Source: an optimization exercise on an open RTL-to-GDS flow (aim: small area). Production flows keep margins and buffers that such runs may drop.
RTL that was checked went through simulation tests only; none was proved equivalent to the original.
Not every run is shown, and edits may drop behaviour that the tests do not exercise.
For runs 4 to 6, only the layout was checked, not whether the RTL still works.
Power figures rest on the tool's default switching activity, not on a simulated workload. No driver is modelled on the clock port, so clocking that relies on it looks cheaper here than on a real chip.

**design/flow/design.v**
```verilog
module router_fifo #(localparam W=9,D=16,A=4)
                      (input clock,resetn,soft_reset,write_enb,read_enb,lfd_state,
			                  input [W-2:0]data_in,
                                output full,empty,
			                           	output reg[W-2:0]data_out);
reg [W-1:0]mem[0:D-1];
reg [A:0]wp,rp;
integer i;
reg [W-3:0]count;
reg tlfd;
always@(posedge clock)begin
	if(!resetn)
		tlfd<=0;
	else
		tlfd<=lfd_state;
end
always@(posedge clock)
begin
	if(!resetn)
	begin
		for(i=0;i<D;i=i+1)begin
			mem[i]<=0;
			end
		wp<=0;
	end
	else if(soft_reset)
	begin
		for(i=0;i<D;i=i+1)begin
			mem[i]<=0;
			end
		wp<=0;
	end
	else if(write_enb && !full)
	begin
			if(wp[4])
			wp<=1'b0;
		else begin
				mem[wp]<={tlfd,data_in};
			wp<=wp+1'b1;
		end
	end
	end
always@(posedge clock)
begin
	if(!resetn)
	begin
		rp<=5'b0;
		data_out<=1'b0;
	end
	else if(soft_reset)
	begin
		rp<=5'b0;
		data_out<= 1'b0;
	end
	else if(count== 7'b0 && data_out!=0)
		data_out<= 1'b0;
	else if(read_enb && !empty)
	begin
			if(rp[4])
			rp<=1'b0;
		else
		begin
	data_out<=mem[rp[3:0]][W-2:0];
		rp<=rp+1'b1;
	end
	end
end
always@(posedge clock)
begin
if(!resetn) count<=7'b0;
else if(soft_reset) count<=7'b0;
else if(read_enb && !empty)begin
	case( mem[rp[3:0]][W-1])
       1'b1 :  count <= mem[rp[3:0]][7:2]+1'b1;
	    1'b0 : if(count!=7'b0) count<=count-1'b1; else count<=count;
	    default : count <= count;
    endcase
end
else
count<=count;
end
assign full=(wp == D && rp == 0);
assign empty=(rp == wp);
endmodule
module router_fsm(input clock,resetn,pkt_valid,parity_done,
                                     input[1:0]data_in,
		                 	input soft_reset_0,soft_reset_1,soft_reset_2,fifo_full,low_pkt_valid,fifo_empty_0,fifo_empty_1,fifo_empty_2,
	                                      output busy,detect_add,ld_state,laf_state,full_state,write_enb_reg,rst_int_reg,lfd_state);
reg [2:0]ste;
reg [2:0]nste;
parameter DECODE_ADDRESS     = 3'b000,        
          LOAD_FIRST_DATA    = 3'b001,        
	  LOAD_DATA          = 3'b010,       
	  FIFO_FULL_STATE    = 3'b011,      
	  LOAD_AFTER_FULL    = 3'b100,     
	  LOAD_PARITY        = 3'b101,    
	  CHECK_PARITY_ERROR = 3'b110,   
	  WAIT_TILL_EMPTY    = 3'b111;  
	  reg[1:0]addr;
	  always@(posedge clock)begin
		  if(!resetn)
			  addr <= 2'b0;
		  else 
			  addr <= data_in;
	  end
	  always@(posedge clock)begin
		  if(!resetn)
			  ste <= DECODE_ADDRESS;
		  else if(soft_reset_0 || soft_reset_1 || soft_reset_2)
			  ste <= DECODE_ADDRESS;
		  else
			  ste <= nste;
	  end
	  always@(*)begin
		  case(ste)
			  DECODE_ADDRESS : if((pkt_valid && (data_in[1:0] == 0) && fifo_empty_0)||
                               (pkt_valid && (data_in[1:0] == 1) && fifo_empty_1)||
					                (pkt_valid && (data_in[1:0] == 2) && fifo_empty_2)) nste = LOAD_FIRST_DATA;
					   else if((pkt_valid && (data_in[1:0] == 0) && !fifo_empty_0)||
                          (pkt_valid && (data_in[1:0] == 1) && !fifo_empty_1)||
					           (pkt_valid && (data_in[1:0] == 2) && !fifo_empty_2)) nste =  WAIT_TILL_EMPTY;  else nste =  DECODE_ADDRESS;
		          LOAD_FIRST_DATA : nste = LOAD_DATA;
		          LOAD_DATA : if(!fifo_full && !pkt_valid) nste =  LOAD_PARITY ; else if(fifo_full) nste = FIFO_FULL_STATE; else nste = LOAD_DATA ;
			  FIFO_FULL_STATE : if(!fifo_full) nste = LOAD_AFTER_FULL ; else nste = FIFO_FULL_STATE;
		          LOAD_AFTER_FULL : if(!parity_done && low_pkt_valid) nste =  LOAD_PARITY; else if(!parity_done && !low_pkt_valid) nste = LOAD_DATA ;
		                            else if(parity_done) nste = DECODE_ADDRESS; else nste = LOAD_AFTER_FULL;
                          LOAD_PARITY : nste = CHECK_PARITY_ERROR;
		          CHECK_PARITY_ERROR : if(fifo_full) nste = FIFO_FULL_STATE; else if(!fifo_full) nste  = DECODE_ADDRESS;else nste = CHECK_PARITY_ERROR;                          
	                  WAIT_TILL_EMPTY : if((fifo_empty_0 && (addr == 0)) || (fifo_empty_1 && (addr == 1)) || (fifo_empty_2 && (addr == 2))) 
		                   nste = LOAD_FIRST_DATA; else nste = WAIT_TILL_EMPTY;
				    default : nste = DECODE_ADDRESS;
		    endcase
	    end
assign detect_add = (ste == DECODE_ADDRESS);
assign ld_state = (ste == LOAD_DATA);
assign laf_state = (ste == LOAD_AFTER_FULL);
assign full_state = (ste == FIFO_FULL_STATE);
assign write_enb_reg = ( ste  == LOAD_DATA || ste == LOAD_PARITY || ste == LOAD_AFTER_FULL);
assign rst_int_reg = (ste == CHECK_PARITY_ERROR);
assign lfd_state = (ste == LOAD_FIRST_DATA);
assign busy = (ste == LOAD_FIRST_DATA || ste == LOAD_PARITY || ste == FIFO_FULL_STATE || ste  == LOAD_AFTER_FULL || ste == WAIT_TILL_EMPTY || ste == CHECK_PARITY_ERROR);
endmodule 
module router_reg(input clock,resetn,pkt_valid,
	input [7:0]data_in,
	input fifo_full,rst_int_reg,detect_add,ld_state,laf_state,full_state,lfd_state,
	output reg parity_done,low_pkt_valid,err,
	output reg [7:0]dout);
reg [7:0] head,ffb,intp,packp; 
always@(posedge clock)begin
	if(!resetn)
		dout<=0;
	else begin
		if(detect_add && pkt_valid && (data_in[1:0] != 3)) dout <= dout;
	        else
		begin
			if(lfd_state) dout<=head;
		        else
			begin
				if(ld_state && (!fifo_full)) dout<=data_in;
				else
				begin
					if(ld_state && fifo_full) dout<=dout;
					else
					begin
						if(laf_state) dout <= ffb; else dout<= dout;
					end
			      end
	        	end
		end
	end
end
always@(posedge clock)begin
	if(!resetn)
		head<=0;
	else
	begin
		if(detect_add && pkt_valid && (data_in[1:0] != 3)) head<= data_in; else head <= head;
	end
end
always@(posedge clock)begin
	if(!resetn)
             intp <= 0;
   else
	begin
		if(detect_add)
			intp <= 0;
		else
		begin
			if(lfd_state)
				intp <= intp ^ head;
			else
			begin
				if(pkt_valid && ld_state && (!full_state))
					intp <= intp ^ data_in;
				else
					intp<=intp;
			end
		end
	end
end
always@(posedge clock)begin
	if(!resetn)
		packp <= 0;
	else
	begin
		if(detect_add)
			packp <= 0;
		else
		begin
			if(ld_state && (!pkt_valid))
				packp <= data_in;
			else
				packp <= packp;
		end
	end
end
always@(posedge clock)begin
	if(!resetn)
		ffb <= 0;
	else
	begin
		if(fifo_full && ld_state)
			ffb <= data_in;
		else
			ffb <= ffb;
	end
end
always@(posedge clock)
begin
	if(!resetn)
		parity_done <= 1'b0;
	  else if(detect_add)
		parity_done <= 1'b0;
		else
	begin
		if((ld_state) && (!fifo_full) && (!pkt_valid) && (laf_state))
			parity_done <= 1'b1;
			else if((laf_state) && (low_pkt_valid) && (!parity_done))
			parity_done <= 1'b1;
		else
			parity_done <= 1'b0;
	end
end
always@(posedge clock)begin
	if(!resetn || rst_int_reg)
		low_pkt_valid <= 0;
	else
	begin
		if(ld_state && (!pkt_valid))
			low_pkt_valid <= 1'b1;
	end
end
always@(posedge clock)begin
	if(!resetn)
		err <= 0;
	else
	begin
		if(rst_int_reg)
		begin
			if(intp != packp)
				err <= 1'b1;
		end
	end
end
endmodule
module router_sync #(parameter N=2)
                    (input detect_add,
			    input [N-1:0]data_in,
			        input write_enb_reg,clock,resetn,read_enb_0,read_enb_1,read_enb_2,empty_0,empty_1,empty_2,
				full_0,full_1,full_2,
				output reg [N:0]write_enb,
				output reg fifo_full,soft_reset_0,soft_reset_1,soft_reset_2,
				output vld_out_0,vld_out_1,vld_out_2);
			reg[N-1:0]add;
			reg[4:0]count_0,count_1,count_2;
			always@(posedge clock)begin
				if(!resetn)
					add <= {N{1'b0}};
				else if(detect_add)
					add <= data_in;
					else
					add<=add;
			end
			always@(*)begin
				if(write_enb_reg)begin
					case(add)
						2'b00 : write_enb = 3'b001;
						2'b01 : write_enb = 3'b010;
						2'b10 : write_enb = 3'b100;
						default : write_enb = 3'b000;
					endcase
				end
				else
					write_enb = 3'b000;
			end
			always@(*)begin
				case(add)
					2'b00 : fifo_full = full_0;
					2'b01 : fifo_full = full_1;
					2'b10 : fifo_full = full_2;
					default : fifo_full = 1'b0;
				endcase
			end
			assign vld_out_0 = ~empty_0;
		   assign vld_out_1 = ~empty_1;
			assign vld_out_2 = ~empty_2;
			always@(posedge clock)begin
				if(!resetn)begin
					count_0 <= 5'b1;
					soft_reset_0 <= 1'b0;
				end
				else if(!vld_out_0)begin
					count_0 <= 5'b1;
					soft_reset_0 <= 5'b0;
				end
				else if(read_enb_0)
	begin
		count_0<=5'b1;
		soft_reset_0<=0;
	end
	else
	begin
		if(count_0==5'd30)
		begin
			count_0<=5'b1;
			soft_reset_0<=1'b1;
		end
		else
		begin
			soft_reset_0<=0;
			count_0<=count_0+1'b1;
		end
	end
			end
			always@(posedge clock)begin
				if(!resetn)begin
					count_1 <= 5'b1;
					soft_reset_1 <= 1'b0;
				end
				else if(!vld_out_1)begin
					count_1 <= 5'b1;
					soft_reset_1 <= 5'b0;
				end
			else if(read_enb_1)
	begin
		count_1<=5'b1;
		soft_reset_1<=0;
	end
	else
	begin
		if(count_1==5'd30)
		begin
			count_1<=5'b1;
			soft_reset_1<=1'b1;
		end
		else
		begin
			soft_reset_1<=0;
			count_1<=count_1+1'b1;
		end
	end
			end
			always@(posedge clock)begin
				if(~resetn)begin
					count_2 <= 5'b1;
					soft_reset_2 <= 1'b0;
				end
				else if(~vld_out_2)begin
					count_2 <= 5'b1;
					soft_reset_2 <= 5'b0;
				end
		else if(read_enb_2)
	begin
		count_2<=5'b1;
		soft_reset_2<=0;
	end
	else
	begin
		if(count_2==5'd30)
		begin
			count_2<=5'b1;
			soft_reset_2<=1'b1;
		end
		else
		begin
			soft_reset_2<=0;
			count_2<=count_2+1'b1;
		end
	end
end
	endmodule
module router_top2 (input clock,resetn,read_enb_0,read_enb_1,read_enb_2,
	input [7:0]data_in,
	input pkt_valid,
	output [7:0]data_out_0,data_out_1,data_out_2,
	output valid_out_0,valid_out_1,valid_out_2,error,busy);
wire [2:0] write_enb1;			
wire [7:0]dt;
wire emt0,emt1,emt2;
router_fsm  rfsm(clock,resetn,pkt_valid,parity_done,data_in[1:0],soft_reset_0,soft_reset_1,soft_reset_2,fifo_full,low_pkt_valid,emt0,emt1,emt2,busy,detect_add,ld_state,laf_state,full_state,write_enb_reg,rst_int_reg,lfd_state);
router_sync  rsync(detect_add,data_in[1:0],write_enb_reg,clock,resetn,read_enb_0,read_enb_1,read_enb_2,emt0,emt1,emt2,
				full_0,full_1,full_2,
			 write_enb1,
				 fifo_full,soft_reset_0,soft_reset_1,soft_reset_2,
				 valid_out_0,valid_out_1,valid_out_2);
router_reg   rr( clock,resetn,pkt_valid,data_in,
	 fifo_full,rst_int_reg,detect_add,ld_state,laf_state,full_state,lfd_state,
	parity_done,low_pkt_valid,error,dt);
router_fifo rf1( clock,resetn,soft_reset_0,write_enb1[0],read_enb_0,lfd_state,dt,full_0,emt0,data_out_0);
router_fifo rf2( clock,resetn,soft_reset_1,write_enb1[1],read_enb_1,lfd_state,dt,full_1,emt1,data_out_1);
router_fifo rf3( clock,resetn,soft_reset_2,write_enb1[2],read_enb_2,lfd_state,dt,full_2,emt2,data_out_2);
endmodule
```
**design/flow/run.sh**
```bash
#!/bin/bash
# synth_recipe.tcl (not shown) runs the flow's synth.tcl, then flattens the netlist and writes it again
# the make line also repeats each setting of config.mk as NAME=value (left out here)
make -C /OpenROAD-flow-scripts/flow DESIGN_CONFIG=/design/flow/config.mk WORK_HOME=/design/flow/orfs CLKGATE_MAP_FILE= SYNTH_SCRIPT=/design/flow/synth_recipe.tcl finish
```
**design/flow/constraint.sdc**
```tcl
create_clock -name core_clock -period 5.0 [get_ports {clock}]
set_input_delay 1.0000 -clock core_clock [delete_from_list [all_inputs] [get_ports {clock}]]
set_output_delay 1.0000 -clock core_clock [all_outputs]
set_load 0.01 [all_outputs]
```
**design/flow/config.mk**
```make
export PLATFORM = sky130hd
export DESIGN_NAME = router_top2
export DESIGN_NICKNAME = router_top2
export VERILOG_FILES = /design/flow/design.v
export SDC_FILE = /design/flow/constraint.sdc
export NUM_CORES = 4
export LEC_CHECK = 0
export CAP_MARGIN = 20
export CORE_MARGIN = 2
export CORE_UTILIZATION = 40
export PLACE_DENSITY = 0.6
export SLEW_MARGIN = 20
```
==> reports/metrics.yaml, run 1 <==
status: "no timing/DRC/antenna violations"
worst_pin_slew_ns: 1.09
synth_area_um2: 27700
synth_top_area_frac: 0.468
cts_tree: "done"
wl_um: 68500
tns_ns: 0
end_kind: "output pin"
crit_chain: "xnor2_1 > nand3_1 > nor2_1 > inv_1 > clkdlybuf4s50_1"
fin_crit_ns: 3.83
vias_per_cell: 5.51
dr.pass1.iters: 5
ys_seq_area_frac: 0.581
synth_area_leaders: "edfxtp_1, dfxtp_1, mux4_2, and2_1, and3_1"
post_cts_resized: 0
fp.dieW_um: 267
clock.fmax_ghz: 0.261
synth_cell_types: 74
hold_path.class: "reg -> reg"
antenna_left: 0
core_um2: 68600
yosysTopAreaCell: "edfxtp_1"
synth_edf_count: 432
drt-initial-drc-count: 1578
finalPower_mw: 14.6
worst-path-buf-inv: 2
postCtsHoldBufs: 0
hold_viol: 0
antenna_cells: 0
crit_path_max_fanout: 12
cts_setup_buffers: 0
grt_max_degree: 49
grt_usage: 0.194
syn_avg_cell_area_um2: 12.4
gp_congestion: 0.832
maxCapViolations: 0
grt_pass1_wl_um: 105000
p_per_area_nw_per_um2: 469
fin_area_um2: 31200
hpwl_um: 45300
cp_slowest_cell: "dfxtp_1"
maxSlewViolCount: 0
clk_path_buf_depth: 3
first_global_vias: 17500
area_growth_pct: 12.8
==> run 1: synthesized netlist by cell type (all sizes together) (4+ instances only) <==
cell type and n:
edfxtp 432, and2 295, nand2 158, dfxtp 156, and3 148, clkbuf 124, nor2 118, mux4 117
a21oi 68, o21ai 68, nand3 60, inv 39, nor3 39, a22oi 37, buf 34, ha 33
nor2b 29, xor2 27, mux2i 25, nand2b 25, xnor2 21, a31oi 20, nor4 11, nor3b 10
or3 10, a21o 9, a22o 9, nand4 9, a21boi 8, o211ai 7, o21bai 7, or4 7
mux2 6, a211oi 5, nor4b 4, o21a 4, o22ai 4, or2 4, or4b 4
==> run 1: cell type report <==
type	instances	area, µm²	area share
Clock buffer	87	1850	0.0593
Clock inverter	34	283	0.00905
Tap cell	931	1160	0.0373
Inverter	39	146	0.00469
Multi-Input combinational cell	1442	10800	0.345
Sequential cell	588	16100	0.515
Timing Repair Buffer	106	901	0.0288
==> run 1: worst paths after layout <==
| check | startpoint | endpoint | slack (ns) | depth (start not counted) |
|---|---|---|---|---|
| worst max register to register | rfsm.ste[1] | rf1.mem[2][1] | 1.46 | 7 |
| worst max-delay path | rf1.wp[2] | valid_out_0 | 1.17 | 5 |
| worst min-delay path | rsync.count_0[0] | rsync.count_0[0] | 0.43 | 1 |
| worst min register to register | rsync.count_0[0] | rsync.count_0[0] | 0.43 | 1 |
==> run 1: logic make-up (layout without fill, tap and decap cells) <==
logic type | count (synthesis) | after routing | synth area share
buf+inv | 197 | 266 | 0.0303
fa+ha+maj | 33 | 33 | 0.0149
mux | 148 | 148 | 0.108
simple gates | 942 | 942 | 0.188
compound gates | 271 | 271 | 0.0623
xor+xnor | 48 | 48 | 0.0152
flops | 588 | 588 | 0.581
==> run 1: report_power, final <==
| part | switching (mW) | internal, mW |
|---|---|---|
| clock network | 1.98 | 2.78 |
| logic | 2.35 | 1.45 |
| registers | 0.486 | 5.60 |
| total | 4.81 | 9.83 |
==> run 1: per-layer routing <==
metal  vias up  share of wire  track usage
li1       8235              -            -
met1      8942           0.45        0.269
met2       505           0.47        0.312
met3        98          0.058       0.0349
met4         0          0.026       0.0557
met5         -              0            0
==> run 1: through the flow <==
stage,instances,setup WS [ns],utilization
floorplan,2227,2.24,-
detailed placement,3106,1.09,0.424
global placement,3106,1.15,0.424
finish,3227,1.17,0.455
CTS,3227,1.19,0.455
global route,3227,1.02,0.455
Figure 1. Routing view (run 1).
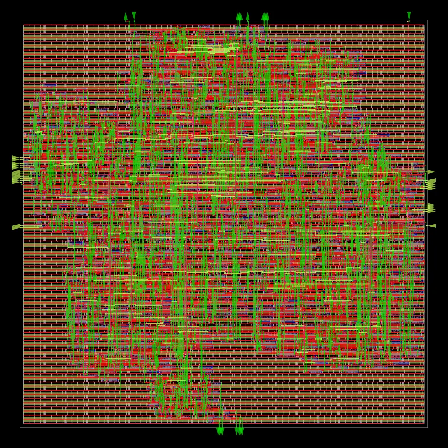
highest routed metal layer: met4
met3 WL: 3960 µm
vias: 17,800
met1 wire length: 30,600 µm
Routed met2 length: 32,100 µm

Figure 2. Routed clock nets over the placement (run 1).
(2 px per µm)
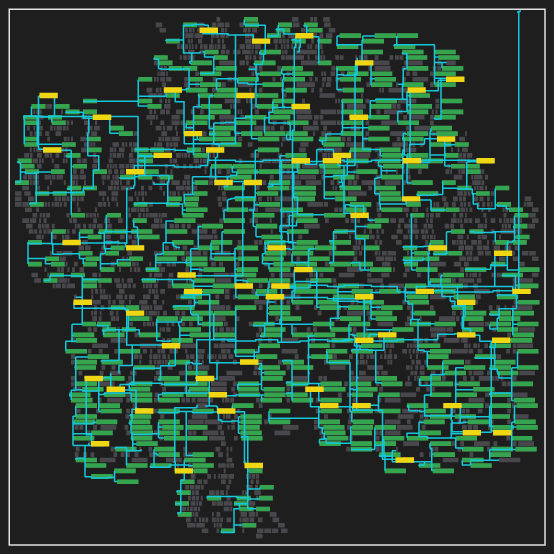
Key: flip-flops = green [count 588]; clock wires = cyan [length 7,450 µm]; clock-net drivers = yellow [count 66]
Position of the flops: spread over the die.
Max Clock Skew: 0.0262 ns
Clk power: 4.76 mW
Clock power frac: 0.325
clock latency on the worst-skew pair: 0.61 ns

Figure 3. The metal 2 layer (run 1).
(1.5 px per µm)
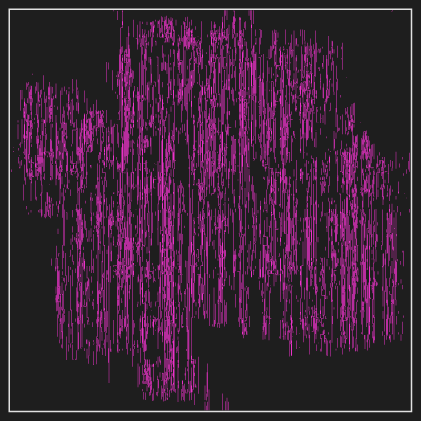
The wires run mostly vertical. The layer holds 47% of the routed length. The layer carries 32.1 mm of wire.

Figure 4. Sequential cells coloured by netlist name (run 1).
(2 px per µm) Other sequential cells in the stronger grey, the rest of the logic in the fainter grey.
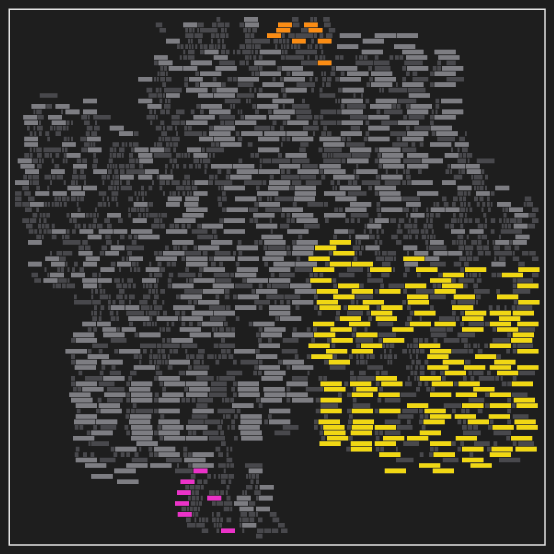

--- run 2 (changed files replaced; the others as in run 1) ---
==> design/flow/design.v <==
module router_fifo (input clock, resetn, soft_reset, write_enb, read_enb, tlfd,
                    input [7:0] data_in,
                    output full, empty,
                    output reg [7:0] data_out);
reg [8:0] mem [0:15];
reg [4:0] wp, rp;
reg [6:0] count;
wire [8:0] rd = mem[rp[3:0]];
always @(posedge clock)
  if (write_enb && !wp[4])
    mem[wp[3:0]] <= {tlfd, data_in};
always @(posedge clock)
  if (!resetn || soft_reset)
    wp <= 5'd0;
  else if (write_enb && !full)
    wp <= wp[4] ? 5'd0 : wp + 5'd1;
always @(posedge clock)
  if (!resetn || soft_reset) begin
    rp <= 5'd0;
    data_out <= 8'd0;
  end else if (count == 7'd0 && data_out != 8'd0)
    data_out <= 8'd0;
  else if (read_enb && !empty) begin
    if (rp[4])
      rp <= 5'd0;
    else begin
      data_out <= rd[7:0];
      rp <= rp + 5'd1;
    end
  end
always @(posedge clock)
  if (!resetn || soft_reset)
    count <= 7'd0;
  else if (read_enb && !empty) begin
    if (rd[8])
      count <= rd[7:2] + 7'd1;
    else if (count != 7'd0)
      count <= count - 7'd1;
  end
assign full  = (wp == 5'd16 && rp == 5'd0);
assign empty = (rp == wp);
endmodule
module router_fsm (input clock, resetn, pkt_valid, parity_done,
                   input [1:0] data_in,
                   input soft_reset_0, soft_reset_1, soft_reset_2, fifo_full, low_pkt_valid,
                   input fifo_empty_0, fifo_empty_1, fifo_empty_2,
                   output busy, detect_add, ld_state, laf_state, full_state,
                   output write_enb_reg, rst_int_reg, lfd_state);
localparam DECODE_ADDRESS     = 3'b000,
           LOAD_FIRST_DATA    = 3'b001,
           LOAD_DATA          = 3'b010,
           FIFO_FULL_STATE    = 3'b011,
           LOAD_AFTER_FULL    = 3'b100,
           LOAD_PARITY        = 3'b101,
           CHECK_PARITY_ERROR = 3'b110,
           WAIT_TILL_EMPTY    = 3'b111;
reg [2:0] ste, nste;
reg [1:0] addr;    
always @(posedge clock)
  addr <= data_in;
always @(posedge clock)
  if (!resetn || soft_reset_0 || soft_reset_1 || soft_reset_2)
    ste <= DECODE_ADDRESS;
  else
    ste <= nste;
wire dest_empty = (data_in == 2'd0 && fifo_empty_0) || (data_in == 2'd1 && fifo_empty_1) ||
                  (data_in == 2'd2 && fifo_empty_2);
wire addr_empty = (addr == 2'd0 && fifo_empty_0) || (addr == 2'd1 && fifo_empty_1) ||
                  (addr == 2'd2 && fifo_empty_2);
always @(*)
  case (ste)
    DECODE_ADDRESS:     nste = !pkt_valid || data_in == 2'd3 ? DECODE_ADDRESS :
                               dest_empty ? LOAD_FIRST_DATA : WAIT_TILL_EMPTY;
    LOAD_FIRST_DATA:    nste = LOAD_DATA;
    LOAD_DATA:          nste = fifo_full ? FIFO_FULL_STATE : !pkt_valid ? LOAD_PARITY : LOAD_DATA;
    FIFO_FULL_STATE:    nste = fifo_full ? FIFO_FULL_STATE : LOAD_AFTER_FULL;
    LOAD_AFTER_FULL:    nste = parity_done ? DECODE_ADDRESS : low_pkt_valid ? LOAD_PARITY : LOAD_DATA;
    LOAD_PARITY:        nste = CHECK_PARITY_ERROR;
    CHECK_PARITY_ERROR: nste = fifo_full ? FIFO_FULL_STATE : DECODE_ADDRESS;
    default:            nste = addr_empty ? LOAD_FIRST_DATA : WAIT_TILL_EMPTY;
  endcase
assign detect_add    = (ste == DECODE_ADDRESS);
assign ld_state      = (ste == LOAD_DATA);
assign laf_state     = (ste == LOAD_AFTER_FULL);
assign full_state    = (ste == FIFO_FULL_STATE);
assign write_enb_reg = (ste == LOAD_DATA || ste == LOAD_PARITY || ste == LOAD_AFTER_FULL);
assign rst_int_reg   = (ste == CHECK_PARITY_ERROR);
assign lfd_state     = (ste == LOAD_FIRST_DATA);
assign busy          = !(ste == DECODE_ADDRESS || ste == LOAD_DATA);
endmodule
module router_reg (input clock, resetn, pkt_valid,
                   input [7:0] data_in,
                   input fifo_full, rst_int_reg, detect_add, ld_state, laf_state, full_state, lfd_state,
                   output reg parity_done, low_pkt_valid, err,
                   output reg [7:0] dout);
reg [7:0] ffb, intp;
reg perr, pw;
always @(posedge clock)
  if (detect_add || (ld_state && !fifo_full))
    dout <= data_in;
  else if (laf_state)
    dout <= ffb;
always @(posedge clock)
  if (detect_add)
    intp <= data_in;
  else if (pkt_valid && ld_state)
    intp <= intp ^ data_in;
always @(posedge clock)
  if (ld_state && !pkt_valid)
    perr <= (intp != data_in);
always @(posedge clock)
  if (detect_add)
    pw <= 1'b0;
  else if (ld_state && !pkt_valid)
    pw <= 1'b1;
always @(posedge clock)
  if (!resetn)
    ffb <= 8'd0;
  else if (fifo_full && ld_state)
    ffb <= data_in;
always @(posedge clock)
  parity_done <= !detect_add && laf_state && low_pkt_valid && !parity_done;
always @(posedge clock)
  if (!resetn || rst_int_reg)
    low_pkt_valid <= 1'b0;
  else if (ld_state && !pkt_valid)
    low_pkt_valid <= 1'b1;
always @(posedge clock)
  if (!resetn)
    err <= 1'b0;
  else if (rst_int_reg && (pw ? perr : intp != 8'd0))
    err <= 1'b1;
endmodule
module router_sync (input detect_add,
                    input [1:0] data_in,
                    input write_enb_reg, clock, resetn, read_enb_0, read_enb_1, read_enb_2,
                    input empty_0, empty_1, empty_2, full_0, full_1, full_2,
                    output [2:0] write_enb,
                    output fifo_full,
                    output reg soft_reset_0, soft_reset_1, soft_reset_2,
                    output vld_out_0, vld_out_1, vld_out_2);
reg [1:0] add;    
reg [4:0] count_0, count_1, count_2;
always @(posedge clock)
  if (detect_add)
    add <= data_in;
assign write_enb = write_enb_reg ? {add == 2'd2, add == 2'd1, add == 2'd0} : 3'b000;
assign fifo_full = (add == 2'd0 && full_0) || (add == 2'd1 && full_1) || (add == 2'd2 && full_2);
assign vld_out_0 = ~empty_0;
assign vld_out_1 = ~empty_1;
assign vld_out_2 = ~empty_2;
always @(posedge clock) begin
  count_0 <= (!vld_out_0 || read_enb_0 || count_0 == 5'd30) ? 5'd1 : count_0 + 5'd1;
  count_1 <= (!vld_out_1 || read_enb_1 || count_1 == 5'd30) ? 5'd1 : count_1 + 5'd1;
  count_2 <= (!vld_out_2 || read_enb_2 || count_2 == 5'd30) ? 5'd1 : count_2 + 5'd1;
  soft_reset_0 <= resetn && vld_out_0 && !read_enb_0 && count_0 == 5'd30;
  soft_reset_1 <= resetn && vld_out_1 && !read_enb_1 && count_1 == 5'd30;
  soft_reset_2 <= resetn && vld_out_2 && !read_enb_2 && count_2 == 5'd30;
end
endmodule
module router_top2 (input clock, resetn, read_enb_0, read_enb_1, read_enb_2,
                    input [7:0] data_in,
                    input pkt_valid,
                    output [7:0] data_out_0, data_out_1, data_out_2,
                    output valid_out_0, valid_out_1, valid_out_2, error, busy);
wire [2:0] write_enb1;
wire [7:0] dt;
wire emt0, emt1, emt2, full_0, full_1, full_2, fifo_full;
wire soft_reset_0, soft_reset_1, soft_reset_2;
wire parity_done, low_pkt_valid, detect_add, ld_state, laf_state, full_state;
wire write_enb_reg, rst_int_reg, lfd_state;
reg tlfd;
always @(posedge clock)
  tlfd <= lfd_state;
router_fsm rfsm (clock, resetn, pkt_valid, parity_done, data_in[1:0], soft_reset_0, soft_reset_1,
                 soft_reset_2, fifo_full, low_pkt_valid, emt0, emt1, emt2, busy, detect_add,
                 ld_state, laf_state, full_state, write_enb_reg, rst_int_reg, lfd_state);
router_sync rsync (detect_add, data_in[1:0], write_enb_reg, clock, resetn, read_enb_0, read_enb_1,
                   read_enb_2, emt0, emt1, emt2, full_0, full_1, full_2, write_enb1, fifo_full,
                   soft_reset_0, soft_reset_1, soft_reset_2, valid_out_0, valid_out_1, valid_out_2);
router_reg rr (clock, resetn, pkt_valid, data_in, fifo_full, rst_int_reg, detect_add, ld_state,
               laf_state, full_state, lfd_state, parity_done, low_pkt_valid, error, dt);
router_fifo rf1 (clock, resetn, soft_reset_0, write_enb1[0], read_enb_0, tlfd, dt, full_0, emt0, data_out_0);
router_fifo rf2 (clock, resetn, soft_reset_1, write_enb1[1], read_enb_1, tlfd, dt, full_1, emt1, data_out_1);
router_fifo rf3 (clock, resetn, soft_reset_2, write_enb1[2], read_enb_2, tlfd, dt, full_2, emt2, data_out_2);
endmodule
==> design/flow/config.mk <==
export PLATFORM = sky130hd
export DESIGN_NAME = router_top2
export DESIGN_NICKNAME = router_top2
export VERILOG_FILES = /design/flow/design.v
export SDC_FILE = /design/flow/constraint.sdc
export NUM_CORES = 4
export LEC_CHECK = 0
export CAP_MARGIN = 20
export CORE_MARGIN = 2
export CORE_UTILIZATION = 60
export CTS_BUF_LIST = sky130_fd_sc_hd__clkbuf_16
export CTS_CLUSTER_DIAMETER = 60
export CTS_CLUSTER_SIZE = 30
export PLACE_DENSITY = 0.7
export SLEW_MARGIN = 20
Figure 5. Sequential cells coloured by netlist name (run 2).
(3 px per µm) Other sequential cells in the stronger grey, the rest of the logic in the fainter grey.
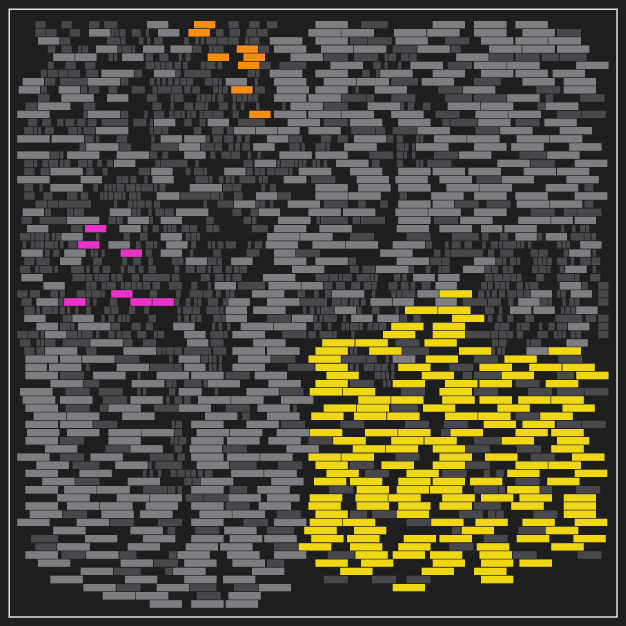
Key: rf3.data_out = orange [flops 8, where north]; rf1.mem = yellow [flops 144]; rf2.count = magenta [flops 7, where west]
Another 415 sequential cells are not coloured.

==> run 2 against run 1 <==
  * Still clean on timing, DRC and antenna
  * Synthesized area is 15% lower
  * Maximum frequency grew 3.1%
  * First-iteration DRC count fell by 25%
  * Clock power is 28% lower
  * Sequential power down 7.1%
  * Die area is 43% lower
  * Cell area decreased by 17%
  * Worst hold slack better by 0.0061 ns
  * Via count is 26% lower
  * Largest power group unchanged
==> reports/metrics.yaml, run 2 <==
synth_area_um2: 23500
layout_common_cells: "edfxtp_1, mux4_2, nor2_1, dfxtp_1, nand2_1"
post_cts_resized: 0
ys_seq_area_frac: 0.680
worst-path-buf-inv: 2
fin_crit_ns: 3.71
drt-initial-drc-count: 1188
dr.pass1.iters: 5
tns_ns: 0
pin_count: 43
fin_nets: 1571
fp.dieW_um: 202
cts_tree: "done"
synth_xor_xnor_area_share: 0.0182
use_met3: 0.0550
synthSimpleGateAreaFrac: 0.0790
worst_slack_ns: 1.29
synth_top_area_frac: 0.575
yosys.area_share.adder: 0.0175
top_usage_layer: "met2"
worstSkewPairLatency_ns: 0.60
hold_path.class: "reg -> reg"
cts_root_buf: "clkbuf_16"
finalNonFillerCells: 2073
synth_mux_area_frac: 0.131
synth_top_flop_cell: "edfxtp_1"
p_per_area_nw_per_um2: 403
crit_path_max_fanout: 15
cts_setup_buffers: 0
yosysMostFrequentCell: "edfxtp_1"
postCtsHoldBufs: 0
core_um2: 38600
final_common_cell: "edfxtp_1"
synth_area_leaders: "edfxtp_1, mux4_2, dfxtp_1, nor2_1, ha_1"
cp_top_family: "flip-flops"
syn_avg_cell_area_um2: 15.9
antenna_found_initial: 2
vias_per_cell: 6.31
clk_path_buf_depth: 3
antenna_left: 0
synth_compound_area_frac: 0.0558
placed_cells: 2002
post-place-ws_ns: 1.55
floorplan.initialDensity: 0.609
grt_usage: 0.249
maxCapViolations: 0
crit_type: "reg -> out"
relSlewSlack: 0.277
area_growth_pct: 10.1
status: "no timing/DRC/antenna violations"
first_global_vias: 13000
finClkSkew_ns: 0.0405
hold_viol: 0
worst_pin_slew_ns: 1.08
synth_common_cells: "edfxtp_1, dfxtp_1, mux4_2, nor2_1, nand2_1"
synth_edf_count: 451
maxSlewViolCount: 0
end_kind: "output pin"
grt_util_met1: 0.373
synth_cell_types: 71
synth_top_family_by_area: "multiplexers"
grt_max_degree: 49
gp_congestion: 0.834
hpwl_um: 31500
yosysTopAreaCell: "edfxtp_1"
crit_chain: "xor2_1 > nor2_1 > inv_1 > clkdlybuf4s50_1"
finalPower_mw: 10.4
clock.fmax_ghz: 0.269
cp_slowest_cell: "dfxtp_1"
grt_pass1_wl_um: 76700
Figure 6. The metal 2 layer (run 2).
(2 px per µm)
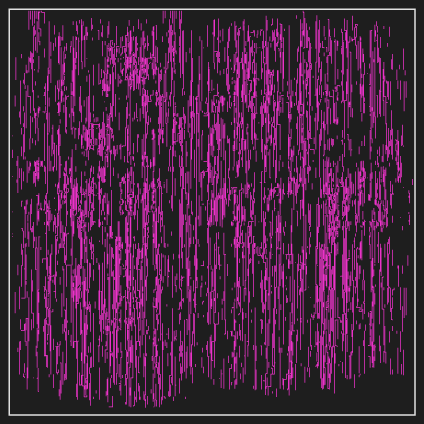
aggregate routed wire length: 49,500 µm
met2 usage: 0.378
vias: 13,100

==> run 2: cell count changes after synthesis, sizes merged, moves of 8 or more <==
cell | before | now
and2 | 295 | 8
and3 | 148 | 4
clkbuf | 124 | 26
nand2 | 158 | 82
a21oi | 68 | 35
dfxtp | 156 | 123
o21ai | 68 | 39
nand3 | 60 | 34
edfxtp | 432 | 451
a31oi | 20 | 10
nor2b | 29 | 19
a22o | 9 | 0
nand2b | 25 | 16
a21boi | 8 | 0
==> run 2: kinds of logic after synthesis <==
logic type | count (synthesis)
multiplexers | 156
adder cells (fa/ha/maj) | 33
XOR/XNOR | 49
flip-flops | 574
AO/OA/AOI/OAI | 193
AND/OR/NAND/NOR | 377
buffers and inverters | 94
==> run 2: routing by layer <==
layer / vias up / wire length (µm)
li1: 5886 / -
met1: 6638 / 21600
met2: 495 / 22700
met3: 55 / 4110
met4: 0 / 1040
met5: - / 0
==> run 2: worst paths after layout <==
path	start	endpoint	slack (ns)	depth (start not counted)
worst max register to register	rfsm.ste[1]	rf3.mem[4][1]	1.81	5
worst min-delay path	rsync.count_2[0]	rsync.count_2[0]	0.44	1
worst min register to register	rsync.count_2[0]	rsync.count_2[0]	0.44	1
worst max-delay path	rf1.rp[4]	valid_out_0	1.29	4
==> run 2: worst register-to-register path: stages, from the launching register on <==
cell	delay (ns)
dfxtp_1	0.49
nand2b_1	0.16
mux2_2	0.37
nor4b_2	0.69
nand2_1	0.32
nor2_1	0.79
==> run 2: cell type report <==
| type | instances | area [µm²] |
|---|---|---|
| clock inverters | 29 | 388 |
| flip-flops and latches | 574 | 16000 |
| multi-input cells | 808 | 7130 |
| clock buffers | 39 | 976 |
| well taps | 518 | 648 |
| diodes | 2 | 5.00 |
| fillers | 2663 | 12700 |
| repair buffers | 67 | 616 |
| inverters | 36 | 135 |
==> run 2: per-stage QoR <==
step / hold WS, ns / utilization / area [µm²]
after CTS: 0.435 / 0.670 / 25900
final: 0.435 / 0.670 / 25900
after global routing: 0.462 / 0.670 / 25900
after detailed placement: 0.418 / 0.634 / 24500
after floorplan: 0.398 / - / 23500
after global placement: 0.409 / 0.634 / 24500
==> run 2: power by group <==
part | internal [mW] | switching [mW] | leakage, nW
sequential | 5.49 | 0.177 | 5.10
clock | 1.69 | 1.77 | 0.664
combinational | 0.506 | 0.824 | 2.43
Figure 7. Port wiring (run 2).
(2 px per µm)
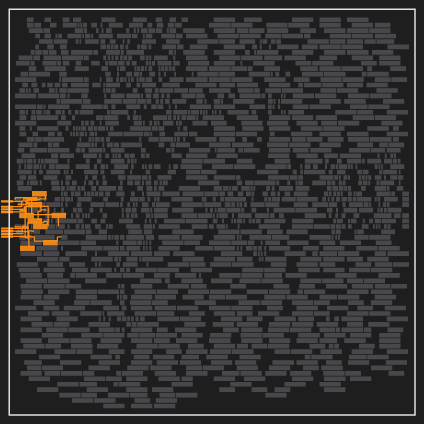

==> run 3: changes to the inputs <==
==> design/flow/config.mk (replaced) <==
export PLATFORM = sky130hd
export DESIGN_NAME = router_top2
export DESIGN_NICKNAME = router_top2
export VERILOG_FILES = /design/flow/design.v
export SDC_FILE = /design/flow/constraint.sdc
export NUM_CORES = 4
export LEC_CHECK = 0
export CAP_MARGIN = 20
export CORE_MARGIN = 2
export CORE_UTILIZATION = 40
export PLACE_DENSITY = 0.6
export SLEW_MARGIN = 20
Figure 8. Port wiring (run 3).
(2 px per µm)
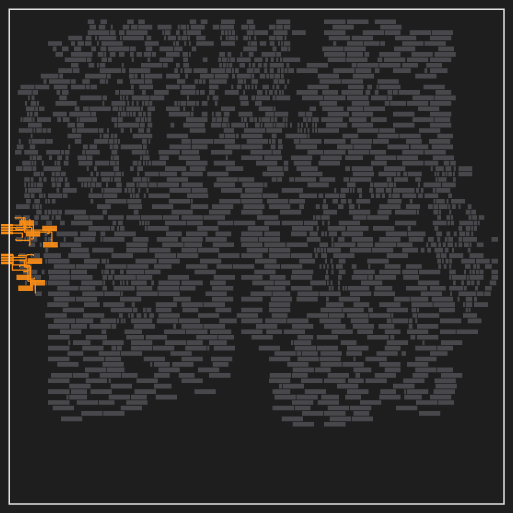
Key: data_out_1 = orange [direction output, edge west, end cells 8, buffers 8, wire 265 µm]
number of I/O pins: 43
IO Port Bufs: 42

Figure 9. Sequential cells coloured by netlist name (run 3).
(2 px per µm) Other sequential cells in the stronger grey, the rest of the logic in the fainter grey.
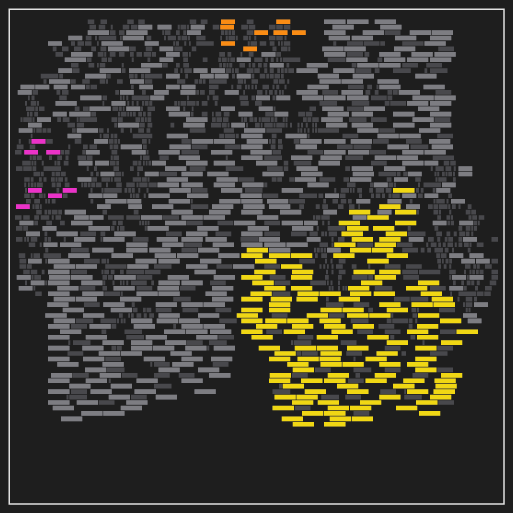
final core utilization: 0.461
P_seq: 5.66 mW

==> run 3 against run 2 <==
  * Worst hold slack lost 0.0018 ns
  * Critical path depth grew 1
  * Critical path type unchanged
  * Global-route usage shrank 7.6 points
  * Still clean
  * Critical endpoint unchanged
==> reports/metrics.yaml, run 3 <==
post_cts_resized: 0
antenna_found_initial: 0
postCtsHoldBufs: 0
clk_path_buf_depth: 3
cts_tree: "done"
tns_ns: 0
maxSlewViolCount: 0
drive_gt1_frac: 0.171
finClkSkew_ns: 0.0202
vias: 13200
drt-initial-drc-count: 1172
end_kind: "output pin"
layout_common_cells: "edfxtp_1, nor2_1, mux4_2, dfxtp_1, nand2_1"
cp.arrival_ns: 2.98
yosysWarnings: 5
synth_top_area_frac: 0.575
relSlewSlack: 0.300
grt_max_degree: 49
grt_usage: 0.173
cts_root_buf: "clkbuf_16"
hold_viol: 0
fin_crit_ns: 3.98
syn_avg_cell_area_um2: 15.9
fin_nets: 1591
antenna_left: 0
floorplan.initialDensity: 0.406
synth_cell_types: 71
synth_top_flop_cell: "edfxtp_1"
status: "no timing/DRC/antenna violations"
ys_seq_area_frac: 0.680
synth_cells: 1476
final_common_cell: "edfxtp_1"
worstHoldEndpoint: "rsync.count_0[0]"
p_per_area_nw_per_um2: 422
p_leak_nw: 8.44
grt_pass1_wl_um: 79200
post-route-period-util: 0.796
crit_type: "reg -> out"
core_um2: 57900
start_kind: "register"
cp_slowest_cell: "dfxtp_1"
synth_common_cells: "edfxtp_1, dfxtp_1, mux4_2, nor2_1, nand2_1"
rsz0062_at_grt: "no"
synth_area_leaders: "edfxtp_1, mux4_2, dfxtp_1, nor2_1, ha_1"
cp.required_ns: 4.00
worst_slack_ns: 1.02
post_dp_cell_area_um2: 24800
drc: 0
maxCapViolations: 0
hold_depth: 1
yosys_register_bits: 574
area_growth_pct: 13.5
ir_drop_mv: 0.273
wl_um: 52000
hpwl_um: 33000
r2r_end: "rf3.mem[5][0]"
setup_viol: 0
synth_edf_count: 451
placed_cells: 2250
clock.fmax_ghz: 0.251
first_global_vias: 13100
gp_congestion: 0.818
fp.dieW_um: 247
die-area_um2: 60800
htree_levels: 2
ys_async_sr_fraction: 0
crit_path_max_fanout: 13
clk_pin_slew_ns: 0.06
dr.pass1.iters: 5
fin_area_um2: 26700
drt-wirelength-per-cell_um: 22.1
vias_per_cell: 5.59
chipHeight_um: 247
max_stage_delay_ns: 0.65
rows: 88
synth_area_um2: 23500
crit_chain: "xnor2_1 > nand4_1 > nor2_1 > inv_1 > clkdlybuf4s50_1"
cts_made_buffers: 57
yosysMostFrequentCell: "edfxtp_1"
worst_pin_slew_ns: 1.05
finalNonFillerCells: 2354
holdCritStartpoint: "rsync.count_0[0]"
reg2reg_setup_slack_ns: 1.68
cts_setup_buffers: 0
grt-ovfl-total: 0
antenna_cells: 0
worstSkewPairLatency_ns: 0.61
cts.sinks: 574
yosysTopAreaCell: "edfxtp_1"
hold_path.class: "reg -> reg"
r2r-start: "rfsm.ste[1]"
post-place-ws_ns: 1.69
reg2reg_depth: 5
-- run 3: how the worst max path moves through the flow --
stage / start / depth (start not counted) / to
final: rf1.wp[2] / 5 / valid_out_0
after global routing: rf1.wp[2] / 5 / valid_out_0
after CTS: rf1.wp[2] / 5 / valid_out_0
after detailed placement: rfsm.ste[1] / 5 / rf1.mem[1][0]
after global placement: rfsm.ste[1] / 5 / rf1.mem[2][5]
after floorplan: rfsm.ste[1] / 6 / rf3.mem[1][0]
-- run 3: critical path, delay by kind of cell (launching register included) --
family	cells	cell delay, ns
buffers and inverters	2	0.58
AND/OR/NAND/NOR	2	0.96
flip-flops	1	0.65
XOR/XNOR	1	0.18
-- run 3: metrics by stage --
stage               power (mW)  hold WS, ns
finish                    11.3        0.434
global route              11.7        0.461
CTS                       11.4        0.434
detailed placement        7.14        0.419
global placement          7.10        0.410
floorplan                 6.61        0.398
-- run 3: cells by family (layout without fill, tap and decap cells) --
group | after synthesis | in the layout | share of synthesized area
DFF | 574 | 574 | 0.680
and+or+nand+nor | 377 | 377 | 0.0790
AOI/OAI and AO/OA | 193 | 193 | 0.0558
muxes | 156 | 156 | 0.131
buffers and inverters | 94 | 207 | 0.0186
xor gates and xnor gates | 49 | 49 | 0.0182
adders and majority gates | 33 | 33 | 0.0175
-- run 3: cell type report --
cell class              instances  area, µm²
fillers                      5078      31200
flip-flops and latches        574      16000
multi-input cells             808       7130
clock buffers                  73       1570
well taps                     765        957
repair buffers                 67        621
clock inverters                31        292
inverters                      36        135
-- run 3: per-layer routing --
layer	global-route usage	vias up	wire length (µm)
met3	0.0328	54	3090
li1	-	5936	-
met4	0.0432	0	785
met5	0	-	0
met1	0.245	6776	23500
met2	0.275	385	24700
-- run 3: power breakdown --
| group | switching [mW] | internal (mW) |
|---|---|---|
| combinational | 0.864 | 0.504 |
| sequential | 0.163 | 5.50 |
| clock | 1.79 | 2.47 |
Figure 10. Cell placement (run 3).
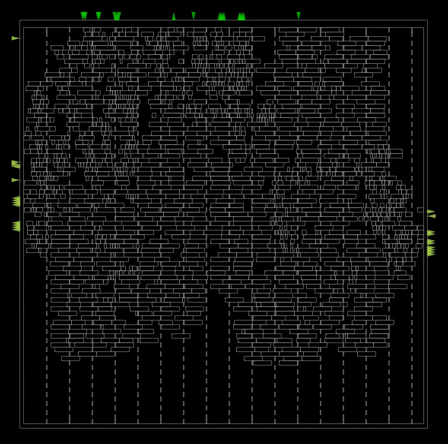

==> run 4: changes to the inputs <==
--- a/design/flow/design.v
+++ b/design/flow/design.v
@@ -4,8 +4,14 @@
                     output reg [7:0] data_out);
 reg [8:0] mem [0:15];
 reg [4:0] wp, rp;
-reg [6:0] count;
-wire [8:0] rd = mem[rp[3:0]];
+reg [6:0] cnt;    
+reg [8:0] rd;
+integer i;
+always @(*) begin
+  rd = 9'd0;
+  for (i = 0; i < 16; i = i + 1)
+    rd = rd | (mem[i] & {9{rp[3:0] == i}});
+end
 always @(posedge clock)
   if (write_enb && !wp[4])
     mem[wp[3:0]] <= {tlfd, data_in};
@@ -18,7 +24,7 @@
   if (!resetn || soft_reset) begin
     rp <= 5'd0;
     data_out <= 8'd0;
-  end else if (count == 7'd0 && data_out != 8'd0)
+  end else if (cnt == 7'd127 && data_out != 8'd0)
     data_out <= 8'd0;
   else if (read_enb && !empty) begin
     if (rp[4])
@@ -30,12 +36,12 @@
   end
 always @(posedge clock)
   if (!resetn || soft_reset)
-    count <= 7'd0;
+    cnt <= 7'd127;
   else if (read_enb && !empty) begin
     if (rd[8])
-      count <= rd[7:2] + 7'd1;
-    else if (count != 7'd0)
-      count <= count - 7'd1;
+      cnt <= {1'b0, rd[7:2]};
+    else if (cnt != 7'd127)
+      cnt <= cnt - 7'd1;
   end
 assign full  = (wp == 5'd16 && rp == 5'd0);
 assign empty = (rp == wp);
==> design/flow/flow/run.sh (new file) <==
#!/bin/bash
set -euo pipefail
CTS="-sink_clustering_enable -repair_clock_nets -dont_use_dummy_load -sink_clustering_size ${CTS_SIZE:-30} -sink_clustering_max_diameter ${CTS_DIAM:-60} -buf_list sky130_fd_sc_hd__clkbuf_16"
bash standard.sh "CTS_ARGS=$CTS" REMOVE_ABC_BUFFERS=1 RECOVER_POWER=100 finish > standard.log 2>&1
==> design/flow/standard.sh (new file) <==
#!/bin/bash
# synth_recipe.tcl (not shown) runs the flow's synth.tcl, then flattens the netlist and writes it again
# the make line also repeats each setting of config.mk as NAME=value (left out here)
make -C /OpenROAD-flow-scripts/flow DESIGN_CONFIG=/design/flow/config.mk WORK_HOME=/design/flow/orfs CLKGATE_MAP_FILE= SYNTH_SCRIPT=/design/flow/synth_recipe.tcl "${@:-finish}"
--- a/design/flow/config.mk
+++ b/design/flow/config.mk
@@ -7,6 +7,6 @@
 export LEC_CHECK = 0
 export CAP_MARGIN = 20
 export CORE_MARGIN = 2
-export CORE_UTILIZATION = 40
-export PLACE_DENSITY = 0.6
+export CORE_UTILIZATION = 60
+export PLACE_DENSITY = 0.7
 export SLEW_MARGIN = 20
removed: design/flow/run.sh
Figure 11. Cell placement (run 4).
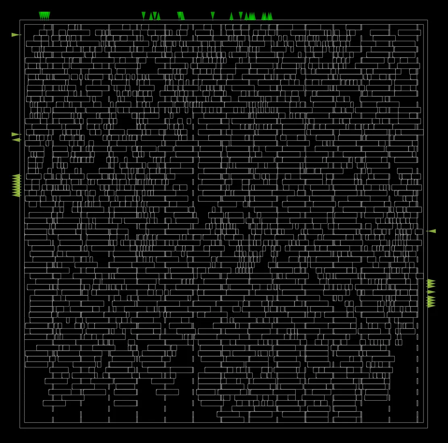
Non-Filler Instances: 2,279
fill count: 2,872
row count: 72

==> run 4 against run 3 <==
  * The layout now fails its checks (max-capacitance violations, max-slew violations)
  * Non-clock buffer count is 19 higher
  * Clock skew up 0.024 ns
  * Worst hold slack better by 0.011 ns
  * Via count up 14%
  * Sequential share of layout area increased by 3.3 points
  * Maximum frequency down 2.7%
  * Flip-flop and latch count decreased by 12
  * Sequential power rose by 9.2%
  * Combinational power rose to 2.9 times the previous value
==> reports/metrics.yaml, run 4 <==
synth_cells: 1749
end_kind: "register"
drive_gt1_frac: 0.0551
ys_async_sr_fraction: 0
synth_edf_count: 451
drt-initial-drc-count: 1938
drc: 0
first_global_vias: 14400
post_dp_cell_area_um2: 24100
cts.sinks: 562
yosysTopAreaCell: "edfxtp_1"
cts_tree: "done"
worstHoldEndpoint: "rsync.count_2[0]"
cp.arrival_ns: 4.55
post-route-period-util: 0.819
p_per_area_nw_per_um2: 514
ir_drop_mv: 0.384
cts_setup_buffers: 0
hold_viol: 0
antenna_left: 0
cp.depth: 9
postCtsHoldBufs: 0
post_cts_resized: 0
hpwl_um: 34600
vias_per_cell: 6.58
vias: 15000
yosys_register_bits: 562
syn_avg_cell_area_um2: 13.3
hold_path.class: "reg -> reg"
synth_area_leaders: "edfxtp_1, dfxtp_1, a22oi_1, nand2_1, a21oi_1"
wl_um: 55900
antenna_found_initial: 1
start_kind: "register"
synth_top_flop_cell: "edfxtp_1"
grt_max_degree: 49
r2r-start: "rf1.rp[0]"
grt_pass1_wl_um: 85400
relSlewSlack: -0.876
layout_common_cells: "edfxtp_1, nand2_1, nor2_1, dfxtp_1, a21oi_1"
hold_depth: 1
ys_seq_area_frac: 0.679
holdCritStartpoint: "rsync.count_2[0]"
gp_congestion: 0.820
crit_path_max_fanout: 23
antenna_cells: 0
maxSlewViolCount: 472
die-area_um2: 40300
chipHeight_um: 201
grt-ovfl-total: 0
synth_cell_types: 79
fp.dieW_um: 201
yosysMostFrequentCell: "edfxtp_1"
cts_made_buffers: 36
check.faults: "max-capacitance violations, max-slew violations"
io_buffers: 42
htree_levels: 2
cts_root_buf: "clkbuf_16"
clk_pin_slew_ns: 0.06
area_growth_pct: 7.34
worst_pin_slew_ns: 2.81
fin_crit_ns: 4.09
reg2reg_depth: 9
maxCapViolations: 11
worst-path-buf-inv: 2
status: "failed layout checks"
cp_top_family: "compound AO/OA/AOI/OAI gates"
cp.required_ns: 5.46
crit_chain: "inv_1 > ha_1 > buf_4 > a222oi_1 > a311oi_1 > a2111oi_2 > a21oi_2 > and2_0 > a21oi_1"
clk_path_buf_depth: 3
synth_top_area_frac: 0.583
placed_cells: 2242
yosysWarnings: 5
fin_nets: 1813
p_leak_nw: 8.05
setup_viol: 0
crit_type: "reg -> reg"
drt-wirelength-per-cell_um: 24.5
final_common_cell: "edfxtp_1"
synth_area_um2: 23200
clock.fmax_ghz: 0.244
pin_count: 43
worstSkewPairLatency_ns: 0.56
fin_area_um2: 24900
dr.pass1.iters: 9
grt_usage: 0.276
floorplan.initialDensity: 0.604
max_stage_delay_ns: 1.46
tns_ns: 0
r2r_end: "rf1.cnt[3]"
reg2reg_setup_slack_ns: 0.91
Figure 12. Port wiring (run 4).
(2 px per µm)
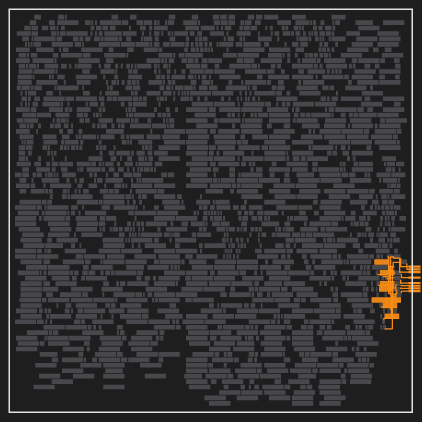

## run 4: cell families after synthesis
family / share of synthesized area
compound gates: 0.127
simple gates: 0.103
xor+xnor: 0.0151
flops: 0.679
buf+inv: 0.0270
mux: 0.0300
fa+ha+maj: 0.0194
## run 4: per-layer routing
metal,GRT usage,routed length [µm]
met1,0.399,23200
met2,0.448,26600
met3,0.0369,4760
met4,0.0733,1330
met5,0,0
## run 4: area by class of cell
type	instances	area, µm²	share of cell area
clock buffers	36	901	0.0361
inverters	40	150	0.00602
multi-input cells	1037	6810	0.273
flip-flops and latches	562	15800	0.632
well taps	518	648	0.0260
repair buffers	86	664	0.0266
## run 4: worst max-delay path by stage
stage | start | to | slack [ns]
final | rf1.rp[0] | rf1.cnt[3] | 0.91
after global placement | rf1.rp[0] | rf1.cnt[6] | 1.66
after global routing | rf1.rp[0] | rf1.cnt[3] | 0.57
after floorplan | rf1.rp[0] | rr.ffb[0] | 1.76
after CTS | rf2.rp[2] | valid_out_1 | 1.26
after detailed placement | rf1.rp[0] | rf1.cnt[6] | 1.56
## run 4: worst register-to-register path, delay by kind of cell, from the launching register on
family / cells / cell delay, ns
AO/OA/AOI/OAI: 5 / 2.39
buffers and inverters: 2 / 0.44
adder cells (fa/ha/maj): 1 / 0.42
AND/OR/NAND/NOR: 1 / 0.33
flip-flops: 1 / 0.45
## run 4: per-stage QoR
step                power (mW)  utilization  setup WS, ns  hold WS, ns
floorplan                 8.62            -          1.76        0.398
global placement          10.1        0.627          1.66        0.415
detailed placement        10.2        0.628          1.56        0.426
CTS                       12.9        0.651          1.26        0.442
global route              13.4        0.648         0.573        0.469
finish                    12.8        0.648         0.907        0.445
## run 4: report_power, final
part           leakage (nW)  switching [mW]  internal (mW)
clock network         0.444            1.43           1.28
logic                  2.60            2.64           1.28
registers              5.01           0.315           5.86
Figure 13. Routing view (run 4).
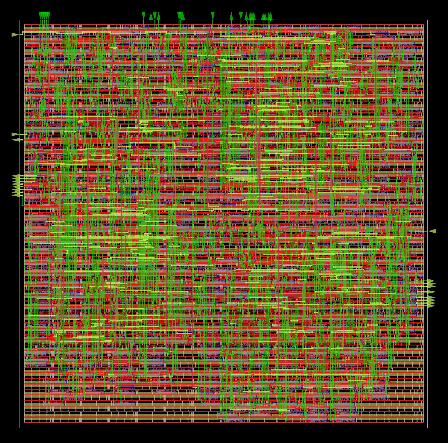

==> run 5: changes to the inputs <==
==> design/flow/flow/run.sh (replaced) <==
#!/bin/bash
# The standard ORFS flow (standard.sh), with:
#  - synthesis: the standard flow's script, but ABC maps for area (flow/area.abc)
#  - CTS without dummy loads, sink clusters sized for clkbuf_16
#  - ABC's buffers removed at floorplan (the resizer re-buffers where needed)
# Each tool's output goes to the ORFS logs under orfs/logs; make's output to
# standard.log.
set -euo pipefail
HERE=$PWD
export AREA_ABC_DIR=$HERE/flow
cat $HERE/flow/area_hook.tcl $HERE/synth_recipe.tcl > $HERE/area_synth.tcl
CTS="-sink_clustering_enable -repair_clock_nets -dont_use_dummy_load -sink_clustering_size 30 -sink_clustering_max_diameter 60 -buf_list sky130_fd_sc_hd__clkbuf_16"
bash standard.sh SYNTH_SCRIPT=$HERE/area_synth.tcl "CTS_ARGS=$CTS" REMOVE_ABC_BUFFERS=1 finish > standard.log 2>&1
==> design/flow/flow/area.abc (new file) <==
&get -n
&st
&dch
&nf -R 1000
&st
&dch
&nf -R 1000
&put
==> design/flow/flow/area_hook.tcl (new file) <==
# Sourced before the standard flow's synthesis script: ABC maps the logic for area with
# area.abc (beside this file) instead of ORFS's speed script. Everything else
# in the synthesis is the standard flow's. Registers are mapped before ABC runs, and ABC
# does not touch them.
set ::area_abc_script [file join $::env(AREA_ABC_DIR) area.abc]
proc abc {args} {
  set i [lsearch -exact $args -script]
  if {$i >= 0} { lset args [expr {$i + 1}] $::area_abc_script }
  puts "area hook: abc $args"
  yosys abc {*}$args
}
Figure 14. Routing view (run 5).
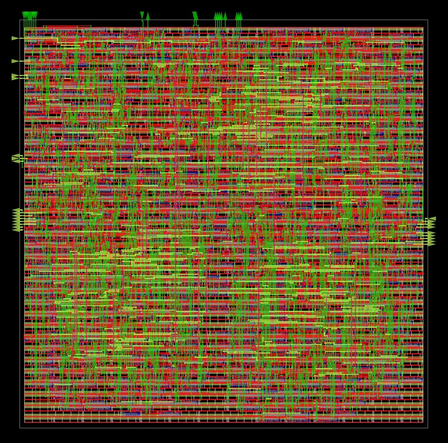
aggregate routed wire length: 52,900 µm
vias: 13,800
Total Routing Usage GR: 0.279
Routed met2 length: 24,700 µm
WL/cell: 25.6 µm

Figure 15. Port wiring (run 5).
(2 px per µm)
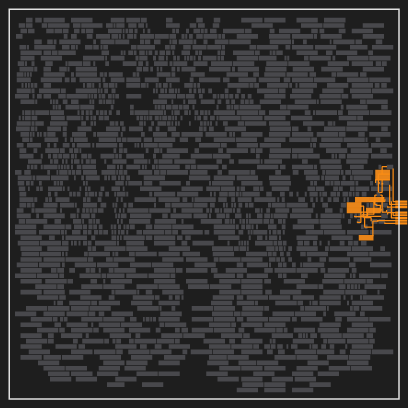
Key: data_out_1 = orange [direction output, edge east, end cells 8, buffers 8, wire 221 µm]

==> run 5 against run 4 <==
  * The run now finishes clean
  * Maximum frequency is 8.4% higher
  * Critical endpoint is now valid_out_1
  * Clock skew is 0.00082 ns lower
  * Cell count is 9.3% lower
  * Cell area is 4.6% lower
  * Largest power group unchanged
==> reports/metrics.yaml, run 5 <==
first_global_vias: 13400
yosysWarnings: 5
status: "no timing/DRC/antenna violations"
reg2reg_depth: 9
cts_made_buffers: 36
cp.arrival_ns: 2.78
fp.dieW_um: 194
grt-ovfl-total: 0
synthSimpleGateAreaFrac: 0.103
antenna_left: 0
fin_crit_ns: 3.78
yosys_register_bits: 562
synth_cells: 1501
maxCapViolations: 0
drt-initial-drc-count: 2014
hold_viol: 0
clk_pin_slew_ns: 0.05
post-route-period-util: 0.755
chipHeight_um: 194
worst_slack_ns: 1.22
tns_ns: 0
yosys.area_share.adder: 0.0208
yosysTopAreaCell: "edfxtp_1"
synth_cell_types: 47
p_per_area_nw_per_um2: 416
area_growth_pct: 9.73
pin_count: 43
synth_area_leaders: "edfxtp_1, dfxtp_1, a222oi_1, nor2_1, ha_1"
layout_common_cells: "edfxtp_1, nor2_1, dfxtp_1, nand2_1"
drc: 0
clk_path_buf_depth: 3
cts_root_buf: "clkbuf_16"
synth_xor_xnor_area_share: 0.0154
ir_drop_mv: 0.414
hpwl_um: 34200
p_leak_nw: 7.79
synth_top_area_frac: 0.625
worst_pin_slew_ns: 1.15
finClkSkew_ns: 0.0437
hold_path.class: "reg -> reg"
final_common_cell: "edfxtp_1"
maxSlewViolCount: 0
worstSkewPairLatency_ns: 0.55
floorplan.initialDensity: 0.610
grt_pass1_wl_um: 80100
dr.pass1.iters: 6
end_kind: "output pin"
vias_per_cell: 6.69
setup_viol: 0
core_um2: 35600
synth_compound_area_frac: 0.116
cts_tree: "done"
synth_top_family_by_area: "compound AO/OA/AOI/OAI gates"
rows: 69
postCtsHoldBufs: 0
post_cts_resized: 0
yosysMostFrequentCell: "edfxtp_1"
htree_levels: 2
grt_max_degree: 49
relSlewSlack: 0.233
gp_congestion: 0.866
clock.fmax_ghz: 0.265
start_kind: "register"
die-area_um2: 37700
synth_mux_area_frac: 0.0113
fin_nets: 1656
synth_top_flop_cell: "edfxtp_1"
rsz0062_at_grt: "no"
synth_common_cells: "edfxtp_1, nor2_1, dfxtp_1, nand2_1"
cts.sinks: 562
synth_edf_count: 451
cts_setup_buffers: 0
post-place-ws_ns: 1.40
antenna_found_initial: 1
syn_avg_cell_area_um2: 14.4
cp.required_ns: 4.00
finalPower_mw: 9.90
crit_type: "reg -> out"
drive_gt1_frac: 0.0430
ys_async_sr_fraction: 0
hold_depth: 1
io_buffers: 42
synth_area_um2: 21700
ys_seq_area_frac: 0.727
crit_path_max_fanout: 10
run 5: changes by cell type in the layout (fill, tap and decap cells not counted), moves of 33 or more:
cell             previous run  this run
and2_0                      2        38
mux2i_1                    37         3
clkinv_1                    0        37
inv_1                      40         0
clkdlybuf4s50_1             9        42
a222oi_1                   29        69
dlygate4sd3_1              33         0
nand2_1                   148        98
run 5: kinds of logic after synthesis:
family / count (synthesis)
adder cells (fa/ha/maj): 36
multiplexers: 22
buffers and inverters: 37
AND/OR/NAND/NOR: 459
flip-flops: 562
AO/OA/AOI/OAI: 347
XOR/XNOR: 38
run 5: routing by layer:
metal | up-vias | global-route usage | part of all wire | wire [µm]
met5 | - | 0 | 0 | 0
met4 | 0 | 0.0707 | 0.023 | 1230
met3 | 85 | 0.0344 | 0.084 | 4440
met2 | 707 | 0.448 | 0.47 | 24700
met1 | 6870 | 0.412 | 0.43 | 22500
li1 | 6160 | - | - | -
run 5: worst paths after layout:
kind	start	end	slack (ns)
max	rf2.wp[2]	valid_out_1	1.22
min	rsync.count_0[0]	rsync.count_0[0]	0.43
max reg2reg	rf2.rp[0]	rf2.cnt[3]	1.31
min reg2reg	rsync.count_0[0]	rsync.count_0[0]	0.43
run 5: worst max-delay path, stage by stage, from the launching register on:
cell and delay, ns:
dfxtp_1 0.50, clkinv_1 0.18, a2111oi_0 0.43, or3b_1 0.59
clkdlybuf4s50_1 0.56
run 5: final cells by class:
cell class | count | area, µm²
Multi-Input combinational cell | 902 | 5800
Antenna cell | 1 | 2.50
Timing Repair Buffer | 67 | 608
Clock buffer | 36 | 901
Fill cell | 2544 | 11800
Sequential cell | 562 | 15800
Tap cell | 461 | 577
Inverter | 37 | 139
run 5: report_power, final:
group          internal [mW]  switching, mW
Sequential              5.59          0.254
Combinational          0.434          0.932
Clock                   1.28           1.41
Total                   7.30           2.59
run 5: per-stage QoR:
step / cell area, µm² / hold WS (ns) / std cells / util
floorplan: 21700 / 0.402 / 1501 / -
global placement: 22900 / 0.417 / 2027 / 0.642
detailed placement: 22900 / 0.422 / 2027 / 0.643
CTS: 23800 / 0.438 / 2063 / 0.668
global route: 23800 / 0.455 / 2065 / 0.669
finish: 23800 / 0.433 / 2066 / 0.669
==> run 6: changes to the inputs <==
==> design/flow/flow/run.sh (replaced) <==
#!/bin/bash
# The standard ORFS flow (standard.sh), with:
#  - synthesis: the standard flow's script, but ABC maps for area (flow/area.abc)
#  - CTS without dummy loads, sink clusters sized for clkbuf_16
# Each tool's output goes to the ORFS logs under orfs/logs; make's output to
# standard.log.
set -euo pipefail
HERE=$PWD
export AREA_ABC_DIR=$HERE/flow
cat $HERE/flow/area_hook.tcl $HERE/synth_recipe.tcl > $HERE/area_synth.tcl
CTS="-sink_clustering_enable -repair_clock_nets -dont_use_dummy_load -sink_clustering_size 30 -sink_clustering_max_diameter 60 -buf_list sky130_fd_sc_hd__clkbuf_16"
bash standard.sh SYNTH_SCRIPT=$HERE/area_synth.tcl "CTS_ARGS=$CTS" finish > standard.log 2>&1
Figure 16. Cell placement (run 6).
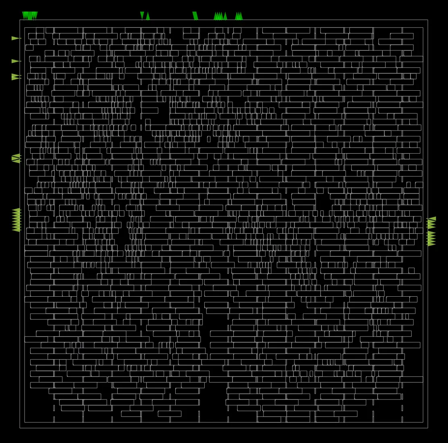
sequential cell count: 562
row count: 69

==> run 6 against run 5 <==
  * Maximum frequency stayed put
  * Clock power about the same
  * Routed wire length stayed put
  * Cell area unchanged
  * Global-route usage is the same
  * Utilization did not move
  * Combinational power is essentially flat
==> reports/metrics.yaml, run 6 <==
cts_tree: "done"
crit_type: "reg -> out"
worst_pin_slew_ns: 1.15
dr.pass1.iters: 6
yosysWarnings: 5
synth_area_um2: 21700
synth_common_cells: "edfxtp_1, nor2_1, dfxtp_1, nand2_1"
fp.dieW_um: 194
status: "no timing/DRC/antenna violations"
first_global_vias: 13400
crit_path_max_fanout: 10
antenna_left: 0
vias: 13800
synth_cells: 1501
cts_root_buf: "clkbuf_16"
layout_common_cells: "edfxtp_1, nor2_1, dfxtp_1, nand2_1"
wl_um: 52900
clock.fmax_ghz: 0.265
final_common_cell: "edfxtp_1"
reg2reg_setup_slack_ns: 1.31
postCtsHoldBufs: 0
total_switching_power_mw: 2.59
die-area_um2: 37700
rsz0062_at_grt: "no"
pwr-share-comb: 0.138
post-route-period-util: 0.755
yosys_register_bits: 562
fin_crit_ns: 3.78
cts.sinks: 562
synth_area_leaders: "edfxtp_1, dfxtp_1, a222oi_1, nor2_1, ha_1"
core_um2: 35600
end_kind: "output pin"
hold_viol: 0
maxSlewViolCount: 0
synth_edf_count: 451
cts_setup_buffers: 0
power_switching_share: 0.262
pin_count: 43
p_per_area_nw_per_um2: 416
p_seq_frac: 0.590
cp.arrival_ns: 2.78
start_kind: "register"
ys_seq_area_frac: 0.727
Figure 17. Routed clock nets over the placement (run 6).
(2 px per µm)
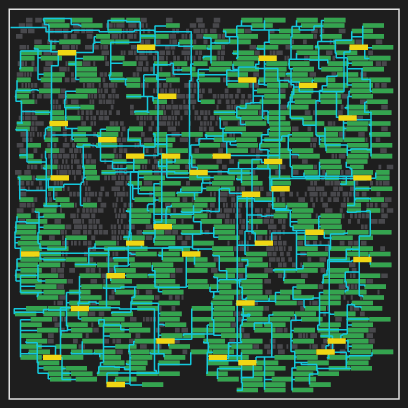
Clock power frac: 0.272
Max Clock Skew: 0.0437 ns
Clk power: 2.69 mW
clock latency on the worst-skew pair: 0.55 ns

-- run 6: final cells by class --
cell class                 count  area, µm²  area share
antenna                        1       2.50    0.000105
clock buffer                  36        901      0.0379
inverter                      37        139     0.00584
multi-input combinational    902       5800       0.244
sequential                   562      15800       0.663
tap                          461        577      0.0242
timing repair buffer          67        608      0.0256
-- run 6: kinds of logic after synthesis --
logic type	share of synthesized area
compound gates	0.116
fa+ha+maj	0.0208
flops	0.727
buf+inv	0.00641
mux	0.0113
simple gates	0.103
xor+xnor	0.0154
-- run 6: critical path: stages, from the launching register on --
cell and delay [ns]:
dfxtp_1 0.50, clkinv_1 0.18, a2111oi_0 0.43, or3b_1 0.59, clkdlybuf4s50_1 0.56
-- run 6: final timing paths --
| path | start | endpoint | cells past startpoint |
|---|---|---|---|
| max reg2reg | rf2.rp[0] | rf2.cnt[3] | 9 |
| min | rsync.count_0[0] | rsync.count_0[0] | 1 |
| min reg2reg | rsync.count_0[0] | rsync.count_0[0] | 1 |
| max | rf2.wp[2] | valid_out_1 | 4 |
-- run 6: metal layers --
layer / part of all wire / global-route usage / vias to the layer above
li1: - / - / 6160
met1: 0.43 / 0.412 / 6870
met2: 0.47 / 0.448 / 707
met3: 0.084 / 0.0344 / 85
met4: 0.023 / 0.0707 / 0
met5: 0 / 0 / -
-- run 6: through the flow --
step                instance area [µm²]  instances  power (mW)  hold slack (ns)
finish                            23800       2066        9.90            0.433
global route                      23800       2065        10.2            0.455
CTS                               23800       2063        9.91            0.438
detailed placement                22900       2027        7.29            0.422
global placement                  22900       2027        7.25            0.417
floorplan                         21700       1501        6.61            0.402
-- run 6: power by group through the flow --
stage	clock network, mW	registers [mW]	logic, mW
after floorplan	0	5.99	0.626
after global placement	0	5.93	1.32
after detailed placement	0	5.94	1.35
after CTS	2.71	5.84	1.36
after global routing	2.89	5.87	1.48
final	2.69	5.84	1.37
Figure 18. Sequential cells coloured by netlist name (run 6).
(3 px per µm) Other sequential cells in the stronger grey, the rest of the logic in the fainter grey.
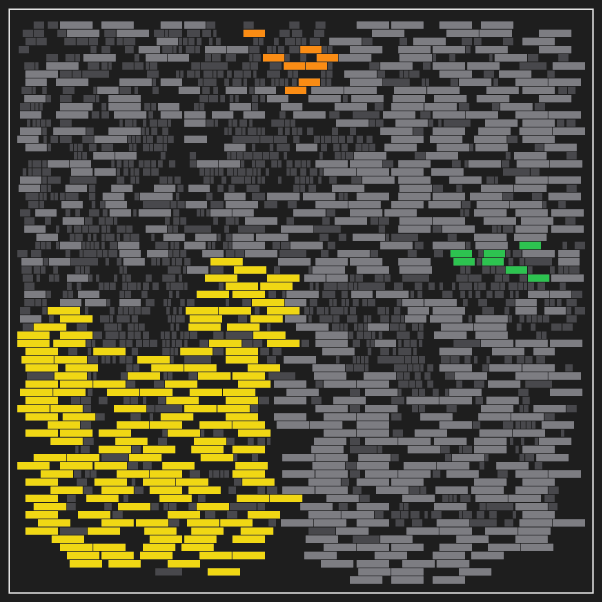

==> run 7: changes to the inputs <==
--- a/design/flow/design.v
+++ b/design/flow/design.v
@@ -4,6 +4,11 @@
                     output reg [7:0] data_out);
 reg [8:0] mem [0:15];
 reg [4:0] wp, rp;
+function [4:0] step(input [4:0] p);
+  step = p[4] ? 5'b00000 :
+         p[3:0] == 4'b1000 ? 5'b10000 :
+         {1'b0, p[2:0], p[3] ^ p[2] ^ (p[2:0] == 3'b000)};
+endfunction
 reg [6:0] cnt;    
 reg [8:0] rd;
 integer i;
@@ -19,7 +24,7 @@
   if (!resetn || soft_reset)
     wp <= 5'd0;
   else if (write_enb && !full)
-    wp <= wp[4] ? 5'd0 : wp + 5'd1;
+    wp <= step(wp);
 always @(posedge clock)
   if (!resetn || soft_reset) begin
     rp <= 5'd0;
@@ -27,12 +32,9 @@
   end else if (cnt == 7'd127 && data_out != 8'd0)
     data_out <= 8'd0;
   else if (read_enb && !empty) begin
-    if (rp[4])
-      rp <= 5'd0;
-    else begin
+    rp <= step(rp);
+    if (!rp[4])
       data_out <= rd[7:0];
-      rp <= rp + 5'd1;
-    end
   end
 always @(posedge clock)
   if (!resetn || soft_reset)
@@ -43,7 +45,7 @@
     else if (cnt != 7'd127)
       cnt <= cnt - 7'd1;
   end
-assign full  = (wp == 5'd16 && rp == 5'd0);
+assign full  = wp[4] && rp == 5'd0;    
 assign empty = (rp == wp);
 endmodule
 module router_fsm (input clock, resetn, pkt_valid, parity_done,
@@ -147,6 +149,10 @@
                     output vld_out_0, vld_out_1, vld_out_2);
 reg [1:0] add;    
 reg [4:0] count_0, count_1, count_2;
+localparam [4:0] C1 = 5'b00001, C30 = 5'b01000;
+function [4:0] lfsr(input [4:0] c);
+  lfsr = {c[3:0], c[4] ^ c[2]};
+endfunction
 always @(posedge clock)
   if (detect_add)
     add <= data_in;
@@ -156,12 +162,12 @@
 assign vld_out_1 = ~empty_1;
 assign vld_out_2 = ~empty_2;
 always @(posedge clock) begin
-  count_0 <= (!vld_out_0 || read_enb_0 || count_0 == 5'd30) ? 5'd1 : count_0 + 5'd1;
-  count_1 <= (!vld_out_1 || read_enb_1 || count_1 == 5'd30) ? 5'd1 : count_1 + 5'd1;
-  count_2 <= (!vld_out_2 || read_enb_2 || count_2 == 5'd30) ? 5'd1 : count_2 + 5'd1;
-  soft_reset_0 <= resetn && vld_out_0 && !read_enb_0 && count_0 == 5'd30;
-  soft_reset_1 <= resetn && vld_out_1 && !read_enb_1 && count_1 == 5'd30;
-  soft_reset_2 <= resetn && vld_out_2 && !read_enb_2 && count_2 == 5'd30;
+  count_0 <= (!vld_out_0 || read_enb_0 || count_0 == C30) ? C1 : lfsr(count_0);
+  count_1 <= (!vld_out_1 || read_enb_1 || count_1 == C30) ? C1 : lfsr(count_1);
+  count_2 <= (!vld_out_2 || read_enb_2 || count_2 == C30) ? C1 : lfsr(count_2);
+  soft_reset_0 <= resetn && vld_out_0 && !read_enb_0 && count_0 == C30;
+  soft_reset_1 <= resetn && vld_out_1 && !read_enb_1 && count_1 == C30;
+  soft_reset_2 <= resetn && vld_out_2 && !read_enb_2 && count_2 == C30;
 end
 endmodule
 module router_top2 (input clock, resetn, read_enb_0, read_enb_1, read_enb_2,
==> design/flow/flow/run.sh (replaced) <==
#!/bin/bash
# The standard ORFS flow (standard.sh), with:
#  - synthesis: the standard flow's script, but ABC maps for area (flow/area.abc)
#  - CTS without dummy loads, sink clusters sized for clkbuf_16
#  - port buffers (one per input and output, as standard) of the smallest
#    buffer cell
# Each tool's output goes to the ORFS logs under orfs/logs; make's output to
# standard.log.
set -euo pipefail
HERE=$PWD
export AREA_ABC_DIR=$HERE/flow
cat $HERE/flow/area_hook.tcl $HERE/synth_recipe.tcl > $HERE/area_synth.tcl
CTS="-sink_clustering_enable -repair_clock_nets -dont_use_dummy_load -sink_clustering_size 30 -sink_clustering_max_diameter 60 -buf_list sky130_fd_sc_hd__clkbuf_16"
bash standard.sh SYNTH_SCRIPT=$HERE/area_synth.tcl "CTS_ARGS=$CTS" "BUFFER_PORTS_ARGS=-buffer_cell sky130_fd_sc_hd__buf_2" finish > standard.log 2>&1
Figure 19. Sequential cells coloured by netlist name (run 7).
(3 px per µm) Other sequential cells in the stronger grey, the rest of the logic in the fainter grey.
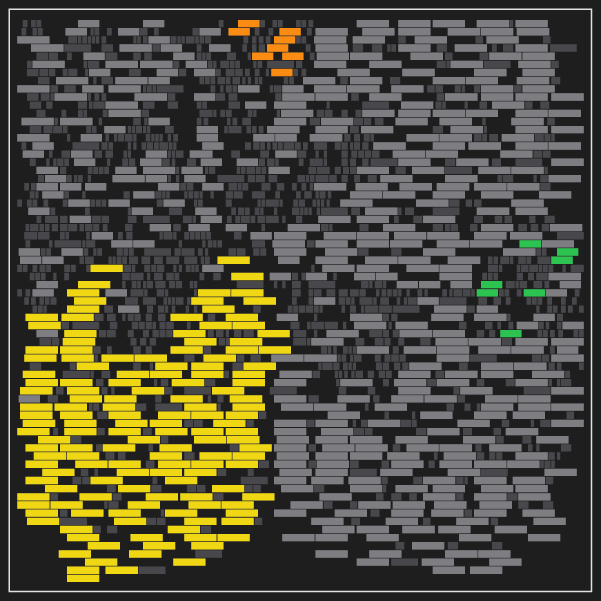
P_seq: 6.37 mW
sequential cell area share: 0.673
final core utilization: 0.660

==> run 7 against run 6 <==
  * Sequential share of layout area is 1.0 points higher
  * First-iteration DRC count is 8.0% lower
  * Synthesized area decreased by 0.56%
  * Total power grew 25%
  * Maximum frequency rose by 6.0%
  * Die area shrank 0.55%
  * Global-route usage grew 0.062 points
  * Clock-buffer cell count shrank 1
  * Utilization fell by 0.84 points
  * Critical path type is now reg -> reg
==> reports/metrics.yaml, run 7 <==
status: "no timing/DRC/antenna violations"
synth_area_leaders: "edfxtp_1, dfxtp_1, a22oi_1, a222oi_1, nor2_1"
synth_area_um2: 21600
post_dp_cell_area_um2: 22500
crit_type: "reg -> reg"
yosys_register_bits: 562
rows: 69
synth_top_flop_cell: "edfxtp_1"
drt-wirelength-per-cell_um: 25.7
start_kind: "register"
relSlewSlack: 0.224
p_seq_frac: 0.517
vias_per_cell: 6.64
fp.dieW_um: 194
cp_top_family: "compound AO/OA/AOI/OAI gates"
area_growth_pct: 8.71
maxCapViolations: 0
floorplan.initialDensity: 0.608
first_global_vias: 12900
antenna_left: 0
cts_tree: "done"
htree_levels: 2
postCtsHoldBufs: 0
end_kind: "register"
grt_max_degree: 49
crit_chain: "clkinv_1 > ha_1 > and2_0 > a22oi_1 > and4_1 > nand4_1 > o21bai_1 > o21ai_0"
tns_ns: 0
post-place-ws_ns: 1.51
p_per_area_nw_per_um2: 526
fin_crit_ns: 3.56
rsz0062_at_grt: "no"
drc: 0
drive_gt1_frac: 0.0681
cts_made_buffers: 35
cts_setup_buffers: 0
clock.fmax_ghz: 0.281
hpwl_um: 33700
post_cts_resized: 0
clk_pin_slew_ns: 0.08
p_int_mw: 8.19
synth_cell_types: 45
core_um2: 35500
pwr-share-comb: 0.269
yosysWarnings: 5
hold_path.class: "reg -> reg"
synth_common_cells: "edfxtp_1, nor2_1, dfxtp_1, nand2_1, a22oi_1"
wl_um: 52600
worst_pin_slew_ns: 1.16
dr.pass1.iters: 6
cp.required_ns: 5.36
power_frac_clock: 0.214
setup_viol: 0
worst_slack_ns: 1.44
syn_avg_cell_area_um2: 14.5
vias: 13600
cts.sinks: 562
ir_drop_mv: 0.491
io_buffers: 42
gp_congestion: 0.908
grt_usage: 0.280
chipHeight_um: 194
ys_seq_area_frac: 0.731
p_leak_nw: 7.66
crit_path_max_fanout: 14
antenna_found_initial: 2
layout_common_cells: "edfxtp_1, nor2_1, dfxtp_1, nand2_1, a22oi_1"
final_common_cell: "edfxtp_1"
pin_count: 43
fin_nets: 1631
hold_viol: 0
yosysTopAreaCell: "edfxtp_1"
finClkSkew_ns: 0.0553
total_switching_power_mw: 4.14
fin_area_um2: 23400
ys_async_sr_fraction: 0
cp_slowest_cell: "o21bai_1"
worstSkewPairLatency_ns: 0.56
synth_top_area_frac: 0.628
maxSlewViolCount: 0
synth_edf_count: 451
synth_cells: 1482
clk_path_buf_depth: 3
cp.arrival_ns: 3.92
cts_root_buf: "clkbuf_16"
power_switching_share: 0.336
grt-ovfl-total: 0
post-route-period-util: 0.712
drt-initial-drc-count: 1852
grt_pass1_wl_um: 79500
max_stage_delay_ns: 0.88
Figure 20. Cell placement (run 7).
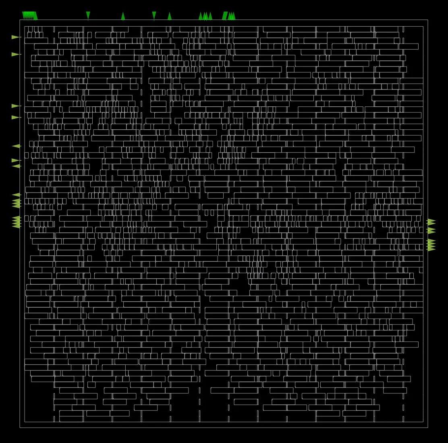
Non-Filler Instances: 2,047
fill count: 2,537

-- run 7: changes by cell type after synthesis, sizes merged, moves of 11 or more --
| cell | previous run | this run |
|---|---|---|
| nand3 | 47 | 28 |
| nor3 | 24 | 39 |
| a22oi | 56 | 86 |
| nor2b | 22 | 11 |
| a222oi | 69 | 48 |
-- run 7: final timing paths --
check                                 startpoint                to  slack (ns)  depth (start not counted)
worst max-delay path                   rf2.rp[2]        rf2.cnt[5]        1.44                          8
worst min-delay path            rsync.count_0[3]  rsync.count_0[4]        0.46                          1
worst max register to register         rf2.rp[2]        rf2.cnt[5]        1.44                          8
worst min register to register  rsync.count_0[3]  rsync.count_0[4]        0.46                          1
-- run 7: layout make-up --
| cell class | count | area [µm²] |
|---|---|---|
| Fill cell | 2537 | 12000 |
| Antenna cell | 1 | 2.50 |
| Clock buffer | 35 | 876 |
| Multi-Input combinational cell | 892 | 5700 |
| Timing Repair Buffer | 68 | 405 |
| Tap cell | 461 | 577 |
| Sequential cell | 562 | 15800 |
| Inverter | 28 | 105 |
-- run 7: power by group through the flow --
| stage | sequential [mW] | combinational [mW] | clock (mW) |
|---|---|---|---|
| 2_1_floorplan | 6.58 | 1.79 | 0 |
| 3_3_place_gp | 6.44 | 3.22 | 0 |
| 3_5_place_dp | 6.47 | 3.28 | 0 |
| 4_1_cts | 6.36 | 3.29 | 2.67 |
| 5_1_grt | 6.43 | 3.64 | 2.84 |
| 6_report | 6.37 | 3.31 | 2.64 |
-- run 7: logic make-up (layout without fill, tap and decap cells) --
kind of cell / count (synthesis) / count (layout) / synth area share
flops: 562 / 562 / 0.731
simple gates: 441 / 441 / 0.101
compound gates: 363 / 363 / 0.120
xor+xnor: 40 / 40 / 0.0162
fa+ha+maj: 30 / 30 / 0.0174
buf+inv: 28 / 131 / 0.00487
mux: 18 / 18 / 0.00934
other cells: 0 / 1 / 0
-- run 7: through the flow --
step           hold WS (ns)  instances   util
3_5_place_dp          0.446       2010  0.635
3_3_place_gp          0.440       2009  0.635
4_1_cts               0.462       2045  0.660
5_1_grt               0.471       2047  0.660
6_report              0.457       2047  0.660
2_1_floorplan         0.416       1482      -
-- run 7: per-layer routing --
metal	vias up	share of wire	GRT usage
met2	693	0.46	0.437
met4	0	0.029	0.0868
met3	91	0.092	0.0530
li1	6086	-	-
met1	6718	0.41	0.404
met5	-	0	0
Figure 21. The metal 2 layer (run 7).
(2 px per µm)
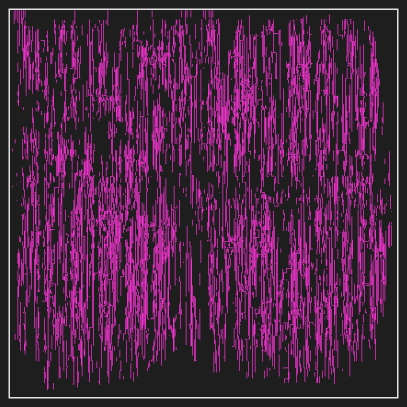

==> run 8: changes to the inputs <==
--- a/design/flow/flow/run.sh
+++ b/design/flow/flow/run.sh
@@ -11,4 +11,4 @@
 export AREA_ABC_DIR=$HERE/flow
 cat $HERE/flow/area_hook.tcl $HERE/synth_recipe.tcl > $HERE/area_synth.tcl
 CTS="-sink_clustering_enable -repair_clock_nets -dont_use_dummy_load -sink_clustering_size 30 -sink_clustering_max_diameter 60 -buf_list sky130_fd_sc_hd__clkbuf_16"
-bash standard.sh SYNTH_SCRIPT=$HERE/area_synth.tcl "CTS_ARGS=$CTS" "BUFFER_PORTS_ARGS=-buffer_cell sky130_fd_sc_hd__buf_2" finish > standard.log 2>&1
+bash standard.sh SYNTH_SCRIPT=$HERE/area_synth.tcl "CTS_ARGS=$CTS" "BUFFER_PORTS_ARGS=-buffer_cell sky130_fd_sc_hd__buf_1" finish > standard.log 2>&1
Figure 22. The metal 2 layer (run 8).
(2 px per µm)
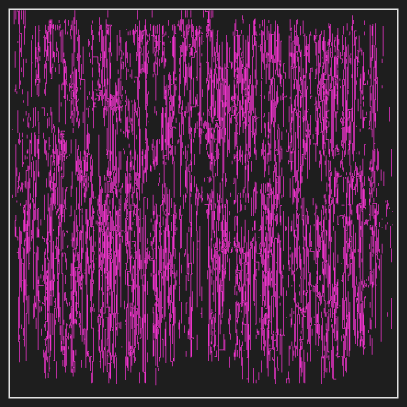
1,358 nets have wire on it. The wires run mostly vertical.
aggregate routed wire length: 52,600 µm
vias: 13,400

Figure 23. Routed clock nets over the placement (run 8).
(2 px per µm)
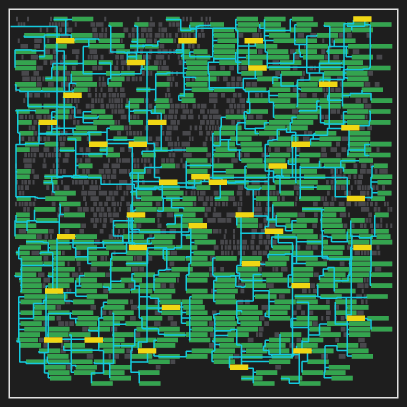
Key: clock wires = cyan [length 5,390 µm]; clock-net drivers = yellow [count 36]; flip-flops = green [count 562]
Position of the flops: spread over the die.

==> run 8 against run 7 <==
  * Clock power increased by 2%
  * Critical endpoint unchanged
  * Non-clock buffer count down 2
  * Routed wire length is essentially flat
  * Critical path type unchanged
  * Largest cell class unchanged
==> reports/metrics.yaml, run 8 <==
clk_pin_slew_ns: 0.07
synth_area_leaders: "edfxtp_1, dfxtp_1, a22oi_1, a222oi_1, nor2_1"
grt_max_degree: 49
finalPower_mw: 12.3
area_growth_pct: 8.48
grt_usage: 0.280
antenna_cells: 0
fin_crit_ns: 3.63
total_switching_power_mw: 4.15
p_int_mw: 8.19
finClkSkew_ns: 0.0518
p_seq_frac: 0.514
cp.arrival_ns: 4.00
crit_chain: "clkinv_1 > ha_1 > and2_0 > a22oi_1 > nand4_1 > o21bai_1 > o21ai_0"
yosysTopAreaCell: "edfxtp_1"
fill_cells: 2540
synth_area_um2: 21600
cts.sinks: 562
relSlewSlack: 0.257
power_switching_share: 0.336
floorplan.initialDensity: 0.608
p_per_area_nw_per_um2: 528
maxSlewViolCount: 0
synth_edf_count: 451
grt-ovfl-total: 0
synth_cells: 1482
multi_input_area_um2: 5700
core_um2: 35500
hold_viol: 0
clk_path_buf_depth: 3
chipHeight_um: 194
fp.dieW_um: 194
yosys_register_bits: 562
gp_congestion: 0.924
hold_path.class: "reg -> reg"
rows: 69
status: "no timing/DRC/antenna violations"
worstSkewPairLatency_ns: 0.55
syn_avg_cell_area_um2: 14.5
ir_drop_mv: 0.445
max_stage_delay_ns: 0.88
run 8: cell counts after synthesis:
Identical to the previous run, type by type.
run 8: final timing paths:
path	depth (start not counted)	to	from	slack, ns
setup reg to reg	7	rf2.cnt[5]	rf2.rp[2]	1.37
hold reg to reg	1	rsync.count_0[2]	rsync.count_0[1]	0.46
hold / removal	1	rsync.count_0[2]	rsync.count_0[1]	0.46
setup / recovery	7	rf2.cnt[5]	rf2.rp[2]	1.37
run 8: stage by stage:
stage                     instance area, µm²  worst slack, ns
final                                  23400             1.37
after global routing                   23400             1.07
after floorplan                        21600             2.24
after global placement                 22500             1.63
after CTS                              23400             1.51
after detailed placement               22500             1.50
run 8: area by class of cell:
class | count | area share
clock buffers | 36 | 0.0385
inverters | 28 | 0.00449
multi-input cells | 892 | 0.244
flip-flops and latches | 562 | 0.674
well taps | 461 | 0.0247
repair buffers | 66 | 0.0143
run 8: cells by family (layout without fill, tap and decap cells):
family	count (synthesis)	after routing	synth area share
XOR/XNOR	40	40	0.0162
AO/OA/AOI/OAI	363	363	0.120
adder cells (fa/ha/maj)	30	30	0.0174
multiplexers	18	18	0.00934
buffers and inverters	28	130	0.00487
flip-flops	562	562	0.731
AND/OR/NAND/NOR	441	441	0.101
run 8: power groups by stage:
stage / clock network (mW) / logic, mW / registers, mW
2_1_floorplan: 0 / 1.79 / 6.58
3_3_place_gp: 0 / 3.20 / 6.41
3_5_place_dp: 0 / 3.28 / 6.44
4_1_cts: 2.70 / 3.29 / 6.33
5_1_grt: 2.87 / 3.65 / 6.39
6_report: 2.68 / 3.32 / 6.34
run 8: worst max-delay path: cells and delay by family, from the launching register on:
kind | cells | cell delay, ns
flip-flops | 1 | 0.44
buffers and inverters | 1 | 0.19
AO/OA/AOI/OAI | 3 | 1.59
AND/OR/NAND/NOR | 2 | 0.97
adder cells (fa/ha/maj) | 1 | 0.29
run 8: routing by layer:
layer / global-route usage / vias up / share of wire
met3: 0.0457 / 86 / 0.098
met4: 0.0681 / 0 / 0.024
met2: 0.446 / 679 / 0.47
met5: 0 / - / 0
li1: - / 6079 / -
met1: 0.409 / 6594 / 0.41
Figure 24. Routing view (run 8).
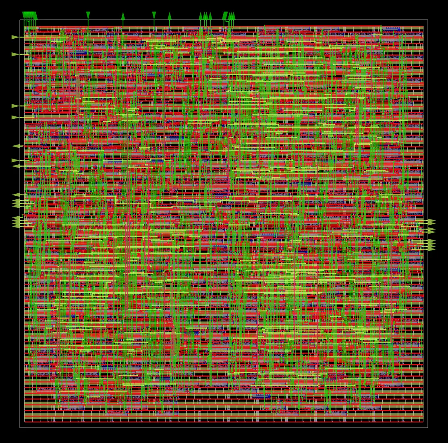

==> run 9: changes to the inputs <==
--- a/design/flow/flow/run.sh
+++ b/design/flow/flow/run.sh
@@ -10,5 +10,5 @@
 HERE=$PWD
 export AREA_ABC_DIR=$HERE/flow
 cat $HERE/flow/area_hook.tcl $HERE/synth_recipe.tcl > $HERE/area_synth.tcl
-CTS="-sink_clustering_enable -repair_clock_nets -dont_use_dummy_load -sink_clustering_size 30 -sink_clustering_max_diameter 60 -buf_list sky130_fd_sc_hd__clkbuf_16"
+CTS="-sink_clustering_enable -repair_clock_nets -dont_use_dummy_load -sink_clustering_size 30 -sink_clustering_max_diameter 100 -buf_list sky130_fd_sc_hd__clkbuf_16"
 bash standard.sh SYNTH_SCRIPT=$HERE/area_synth.tcl "CTS_ARGS=$CTS" "BUFFER_PORTS_ARGS=-buffer_cell sky130_fd_sc_hd__buf_1" finish > standard.log 2>&1
Figure 25. Routing view (run 9).
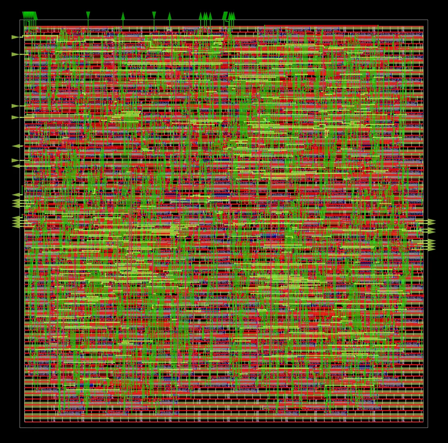
Total Routing Usage GR: 0.277
aggregate routed wire length: 52,300 µm
Routed met2 length: 24,800 µm

Figure 26. Sequential cells coloured by netlist name (run 9).
(3 px per µm) Other sequential cells in the stronger grey, the rest of the logic in the fainter grey.
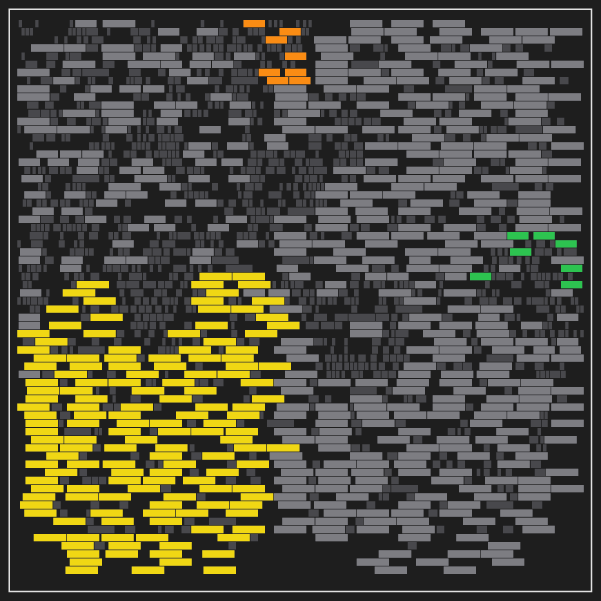
Key: rf1.mem = yellow [flops 144]; rf3.data_out = orange [flops 8, where north]; rf2.cnt = green [flops 7, where east]
Another 403 sequential cells are not coloured.
register area: 15,800 µm²
P_seq: 6.34 mW

==> run 9 against run 8 <==
  * Clock power decreased by 22%
  * Cell area decreased by 1.5%
  * Total power decreased by 4.8%
==> reports/metrics.yaml, run 9 <==
route.met3.wl_um: 4580
cp.required_ns: 5.41
rows: 69
antenna_cells: 0
synth_common_cells: "edfxtp_1, nor2_1, dfxtp_1, nand2_1, a22oi_1"
placed_cells: 2008
power_frac_clock: 0.178
yosysMostFrequentCell: "edfxtp_1"
synth_cells: 1482
synth_edf_count: 451
area_growth_pct: 6.86
pwr-share-comb: 0.283
hold_path.class: "reg -> reg"
io_buffers: 42
cts_made_buffers: 22
final_util: 0.649
crit_type: "reg -> reg"
antenna_left: 0
synth_area_um2: 21600
yosys_register_bits: 562
setup_viol: 0
p_per_area_nw_per_um2: 510
grt_max_degree: 49
crit_chain: "clkinv_1 > ha_1 > and2_0 > a22oi_1 > and4_1 > nand4_1 > o21bai_1 > o21ai_0"
cts_root_buf: "clkbuf_16"
maxCapViolations: 0
pin_count: 43
ys_seq_area_frac: 0.731
rsz0062_at_grt: "no"
chipHeight_um: 194
synth_cell_types: 45
grt_pass1_wl_um: 78900
relSlewSlack: 0.254
p_leak_nw: 7.33
clock.fmax_ghz: 0.280
drt-initial-drc-count: 1904
wl_met1_um: 22000
cp_slowest_cell: "o21bai_1"
multi_input_area_um2: 5700
worst_slack_ns: 1.42
status: "no timing/DRC/antenna violations"
syn_avg_cell_area_um2: 14.5
dr.pass1.iters: 8
first_global_vias: 12800
cts_setup_buffers: 0
fill_cells: 2597
yosysWarnings: 5
ys_async_sr_fraction: 0
finClkSkew_ns: 0.0264
core_um2: 35500
finalNonFillerCells: 2031
cts_tree: "done"
worstSkewPairLatency_ns: 0.55
synth_area_leaders: "edfxtp_1, dfxtp_1, a22oi_1, a222oi_1, nor2_1"
clk_path_buf_depth: 3
antenna_found_initial: 0
hold_ws_ns: 0.471
ir_drop_mv: 0.384
cts.sinks: 562
power_switching_share: 0.344
yosysTopAreaCell: "edfxtp_1"
total_switching_power_mw: 4.04
synth_top_area_frac: 0.628
p_seq_frac: 0.540
fp.dieW_um: 194
top_layer_used: "met4"
crit_path_max_fanout: 14
vias_per_cell: 6.59
grt-ovfl-total: 0
start_kind: "register"
p_int_mw: 7.71
tns_ns: 0
die-area_um2: 37500
max_stage_delay_ns: 0.87
hold_viol: 0
post_cts_resized: 0
postCtsHoldBufs: 0
maxSlewViolCount: 0
clk_pin_slew_ns: 0.11
drive_gt1_frac: 0.0331
drt-wirelength-per-cell_um: 25.8
## run 9: critical path: cells and delay by family (launching register included)
kind            cells  cell delay (ns)
compound gates      3             1.44
flops               1             0.46
simple gates        3             1.05
buf+inv             1             0.19
fa+ha+maj           1             0.29
## run 9: power by group through the flow
stage / logic [mW] / clock network [mW] / registers [mW]
after CTS: 3.30 / 2.12 / 6.33
after floorplan: 1.79 / 0 / 6.58
after global placement: 3.20 / 0 / 6.41
after detailed placement: 3.28 / 0 / 6.44
after global routing: 3.65 / 2.25 / 6.39
final: 3.32 / 2.09 / 6.34
## run 9: final cells by class
cell class / instances / share of cell area
multi-input cells: 892 / 0.248
inverters: 28 / 0.00456
repair buffers: 66 / 0.0146
flip-flops and latches: 562 / 0.684
well taps: 461 / 0.0250
clock buffers: 22 / 0.0239
## run 9: worst paths after layout
kind / startpoint / slack, ns / endpoint / cells past startpoint
hold reg to reg: rsync.count_0[0] / 0.47 / rsync.count_0[1] / 1
hold / removal: rsync.count_0[0] / 0.47 / rsync.count_0[1] / 1
setup / recovery: rf2.rp[2] / 1.42 / rf2.cnt[5] / 8
setup reg to reg: rf2.rp[2] / 1.42 / rf2.cnt[5] / 8
## run 9: logic make-up after synthesis
kind of cell / share of synthesized area
AND/OR/NAND/NOR: 0.101
buffers and inverters: 0.00487
flip-flops: 0.731
XOR/XNOR: 0.0162
multiplexers: 0.00934
adder cells (fa/ha/maj): 0.0174
AO/OA/AOI/OAI: 0.120
## run 9: layer usage
| metal | GRT usage | vias to the layer above |
|---|---|---|
| li1 | - | 6054 |
| met1 | 0.411 | 6597 |
| met2 | 0.451 | 661 |
| met3 | 0.0329 | 63 |
| met4 | 0.0512 | 0 |
| met5 | 0 | - |
## run 9: stage by stage
stage / area, µm² / total power, mW
6_report: 23000 / 11.7
5_1_grt: 23000 / 12.3
4_1_cts: 23000 / 11.7
3_5_place_dp: 22500 / 9.71
3_3_place_gp: 22500 / 9.62
2_1_floorplan: 21600 / 8.36
==> run 10: changes to the inputs <==
--- a/design/flow/flow/run.sh
+++ b/design/flow/flow/run.sh
@@ -10,5 +10,5 @@
 HERE=$PWD
 export AREA_ABC_DIR=$HERE/flow
 cat $HERE/flow/area_hook.tcl $HERE/synth_recipe.tcl > $HERE/area_synth.tcl
-CTS="-sink_clustering_enable -repair_clock_nets -dont_use_dummy_load -sink_clustering_size 30 -sink_clustering_max_diameter 100 -buf_list sky130_fd_sc_hd__clkbuf_16"
+CTS="-sink_clustering_enable -repair_clock_nets -dont_use_dummy_load -sink_clustering_size 30 -sink_clustering_max_diameter 100 -buf_list \"sky130_fd_sc_hd__clkbuf_8 sky130_fd_sc_hd__clkbuf_16\" -sink_clustering_buffer sky130_fd_sc_hd__clkbuf_16 -root_buf sky130_fd_sc_hd__clkbuf_8 -tree_buf sky130_fd_sc_hd__clkbuf_8"
 bash standard.sh SYNTH_SCRIPT=$HERE/area_synth.tcl "CTS_ARGS=$CTS" "BUFFER_PORTS_ARGS=-buffer_cell sky130_fd_sc_hd__buf_1" finish > standard.log 2>&1
==> run 10 against run 9 <==
  * Synthesized area did not move
  * The flow now stops in clock tree synthesis (4_1_cts)
  * Synthesized cell count did not move
==> reports/metrics.yaml, run 10 <==
yosysTopAreaCell: "edfxtp_1"
synth_area_leaders: "edfxtp_1, dfxtp_1, a22oi_1, a222oi_1, nor2_1"
synth_cells: 1482
synth_cell_types: 45
rows: 69
status: "stopped before the end"
syn_avg_cell_area_um2: 14.5
synth_common_cells: "edfxtp_1, nor2_1, dfxtp_1, nand2_1, a22oi_1"
ys_async_sr_fraction: 0
ys_seq_area_frac: 0.731
error_line: "[ERROR STA-0564] clock_tree_synthesis positional arguments not supported."
placed_cells: 2008
synth_edf_count: 451
fp.dieW_um: 194
yosys_register_bits: 562
floorplan.initialDensity: 0.608
yosysMostFrequentCell: "edfxtp_1"
yosysWarnings: 5
io_buffers: 42
hpwl_um: 33900
lastStage: "clock tree synthesis (4_1_cts)"
chipHeight_um: 194
synth_top_area_frac: 0.628
synth_area_um2: 21600
pin_count: 43
synth_top_flop_cell: "edfxtp_1"
gp_congestion: 0.924
run 10: cell counts after synthesis:
Identical to the previous run, type by type.
run 10: logic make-up after synthesis:
logic type / after synthesis / synth area share
multiplexers: 18 / 0.00934
AO/OA/AOI/OAI: 363 / 0.120
buffers and inverters: 28 / 0.00487
flip-flops: 562 / 0.731
adder cells (fa/ha/maj): 30 / 0.0174
AND/OR/NAND/NOR: 441 / 0.101
XOR/XNOR: 40 / 0.0162
run 10: worst min path at each step:
| stage | startpoint | to | slack (ns) | cells after the start |
|---|---|---|---|---|
| after floorplan | rr.parity_done | rr.parity_done | 0.42 | 1 |
| after global placement | rsync.count_2[3] | rsync.count_2[4] | 0.44 | 1 |
| after detailed placement | rr.parity_done | rr.parity_done | 0.45 | 1 |
run 10: power by group through the flow:
stage                     Clock [mW]  Combinational, mW  Sequential (mW)
after floorplan                    0               1.79             6.58
after global placement             0               3.20             6.41
after detailed placement           0               3.28             6.44
run 10: per-stage QoR:
stage          instance area, µm²  hold WS (ns)   util  worst slack [ns]
3_3_place_gp                22500         0.435  0.633              1.63
2_1_floorplan               21600         0.416      -              2.24
3_5_place_dp                22500         0.447  0.633              1.50
==> run 11: changes to the inputs <==
--- a/design/flow/flow/run.sh
+++ b/design/flow/flow/run.sh
@@ -10,5 +10,5 @@
 HERE=$PWD
 export AREA_ABC_DIR=$HERE/flow
 cat $HERE/flow/area_hook.tcl $HERE/synth_recipe.tcl > $HERE/area_synth.tcl
-CTS="-sink_clustering_enable -repair_clock_nets -dont_use_dummy_load -sink_clustering_size 30 -sink_clustering_max_diameter 100 -buf_list \"sky130_fd_sc_hd__clkbuf_8 sky130_fd_sc_hd__clkbuf_16\" -sink_clustering_buffer sky130_fd_sc_hd__clkbuf_16 -root_buf sky130_fd_sc_hd__clkbuf_8 -tree_buf sky130_fd_sc_hd__clkbuf_8"
+CTS="-sink_clustering_enable -repair_clock_nets -dont_use_dummy_load -sink_clustering_size 30 -sink_clustering_max_diameter 100 -buf_list {sky130_fd_sc_hd__clkbuf_8 sky130_fd_sc_hd__clkbuf_16} -sink_clustering_buffer sky130_fd_sc_hd__clkbuf_16 -root_buf sky130_fd_sc_hd__clkbuf_8 -tree_buf sky130_fd_sc_hd__clkbuf_8"
 bash standard.sh SYNTH_SCRIPT=$HERE/area_synth.tcl "CTS_ARGS=$CTS" "BUFFER_PORTS_ARGS=-buffer_cell sky130_fd_sc_hd__buf_1" finish > standard.log 2>&1
Figure 27. Sequential cells coloured by netlist name (run 11).
(3 px per µm) Other sequential cells in the stronger grey, the rest of the logic in the fainter grey.
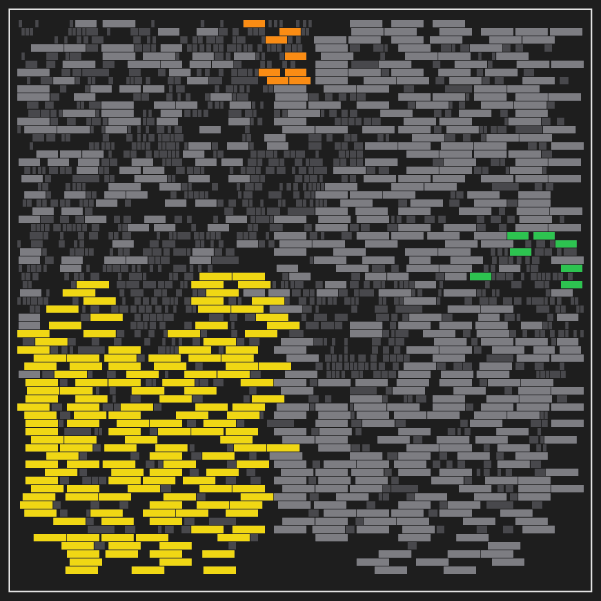
Key: rf2.cnt = green [flops 7, where east]; rf3.data_out = orange [flops 8, where north]; rf1.mem = yellow [flops 144]
Another 403 sequential cells are not coloured.
final core utilization: 0.648
sequential cell area share: 0.685

==> run 11 against run 10 <==
  * Now clean on timing, DRC and antenna
  * Synthesized area unchanged
  * Synthesized cell count stayed put
==> reports/metrics.yaml, run 11 <==
hold_ws_ns: 0.471
yosysWarnings: 5
post-route-period-util: 0.731
cts_made_buffers: 22
max_stage_delay_ns: 0.87
tns_ns: 0
p_per_area_nw_per_um2: 508
grt_max_degree: 49
yosysTopAreaCell: "edfxtp_1"
synth_mux_area_frac: 0.00934
drc: 0
maxCapViolations: 0
fp.dieW_um: 194
cts_setup_buffers: 0
grt-ovfl-total: 0
syn_avg_cell_area_um2: 14.5
area_growth_pct: 6.70
crit_path_max_fanout: 14
clk_pin_slew_ns: 0.11
cts_tree: "done"
hold_path.class: "reg -> reg"
drt-wirelength-per-cell_um: 25.8
cp_top_family: "compound AO/OA/AOI/OAI gates"
dr.pass1.iters: 7
worst_pin_slew_ns: 1.10
relSlewSlack: 0.267
synth_cells: 1482
cp.required_ns: 5.50
synth_cell_types: 45
rsz0062_at_grt: "no"
synth_top_area_frac: 0.628
final_common_cell: "edfxtp_1"
cts_root_buf: "clkbuf_8"
worst-path-buf-inv: 1
synthSimpleGateAreaFrac: 0.101
ys_async_sr_fraction: 0
floorplan.initialDensity: 0.608
start_kind: "register"
die-area_um2: 37500
chipHeight_um: 194
synth_area_um2: 21600
core_um2: 35500
synth_area_leaders: "edfxtp_1, dfxtp_1, a22oi_1, a222oi_1, nor2_1"
yosys.area_share.adder: 0.0174
synth_compound_area_frac: 0.120
synth_edf_count: 451
cp_slowest_cell: "o21bai_1"
antenna_found_initial: 0
synth_xor_xnor_area_share: 0.0162
hold_viol: 0
ir_drop_mv: 0.383
hpwl_um: 33900
io_buffers: 42
cts.sinks: 562
layout_common_cells: "edfxtp_1, nor2_1, dfxtp_1, nand2_1, a22oi_1"
setup_viol: 0
wl_um: 52500
maxSlewViolCount: 0
vias_per_cell: 6.63
vias: 13500
ys_seq_area_frac: 0.731
p_leak_nw: 7.32
pin_count: 43
clock.fmax_ghz: 0.274
status: "no timing/DRC/antenna violations"
fin_nets: 1616
postCtsHoldBufs: 0
fin_area_um2: 23000
crit_type: "reg -> reg"
yosys_register_bits: 562
post_cts_resized: 0
grt_pass1_wl_um: 78900
crit_chain: "clkinv_1 > ha_1 > and2_0 > a22oi_1 > and4_1 > nand4_1 > o21bai_1 > o21ai_0"
end_kind: "register"
finClkSkew_ns: 0.0252
reg2reg_setup_slack_ns: 1.35
antenna_cells: 0
grt_usage: 0.277
post_dp_cell_area_um2: 22500
cp.arrival_ns: 4.16
first_global_vias: 12800
fin_crit_ns: 3.65
yosysMostFrequentCell: "edfxtp_1"
synth_top_flop_cell: "edfxtp_1"
worstSkewPairLatency_ns: 0.65
gp_congestion: 0.924
synth_top_family_by_area: "compound AO/OA/AOI/OAI gates"
clk_path_buf_depth: 3
htree_levels: 1
synth_common_cells: "edfxtp_1, nor2_1, dfxtp_1, nand2_1, a22oi_1"
antenna_left: 0
drive_gt1_frac: 0.0331
rows: 69
drt-initial-drc-count: 1827
Figure 28. Cell placement (run 11).
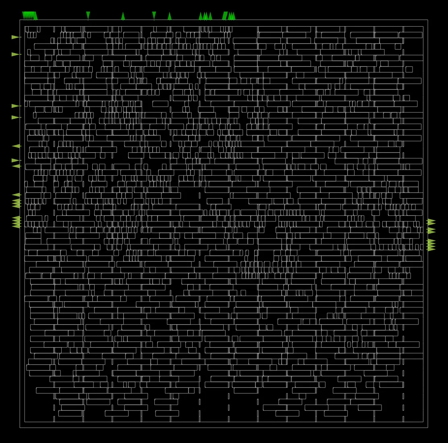
fill count: 2,602
Non-Filler Instances: 2,031

[run 11: cell counts after synthesis]
Identical to the previous run, type by type.
[run 11: path summary, 6_finish.rpt]
check	start	end	cells past startpoint
max	rf2.rp[2]	rf2.cnt[5]	8
min	rsync.count_0[0]	rsync.count_0[1]	1
max reg2reg	rf2.rp[2]	rf2.cnt[5]	8
min reg2reg	rsync.count_0[0]	rsync.count_0[1]	1
[run 11: layer usage]
layer  track usage  wire (µm)  share of wire  up-vias
li1              -          -              -     6042
met1         0.412      21800           0.42     6662
met2         0.451      24700           0.47      682
met3        0.0310       4890          0.093       70
met4        0.0548       1090          0.021        0
met5             0          0              0        -
[run 11: worst register-to-register path: stages (launching register included)]
cell and delay, ns:
dfxtp_1 0.47, clkinv_1 0.20, ha_1 0.29, and2_0 0.41, a22oi_1 0.36, and4_1 0.23
nand4_1 0.44, o21bai_1 0.88, o21ai_0 0.22
[run 11: layout make-up]
class                      count  area [µm²]
timing repair buffer          66         335
inverter                      28         105
multi-input combinational    892        5700
fill                        2602       12500
tap                          461         577
clock buffer                  22         517
sequential                   562       15800
[run 11: metrics by stage]
stage	worst slack (ns)	utilization	total power, mW	std cells
after floorplan	2.24	-	8.36	1482
after global routing	1.07	0.648	12.2	2031
after detailed placement	1.50	0.633	9.71	2008
final	1.35	0.648	11.7	2031
after global placement	1.63	0.633	9.62	2007
after CTS	1.49	0.648	11.7	2030
[run 11: where the power goes]
part / internal, mW / leakage (nW) / total (mW) / switching, mW
combinational: 0.953 / 2.05 / 3.32 / 2.37
clock: 0.734 / 0.256 / 2.02 / 1.29
sequential: 5.96 / 5.01 / 6.34 / 0.384
total: 7.65 / 7.32 / 11.7 / 4.04
[run 11: cells by family (layout without fill, tap and decap cells)]
logic type,count (synthesis),count (layout)
AO/OA/AOI/OAI,363,363
XOR/XNOR,40,40
adder cells (fa/ha/maj),30,30
buffers and inverters,28,116
flip-flops,562,562
multiplexers,18,18
AND/OR/NAND/NOR,441,441
Figure 29. Routing view (run 11).
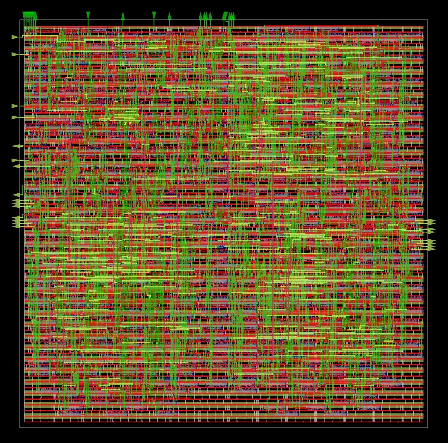

==> run 12: changes to the inputs <==
--- a/design/flow/design.v
+++ b/design/flow/design.v
@@ -9,7 +9,8 @@
          p[3:0] == 4'b1000 ? 5'b10000 :
          {1'b0, p[2:0], p[3] ^ p[2] ^ (p[2:0] == 3'b000)};
 endfunction
-reg [6:0] cnt;    
+reg zero;
+reg [5:0] cnt;
 reg [8:0] rd;
 integer i;
 always @(*) begin
@@ -29,7 +30,7 @@
   if (!resetn || soft_reset) begin
     rp <= 5'd0;
     data_out <= 8'd0;
-  end else if (cnt == 7'd127 && data_out != 8'd0)
+  end else if (zero && data_out != 8'd0)
     data_out <= 8'd0;
   else if (read_enb && !empty) begin
     rp <= step(rp);
@@ -38,12 +39,19 @@
   end
 always @(posedge clock)
   if (!resetn || soft_reset)
-    cnt <= 7'd127;
+    zero <= 1'b1;
   else if (read_enb && !empty) begin
     if (rd[8])
-      cnt <= {1'b0, rd[7:2]};
-    else if (cnt != 7'd127)
-      cnt <= cnt - 7'd1;
+      zero <= 1'b0;
+    else if (cnt == 6'd0)
+      zero <= 1'b1;
+  end
+always @(posedge clock)
+  if (read_enb && !empty) begin
+    if (rd[8])
+      cnt <= rd[7:2];
+    else
+      cnt <= cnt - 6'd1;
   end
 assign full  = wp[4] && rp == 5'd0;    
 assign empty = (rp == wp);
--- a/design/flow/flow/run.sh
+++ b/design/flow/flow/run.sh
@@ -10,5 +10,5 @@
 HERE=$PWD
 export AREA_ABC_DIR=$HERE/flow
 cat $HERE/flow/area_hook.tcl $HERE/synth_recipe.tcl > $HERE/area_synth.tcl
-CTS="-sink_clustering_enable -repair_clock_nets -dont_use_dummy_load -sink_clustering_size 30 -sink_clustering_max_diameter 100 -buf_list {sky130_fd_sc_hd__clkbuf_8 sky130_fd_sc_hd__clkbuf_16} -sink_clustering_buffer sky130_fd_sc_hd__clkbuf_16 -root_buf sky130_fd_sc_hd__clkbuf_8 -tree_buf sky130_fd_sc_hd__clkbuf_8"
+CTS="-sink_clustering_enable -repair_clock_nets -dont_use_dummy_load -sink_clustering_size 30 -sink_clustering_max_diameter 100 -buf_list sky130_fd_sc_hd__clkbuf_16"
 bash standard.sh SYNTH_SCRIPT=$HERE/area_synth.tcl "CTS_ARGS=$CTS" "BUFFER_PORTS_ARGS=-buffer_cell sky130_fd_sc_hd__buf_1" finish > standard.log 2>&1
==> design/flow/flow/area.abc (replaced) <==
&get -n
&st
&dch
&nf -R 1000
&put
Figure 30. Routing view (run 12).
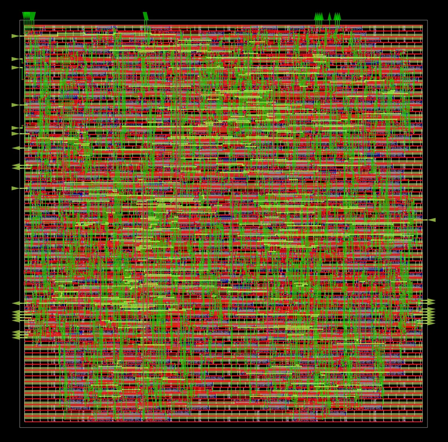
met1 wire length: 20,800 µm
aggregate routed wire length: 47,600 µm
vias: 12,900
Total Routing Usage GR: 0.258
WL/cell: 24.0 µm

Figure 31. The metal 2 layer (run 12).
(2 px per µm)
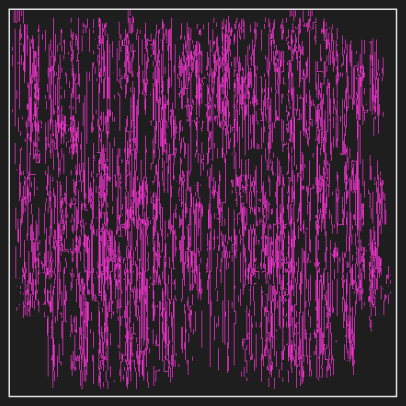
1,332 nets have wire on it. The layer holds 47% of the routed length. The longest straight run is 75.8 µm. The layer carries 22.6 mm of wire.

==> run 12 against run 11 <==
  * Still clean on timing, DRC and antenna
  * First-iteration DRC count shrank 5.1%
  * Routed wire length shrank 9.3%
  * Clock power rose by 2%
  * Non-clock buffer count down 9
  * Die area decreased by 0.75%
  * Critical endpoint is now rf1.data_out[1]
  * Largest cell class unchanged
==> reports/metrics.yaml, run 12 <==
drc: 0
clk_path_buf_depth: 3
synth_top_area_frac: 0.658
status: "no timing/DRC/antenna violations"
finClkSkew_ns: 0.0400
cp_slowest_cell: "dfxtp_1"
ys_seq_area_frac: 0.745
cts_setup_buffers: 0
dr.pass1.iters: 9
yosysMostFrequentCell: "edfxtp_1"
core_um2: 35300
vias_per_cell: 6.50
pin_count: 43
hpwl_um: 30800
synth_common_cells: "edfxtp_1, nor2_1, nand2_1, dfxtp_1, a222oi_1"
fin_nets: 1568
cp.arrival_ns: 3.87
setup_viol: 0
area_growth_pct: 6.65
die-area_um2: 37200
worst_slack_ns: 1.56
drt-initial-drc-count: 1733
ys_async_sr_fraction: 0
gp_congestion: 0.853
max_stage_delay_ns: 0.48
synth_area_um2: 21400
crit_path_max_fanout: 10
synth_edf_count: 469
p_per_area_nw_per_um2: 474
io_buffers: 42
floorplan.initialDensity: 0.606
layout_common_cells: "edfxtp_1, nor2_1, nand2_1, dfxtp_1, a222oi_1"
rows: 69
synth_cell_types: 43
cts.sinks: 562
ir_drop_mv: 0.335
syn_avg_cell_area_um2: 14.8
first_global_vias: 12200
post_cts_resized: 0
grt-ovfl-total: 0
final_common_cell: "edfxtp_1"
cts_made_buffers: 22
antenna_left: 0
tns_ns: 0
p_leak_nw: 7.26
cts_tree: "done"
antenna_found_initial: 0
hold_path.class: "reg -> reg"
worst_pin_slew_ns: 0.991
hold_viol: 0
crit_chain: "clkinv_1 > ha_1 > and2_0 > a222oi_1 > a21boi_0 > nand3_1 > a221o_1 > a221o_1 > a221o_1 > a221oi_1 > a21oi_1"
post-place-ws_ns: 1.63
synth_area_leaders: "edfxtp_1, dfxtp_1, a222oi_1, nor2_1, nand2_1"
worstSkewPairLatency_ns: 0.56
rsz0062_at_grt: "no"
yosysWarnings: 5
relSlewSlack: 0.337
postCtsHoldBufs: 0
clk_pin_slew_ns: 0.11
yosysTopAreaCell: "edfxtp_1"
htree_levels: 1
antenna_cells: 0
synth_top_flop_cell: "edfxtp_1"
end_kind: "register"
clock.fmax_ghz: 0.290
start_kind: "register"
synth_cells: 1443
worst_path_most_repeated_cell: "a221o_1"
grt_pass1_wl_um: 72100
cts_root_buf: "clkbuf_16"
crit_type: "reg -> reg"
maxCapViolations: 0
fp.dieW_um: 193
yosys_register_bits: 562
drive_gt1_frac: 0.0283
maxSlewViolCount: 0
post-route-period-util: 0.689
chipHeight_um: 193
grt_max_degree: 49
cp.required_ns: 5.43
fin_crit_ns: 3.44
==> run 12: layout make-up <==
class                           instances  area (µm²)
Sequential cell                       562       15900
Multi-Input combinational cell        851        5360
Clock buffer                           22         551
Inverter                               30         113
Fill cell                            2580       12500
Tap cell                              461         577
Timing Repair Buffer                   57         270
==> run 12: path summary, 6_finish.rpt <==
check | startpoint | end | slack [ns] | cells after the start
min | rr.parity_done | rr.parity_done | 0.46 | 1
min reg2reg | rr.parity_done | rr.parity_done | 0.46 | 1
max reg2reg | rf1.rp[2] | rf1.data_out[1] | 1.56 | 11
max | rf1.rp[2] | rf1.data_out[1] | 1.56 | 11
==> run 12: report_power, final <==
| part | internal (mW) | switching (mW) | leakage (nW) | total [mW] |
|---|---|---|---|---|
| registers | 5.92 | 0.274 | 5.02 | 6.19 |
| clock network | 0.797 | 1.27 | 0.271 | 2.07 |
| logic | 0.700 | 1.84 | 1.97 | 2.54 |
| total | 7.42 | 3.39 | 7.26 | 10.8 |
==> run 12: cells by family (layout without fill, tap and decap cells) <==
| family | count (synthesis) | in the layout | share of synthesized area |
|---|---|---|---|
| fa+ha+maj | 30 | 30 | 0.0175 |
| mux | 15 | 15 | 0.00784 |
| flops | 562 | 562 | 0.745 |
| xor+xnor | 34 | 34 | 0.0139 |
| buf+inv | 30 | 109 | 0.00526 |
| simple gates | 455 | 455 | 0.101 |
| compound gates | 317 | 317 | 0.109 |
==> run 12: routing by layer <==
| layer | share of wire | vias to the layer above | track usage |
|---|---|---|---|
| met5 | 0 | - | 0 |
| met4 | 0.016 | 0 | 0.0446 |
| met3 | 0.074 | 45 | 0.0273 |
| met2 | 0.47 | 542 | 0.414 |
| met1 | 0.44 | 6445 | 0.392 |
| li1 | - | 5866 | - |
==> run 12: critical path: cells and delay by family, from the launching register on <==
kind                     cells  cell delay [ns]
AO/OA/AOI/OAI                7             1.98
flip-flops                   1             0.48
buffers and inverters        1             0.16
adder cells (fa/ha/maj)      1             0.25
AND/OR/NAND/NOR              2             0.45
==> run 12: metrics by stage <==
stage	hold slack (ns)	util	instances	instance area (µm²)	power [mW]
6_report	0.462	0.646	1983	22800	10.8
5_1_grt	0.475	0.646	1983	22800	11.3
4_1_cts	0.461	0.646	1983	22800	10.8
3_5_place_dp	0.447	0.630	1961	22300	8.81
3_3_place_gp	0.437	0.630	1961	22200	8.72
2_1_floorplan	0.415	-	1443	21400	7.78
Figure 32. Cell placement (run 12).
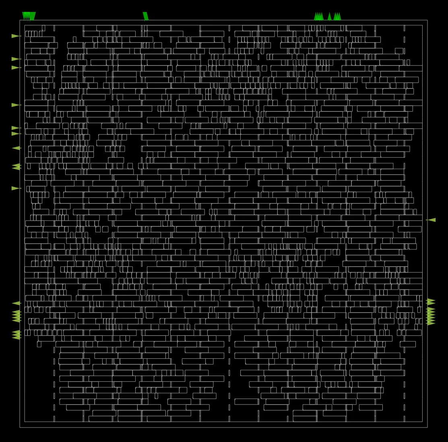

==> run 13: changes to the inputs <==
==> design/flow/flow/run.sh (replaced) <==
#!/bin/bash
# The standard ORFS flow (standard.sh), with:
#  - synthesis: the standard flow's script, but ABC maps for area (flow/area.abc), and
#    adders are left to ABC instead of ORFS's half/full-adder cells
#  - CTS without dummy loads, sink clusters of up to 30 on clkbuf_16,
#    clkbuf_8 above them
#  - port buffers (one per input and output, as standard) of the smallest
#    buffer cell
# Each tool's output goes to the ORFS logs under orfs/logs; make's output to
# standard.log.
set -euo pipefail
HERE=$PWD
export AREA_ABC_DIR=$HERE/flow
cat $HERE/flow/area_hook.tcl $HERE/synth_recipe.tcl > $HERE/area_synth.tcl
CTS="-sink_clustering_enable -repair_clock_nets -dont_use_dummy_load -sink_clustering_size 30 -sink_clustering_max_diameter 100 -buf_list {sky130_fd_sc_hd__clkbuf_8 sky130_fd_sc_hd__clkbuf_16} -sink_clustering_buffer sky130_fd_sc_hd__clkbuf_16 -root_buf sky130_fd_sc_hd__clkbuf_8 -tree_buf sky130_fd_sc_hd__clkbuf_8"
bash standard.sh SYNTH_SCRIPT=$HERE/area_synth.tcl ADDER_MAP_FILE= "CTS_ARGS=$CTS" "BUFFER_PORTS_ARGS=-buffer_cell sky130_fd_sc_hd__buf_1" finish > standard.log 2>&1
==> design/flow/flow/area.abc (replaced) <==
&get -n
&st
&dch
&nf -p -C 32 -F 10 -R 1000
&put
Figure 33. Cell placement (run 13).
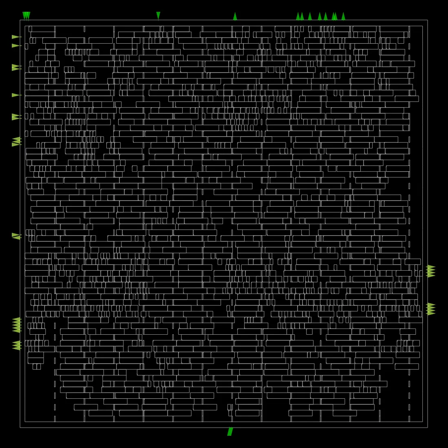
final core utilization: 0.653
fill count: 2,510
sequential cell area share: 0.711

Figure 34. Sequential cells coloured by netlist name (run 13).
(3 px per µm) Other sequential cells in the stronger grey, the rest of the logic in the fainter grey.
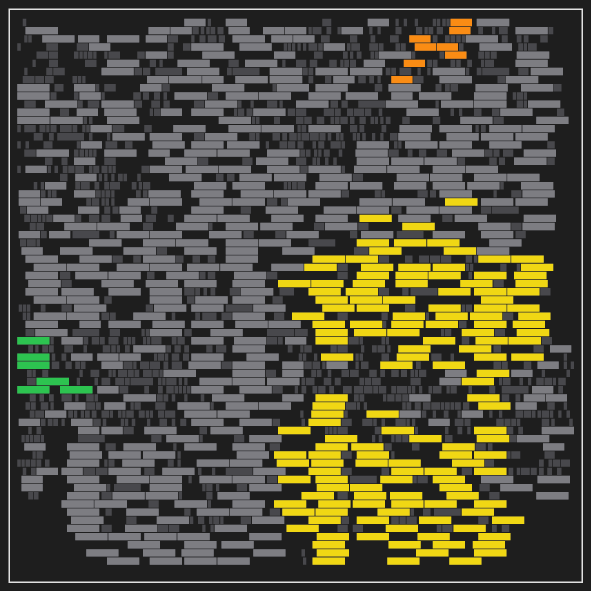
register area: 15,900 µm²
P_seq: 5.77 mW

==> run 13 against run 12 <==
  * Still clean
  * Global-route usage up 0.35 points
  * Die area down 2.4%
  * Cell count down 3.1%
  * Clock power down 3%
  * Cell area down 1.7%
  * Total power down 16%
  * Register-to-register slack better by 0.05 ns
  * Critical path type is now reg -> out
==> reports/metrics.yaml, run 13 <==
status: "no timing/DRC/antenna violations"
synth_common_cells: "edfxtp_1, nor2_1, nand2_1, a222oi_1, dfxtp_1"
die-area_um2: 36300
floorplan.initialDensity: 0.607
clock.fmax_ghz: 0.269
grt_usage: 0.261
grt-ovfl-total: 0
synth_edf_count: 469
power_switching_share: 0.264
p_per_area_nw_per_um2: 403
post_cts_resized: 0
drt-initial-drc-count: 2117
dr.pass1.iters: 9
synth_cells: 1370
pwr-share-comb: 0.141
antenna_found_initial: 0
synth_area_um2: 20900
relSlewSlack: 0.241
use_met3: 0.0405
yosysMostFrequentCell: "edfxtp_1"
cts.sinks: 562
drt-wirelength-per-cell_um: 24.7
r2r-start: "rfsm.ste[2]"
synth_area_leaders: "edfxtp_1, dfxtp_1, a222oi_1, nor2_1, a22oi_1"
pin_count: 43
reg2reg_depth: 5
reg2reg_setup_slack_ns: 1.61
cp.required_ns: 4.00
worstHoldEndpoint: "rsync.count_1[2]"
placed_cells: 1900
core_um2: 34400
rows: 68
post-place-ws_ns: 1.60
clk_path_buf_depth: 3
p_leak_nw: 6.95
grt_max_degree: 49
syn_avg_cell_area_um2: 15.2
finalNonFillerCells: 1922
total_switching_power_mw: 2.38
ys_seq_area_frac: 0.764
fp.dieW_um: 190
yosysTopAreaCell: "edfxtp_1"
p_int_mw: 6.66
gp_congestion: 0.901
power_frac_clock: 0.222
cts_made_buffers: 22
area_growth_pct: 7.50
drive_gt1_frac: 0.0464
cts_root_buf: "clkbuf_8"
final_common_cell: "edfxtp_1"
crit_path_max_fanout: 11
wl_um: 47500
setup_viol: 0
yosysWarnings: 5
worstSkewPairLatency_ns: 0.65
top_usage_layer: "met2"
synth_top_flop_cell: "edfxtp_1"
cts_tree: "done"
antenna_cells: 0
fin_nets: 1483
crit_chain: "xnor2_1 > nand3_1 > nor3_1 > clkinv_1 > buf_1"
cp_slowest_cell: "nor3_1"
clk_pin_slew_ns: 0.11
hold_path.class: "reg -> reg"
finalPower_mw: 9.04
hpwl_um: 30300
post-route-period-util: 0.745
io_buffers: 42
cts_setup_buffers: 0
grt_util_met1: 0.387
chipHeight_um: 190
r2r_end: "rf2.mem[14][2]"
postCtsHoldBufs: 0
tns_ns: 0
start_kind: "register"
vias: 12900
use_met2: 0.417
maxSlewViolCount: 0
synth_cell_types: 44
grt_pass1_wl_um: 71300
worst_pin_slew_ns: 1.13
yosys_register_bits: 562
ir_drop_mv: 0.338
rsz0062_at_grt: "no"
layout_common_cells: "edfxtp_1, nor2_1, nand2_1, a222oi_1, dfxtp_1"
maxCapViolations: 0
worst_slack_ns: 1.28
finClkSkew_ns: 0.0275
## run 13: through the flow
step,cell area (µm²),hold WS [ns]
CTS,22400,0.464
global route,22400,0.480
detailed placement,21900,0.447
global placement,21900,0.434
floorplan,20900,0.422
finish,22400,0.458
## run 13: critical path: cells and delay by family (launching register included)
family / cells / cell delay [ns]
flops: 1 / 0.59
simple gates: 2 / 0.84
buf+inv: 2 / 0.51
xor+xnor: 1 / 0.17
## run 13: worst max-delay path by stage
stage / end / slack, ns / startpoint / cells after the start
2_1_floorplan: rf1.mem[8][0] / 2.24 / rfsm.ste[2] / 5
3_3_place_gp: rf1.mem[15][3] / 1.67 / rfsm.ste[2] / 5
3_5_place_dp: rf2.mem[4][4] / 1.60 / rfsm.ste[2] / 5
5_1_grt: valid_out_0 / 1.09 / rf1.rp[2] / 5
4_1_cts: valid_out_0 / 1.24 / rf1.rp[2] / 5
6_report: valid_out_0 / 1.28 / rf1.rp[2] / 5
## run 13: power by group through the flow
stage	clock (mW)	sequential, mW	combinational, mW
2_1_floorplan	0	5.97	0.575
3_3_place_gp	0	5.86	1.23
3_5_place_dp	0	5.87	1.26
4_1_cts	2.04	5.76	1.26
5_1_grt	2.17	5.79	1.40
6_report	2.01	5.77	1.27
## run 13: logic make-up (layout without fill, tap and decap cells)
family | Yosys count | after routing | share of synthesized area
xor+xnor | 35 | 35 | 0.0147
flops | 562 | 562 | 0.764
buf+inv | 7 | 104 | 0.00126
simple gates | 467 | 467 | 0.106
compound gates | 277 | 277 | 0.103
mux | 22 | 22 | 0.0115
## run 13: layout make-up
cell class                 count  area, µm²  share of cell area
clock buffer                  22        517              0.0230
inverter                       7       26.3             0.00117
multi-input combinational    801       4970               0.222
sequential                   562      15900               0.711
tap                          455        569              0.0254
timing repair buffer          75        405              0.0181
## run 13: per-layer routing
layer | routed length, µm | part of all wire
met4 | 964 | 0.020
met5 | 0 | 0
met1 | 19600 | 0.41
met2 | 22500 | 0.47
met3 | 4450 | 0.094

-- what the ideal ports hide --
The results above use ideal ports. As a check the final layouts listed here were re-extracted and re-timed, cells and wires unchanged.
Step 1 (the two cells are an assumption about what drives the block):
set clk [get_ports {clock}]
set_driving_cell -lib_cell sky130_fd_sc_hd__clkbuf_16 $clk
set_driving_cell -lib_cell sky130_fd_sc_hd__buf_2 [delete_from_list [all_inputs] $clk]
Step 2 adds t to the input delays and takes it off the output delays; t is the mean of the earliest and latest rising clock arrival at the registers after step 1. Input paths then give back, and output paths get back, about the clock's delay inside the block.
Three values: no drivers, after step 1, after step 2; two values: the first two.
| run | t (ns) | setup WS [ns] | worst register clock-pin slew, ns |
|---|---|---|---|
| run 1 | 0.663 | 1.169 / 1.104 / 1.063 | 0.06 / 0.06 |
| run 2 | 0.635 | 1.285 / 1.233 / 1.500 | 0.10 / 0.10 |
| run 3 | 0.657 | 1.019 / 0.962 / 1.620 | 0.07 / 0.07 |
| run 4 | 0.592 | 0.907 / 0.907 / 0.854 | 0.10 / 0.10 |
| run 5 | 0.583 | 1.225 / 1.172 / 1.308 | 0.11 / 0.11 |
| run 6 | 0.583 | 1.225 / 1.172 / 1.308 | 0.11 / 0.11 |
| run 7 | 0.593 | 1.438 / 1.438 / 1.438 | 0.11 / 0.11 |
| run 8 | 0.582 | 1.373 / 1.373 / 1.373 | 0.10 / 0.10 |
| run 9 | 0.595 | 1.422 / 1.422 / 1.422 | 0.11 / 0.11 |
| run 11 | 0.692 | 1.346 / 1.346 / 1.346 | 0.11 / 0.11 |
| run 12 | 0.595 | 1.556 / 1.556 / 1.556 | 0.12 / 0.12 |
| run 13 | 0.685 | 1.276 / 1.224 / 1.614 | 0.11 / 0.11 |
For run 1, which loses most, drivers alone change the setup slack by -0.065 ns; drivers and shift together by -0.106 ns.
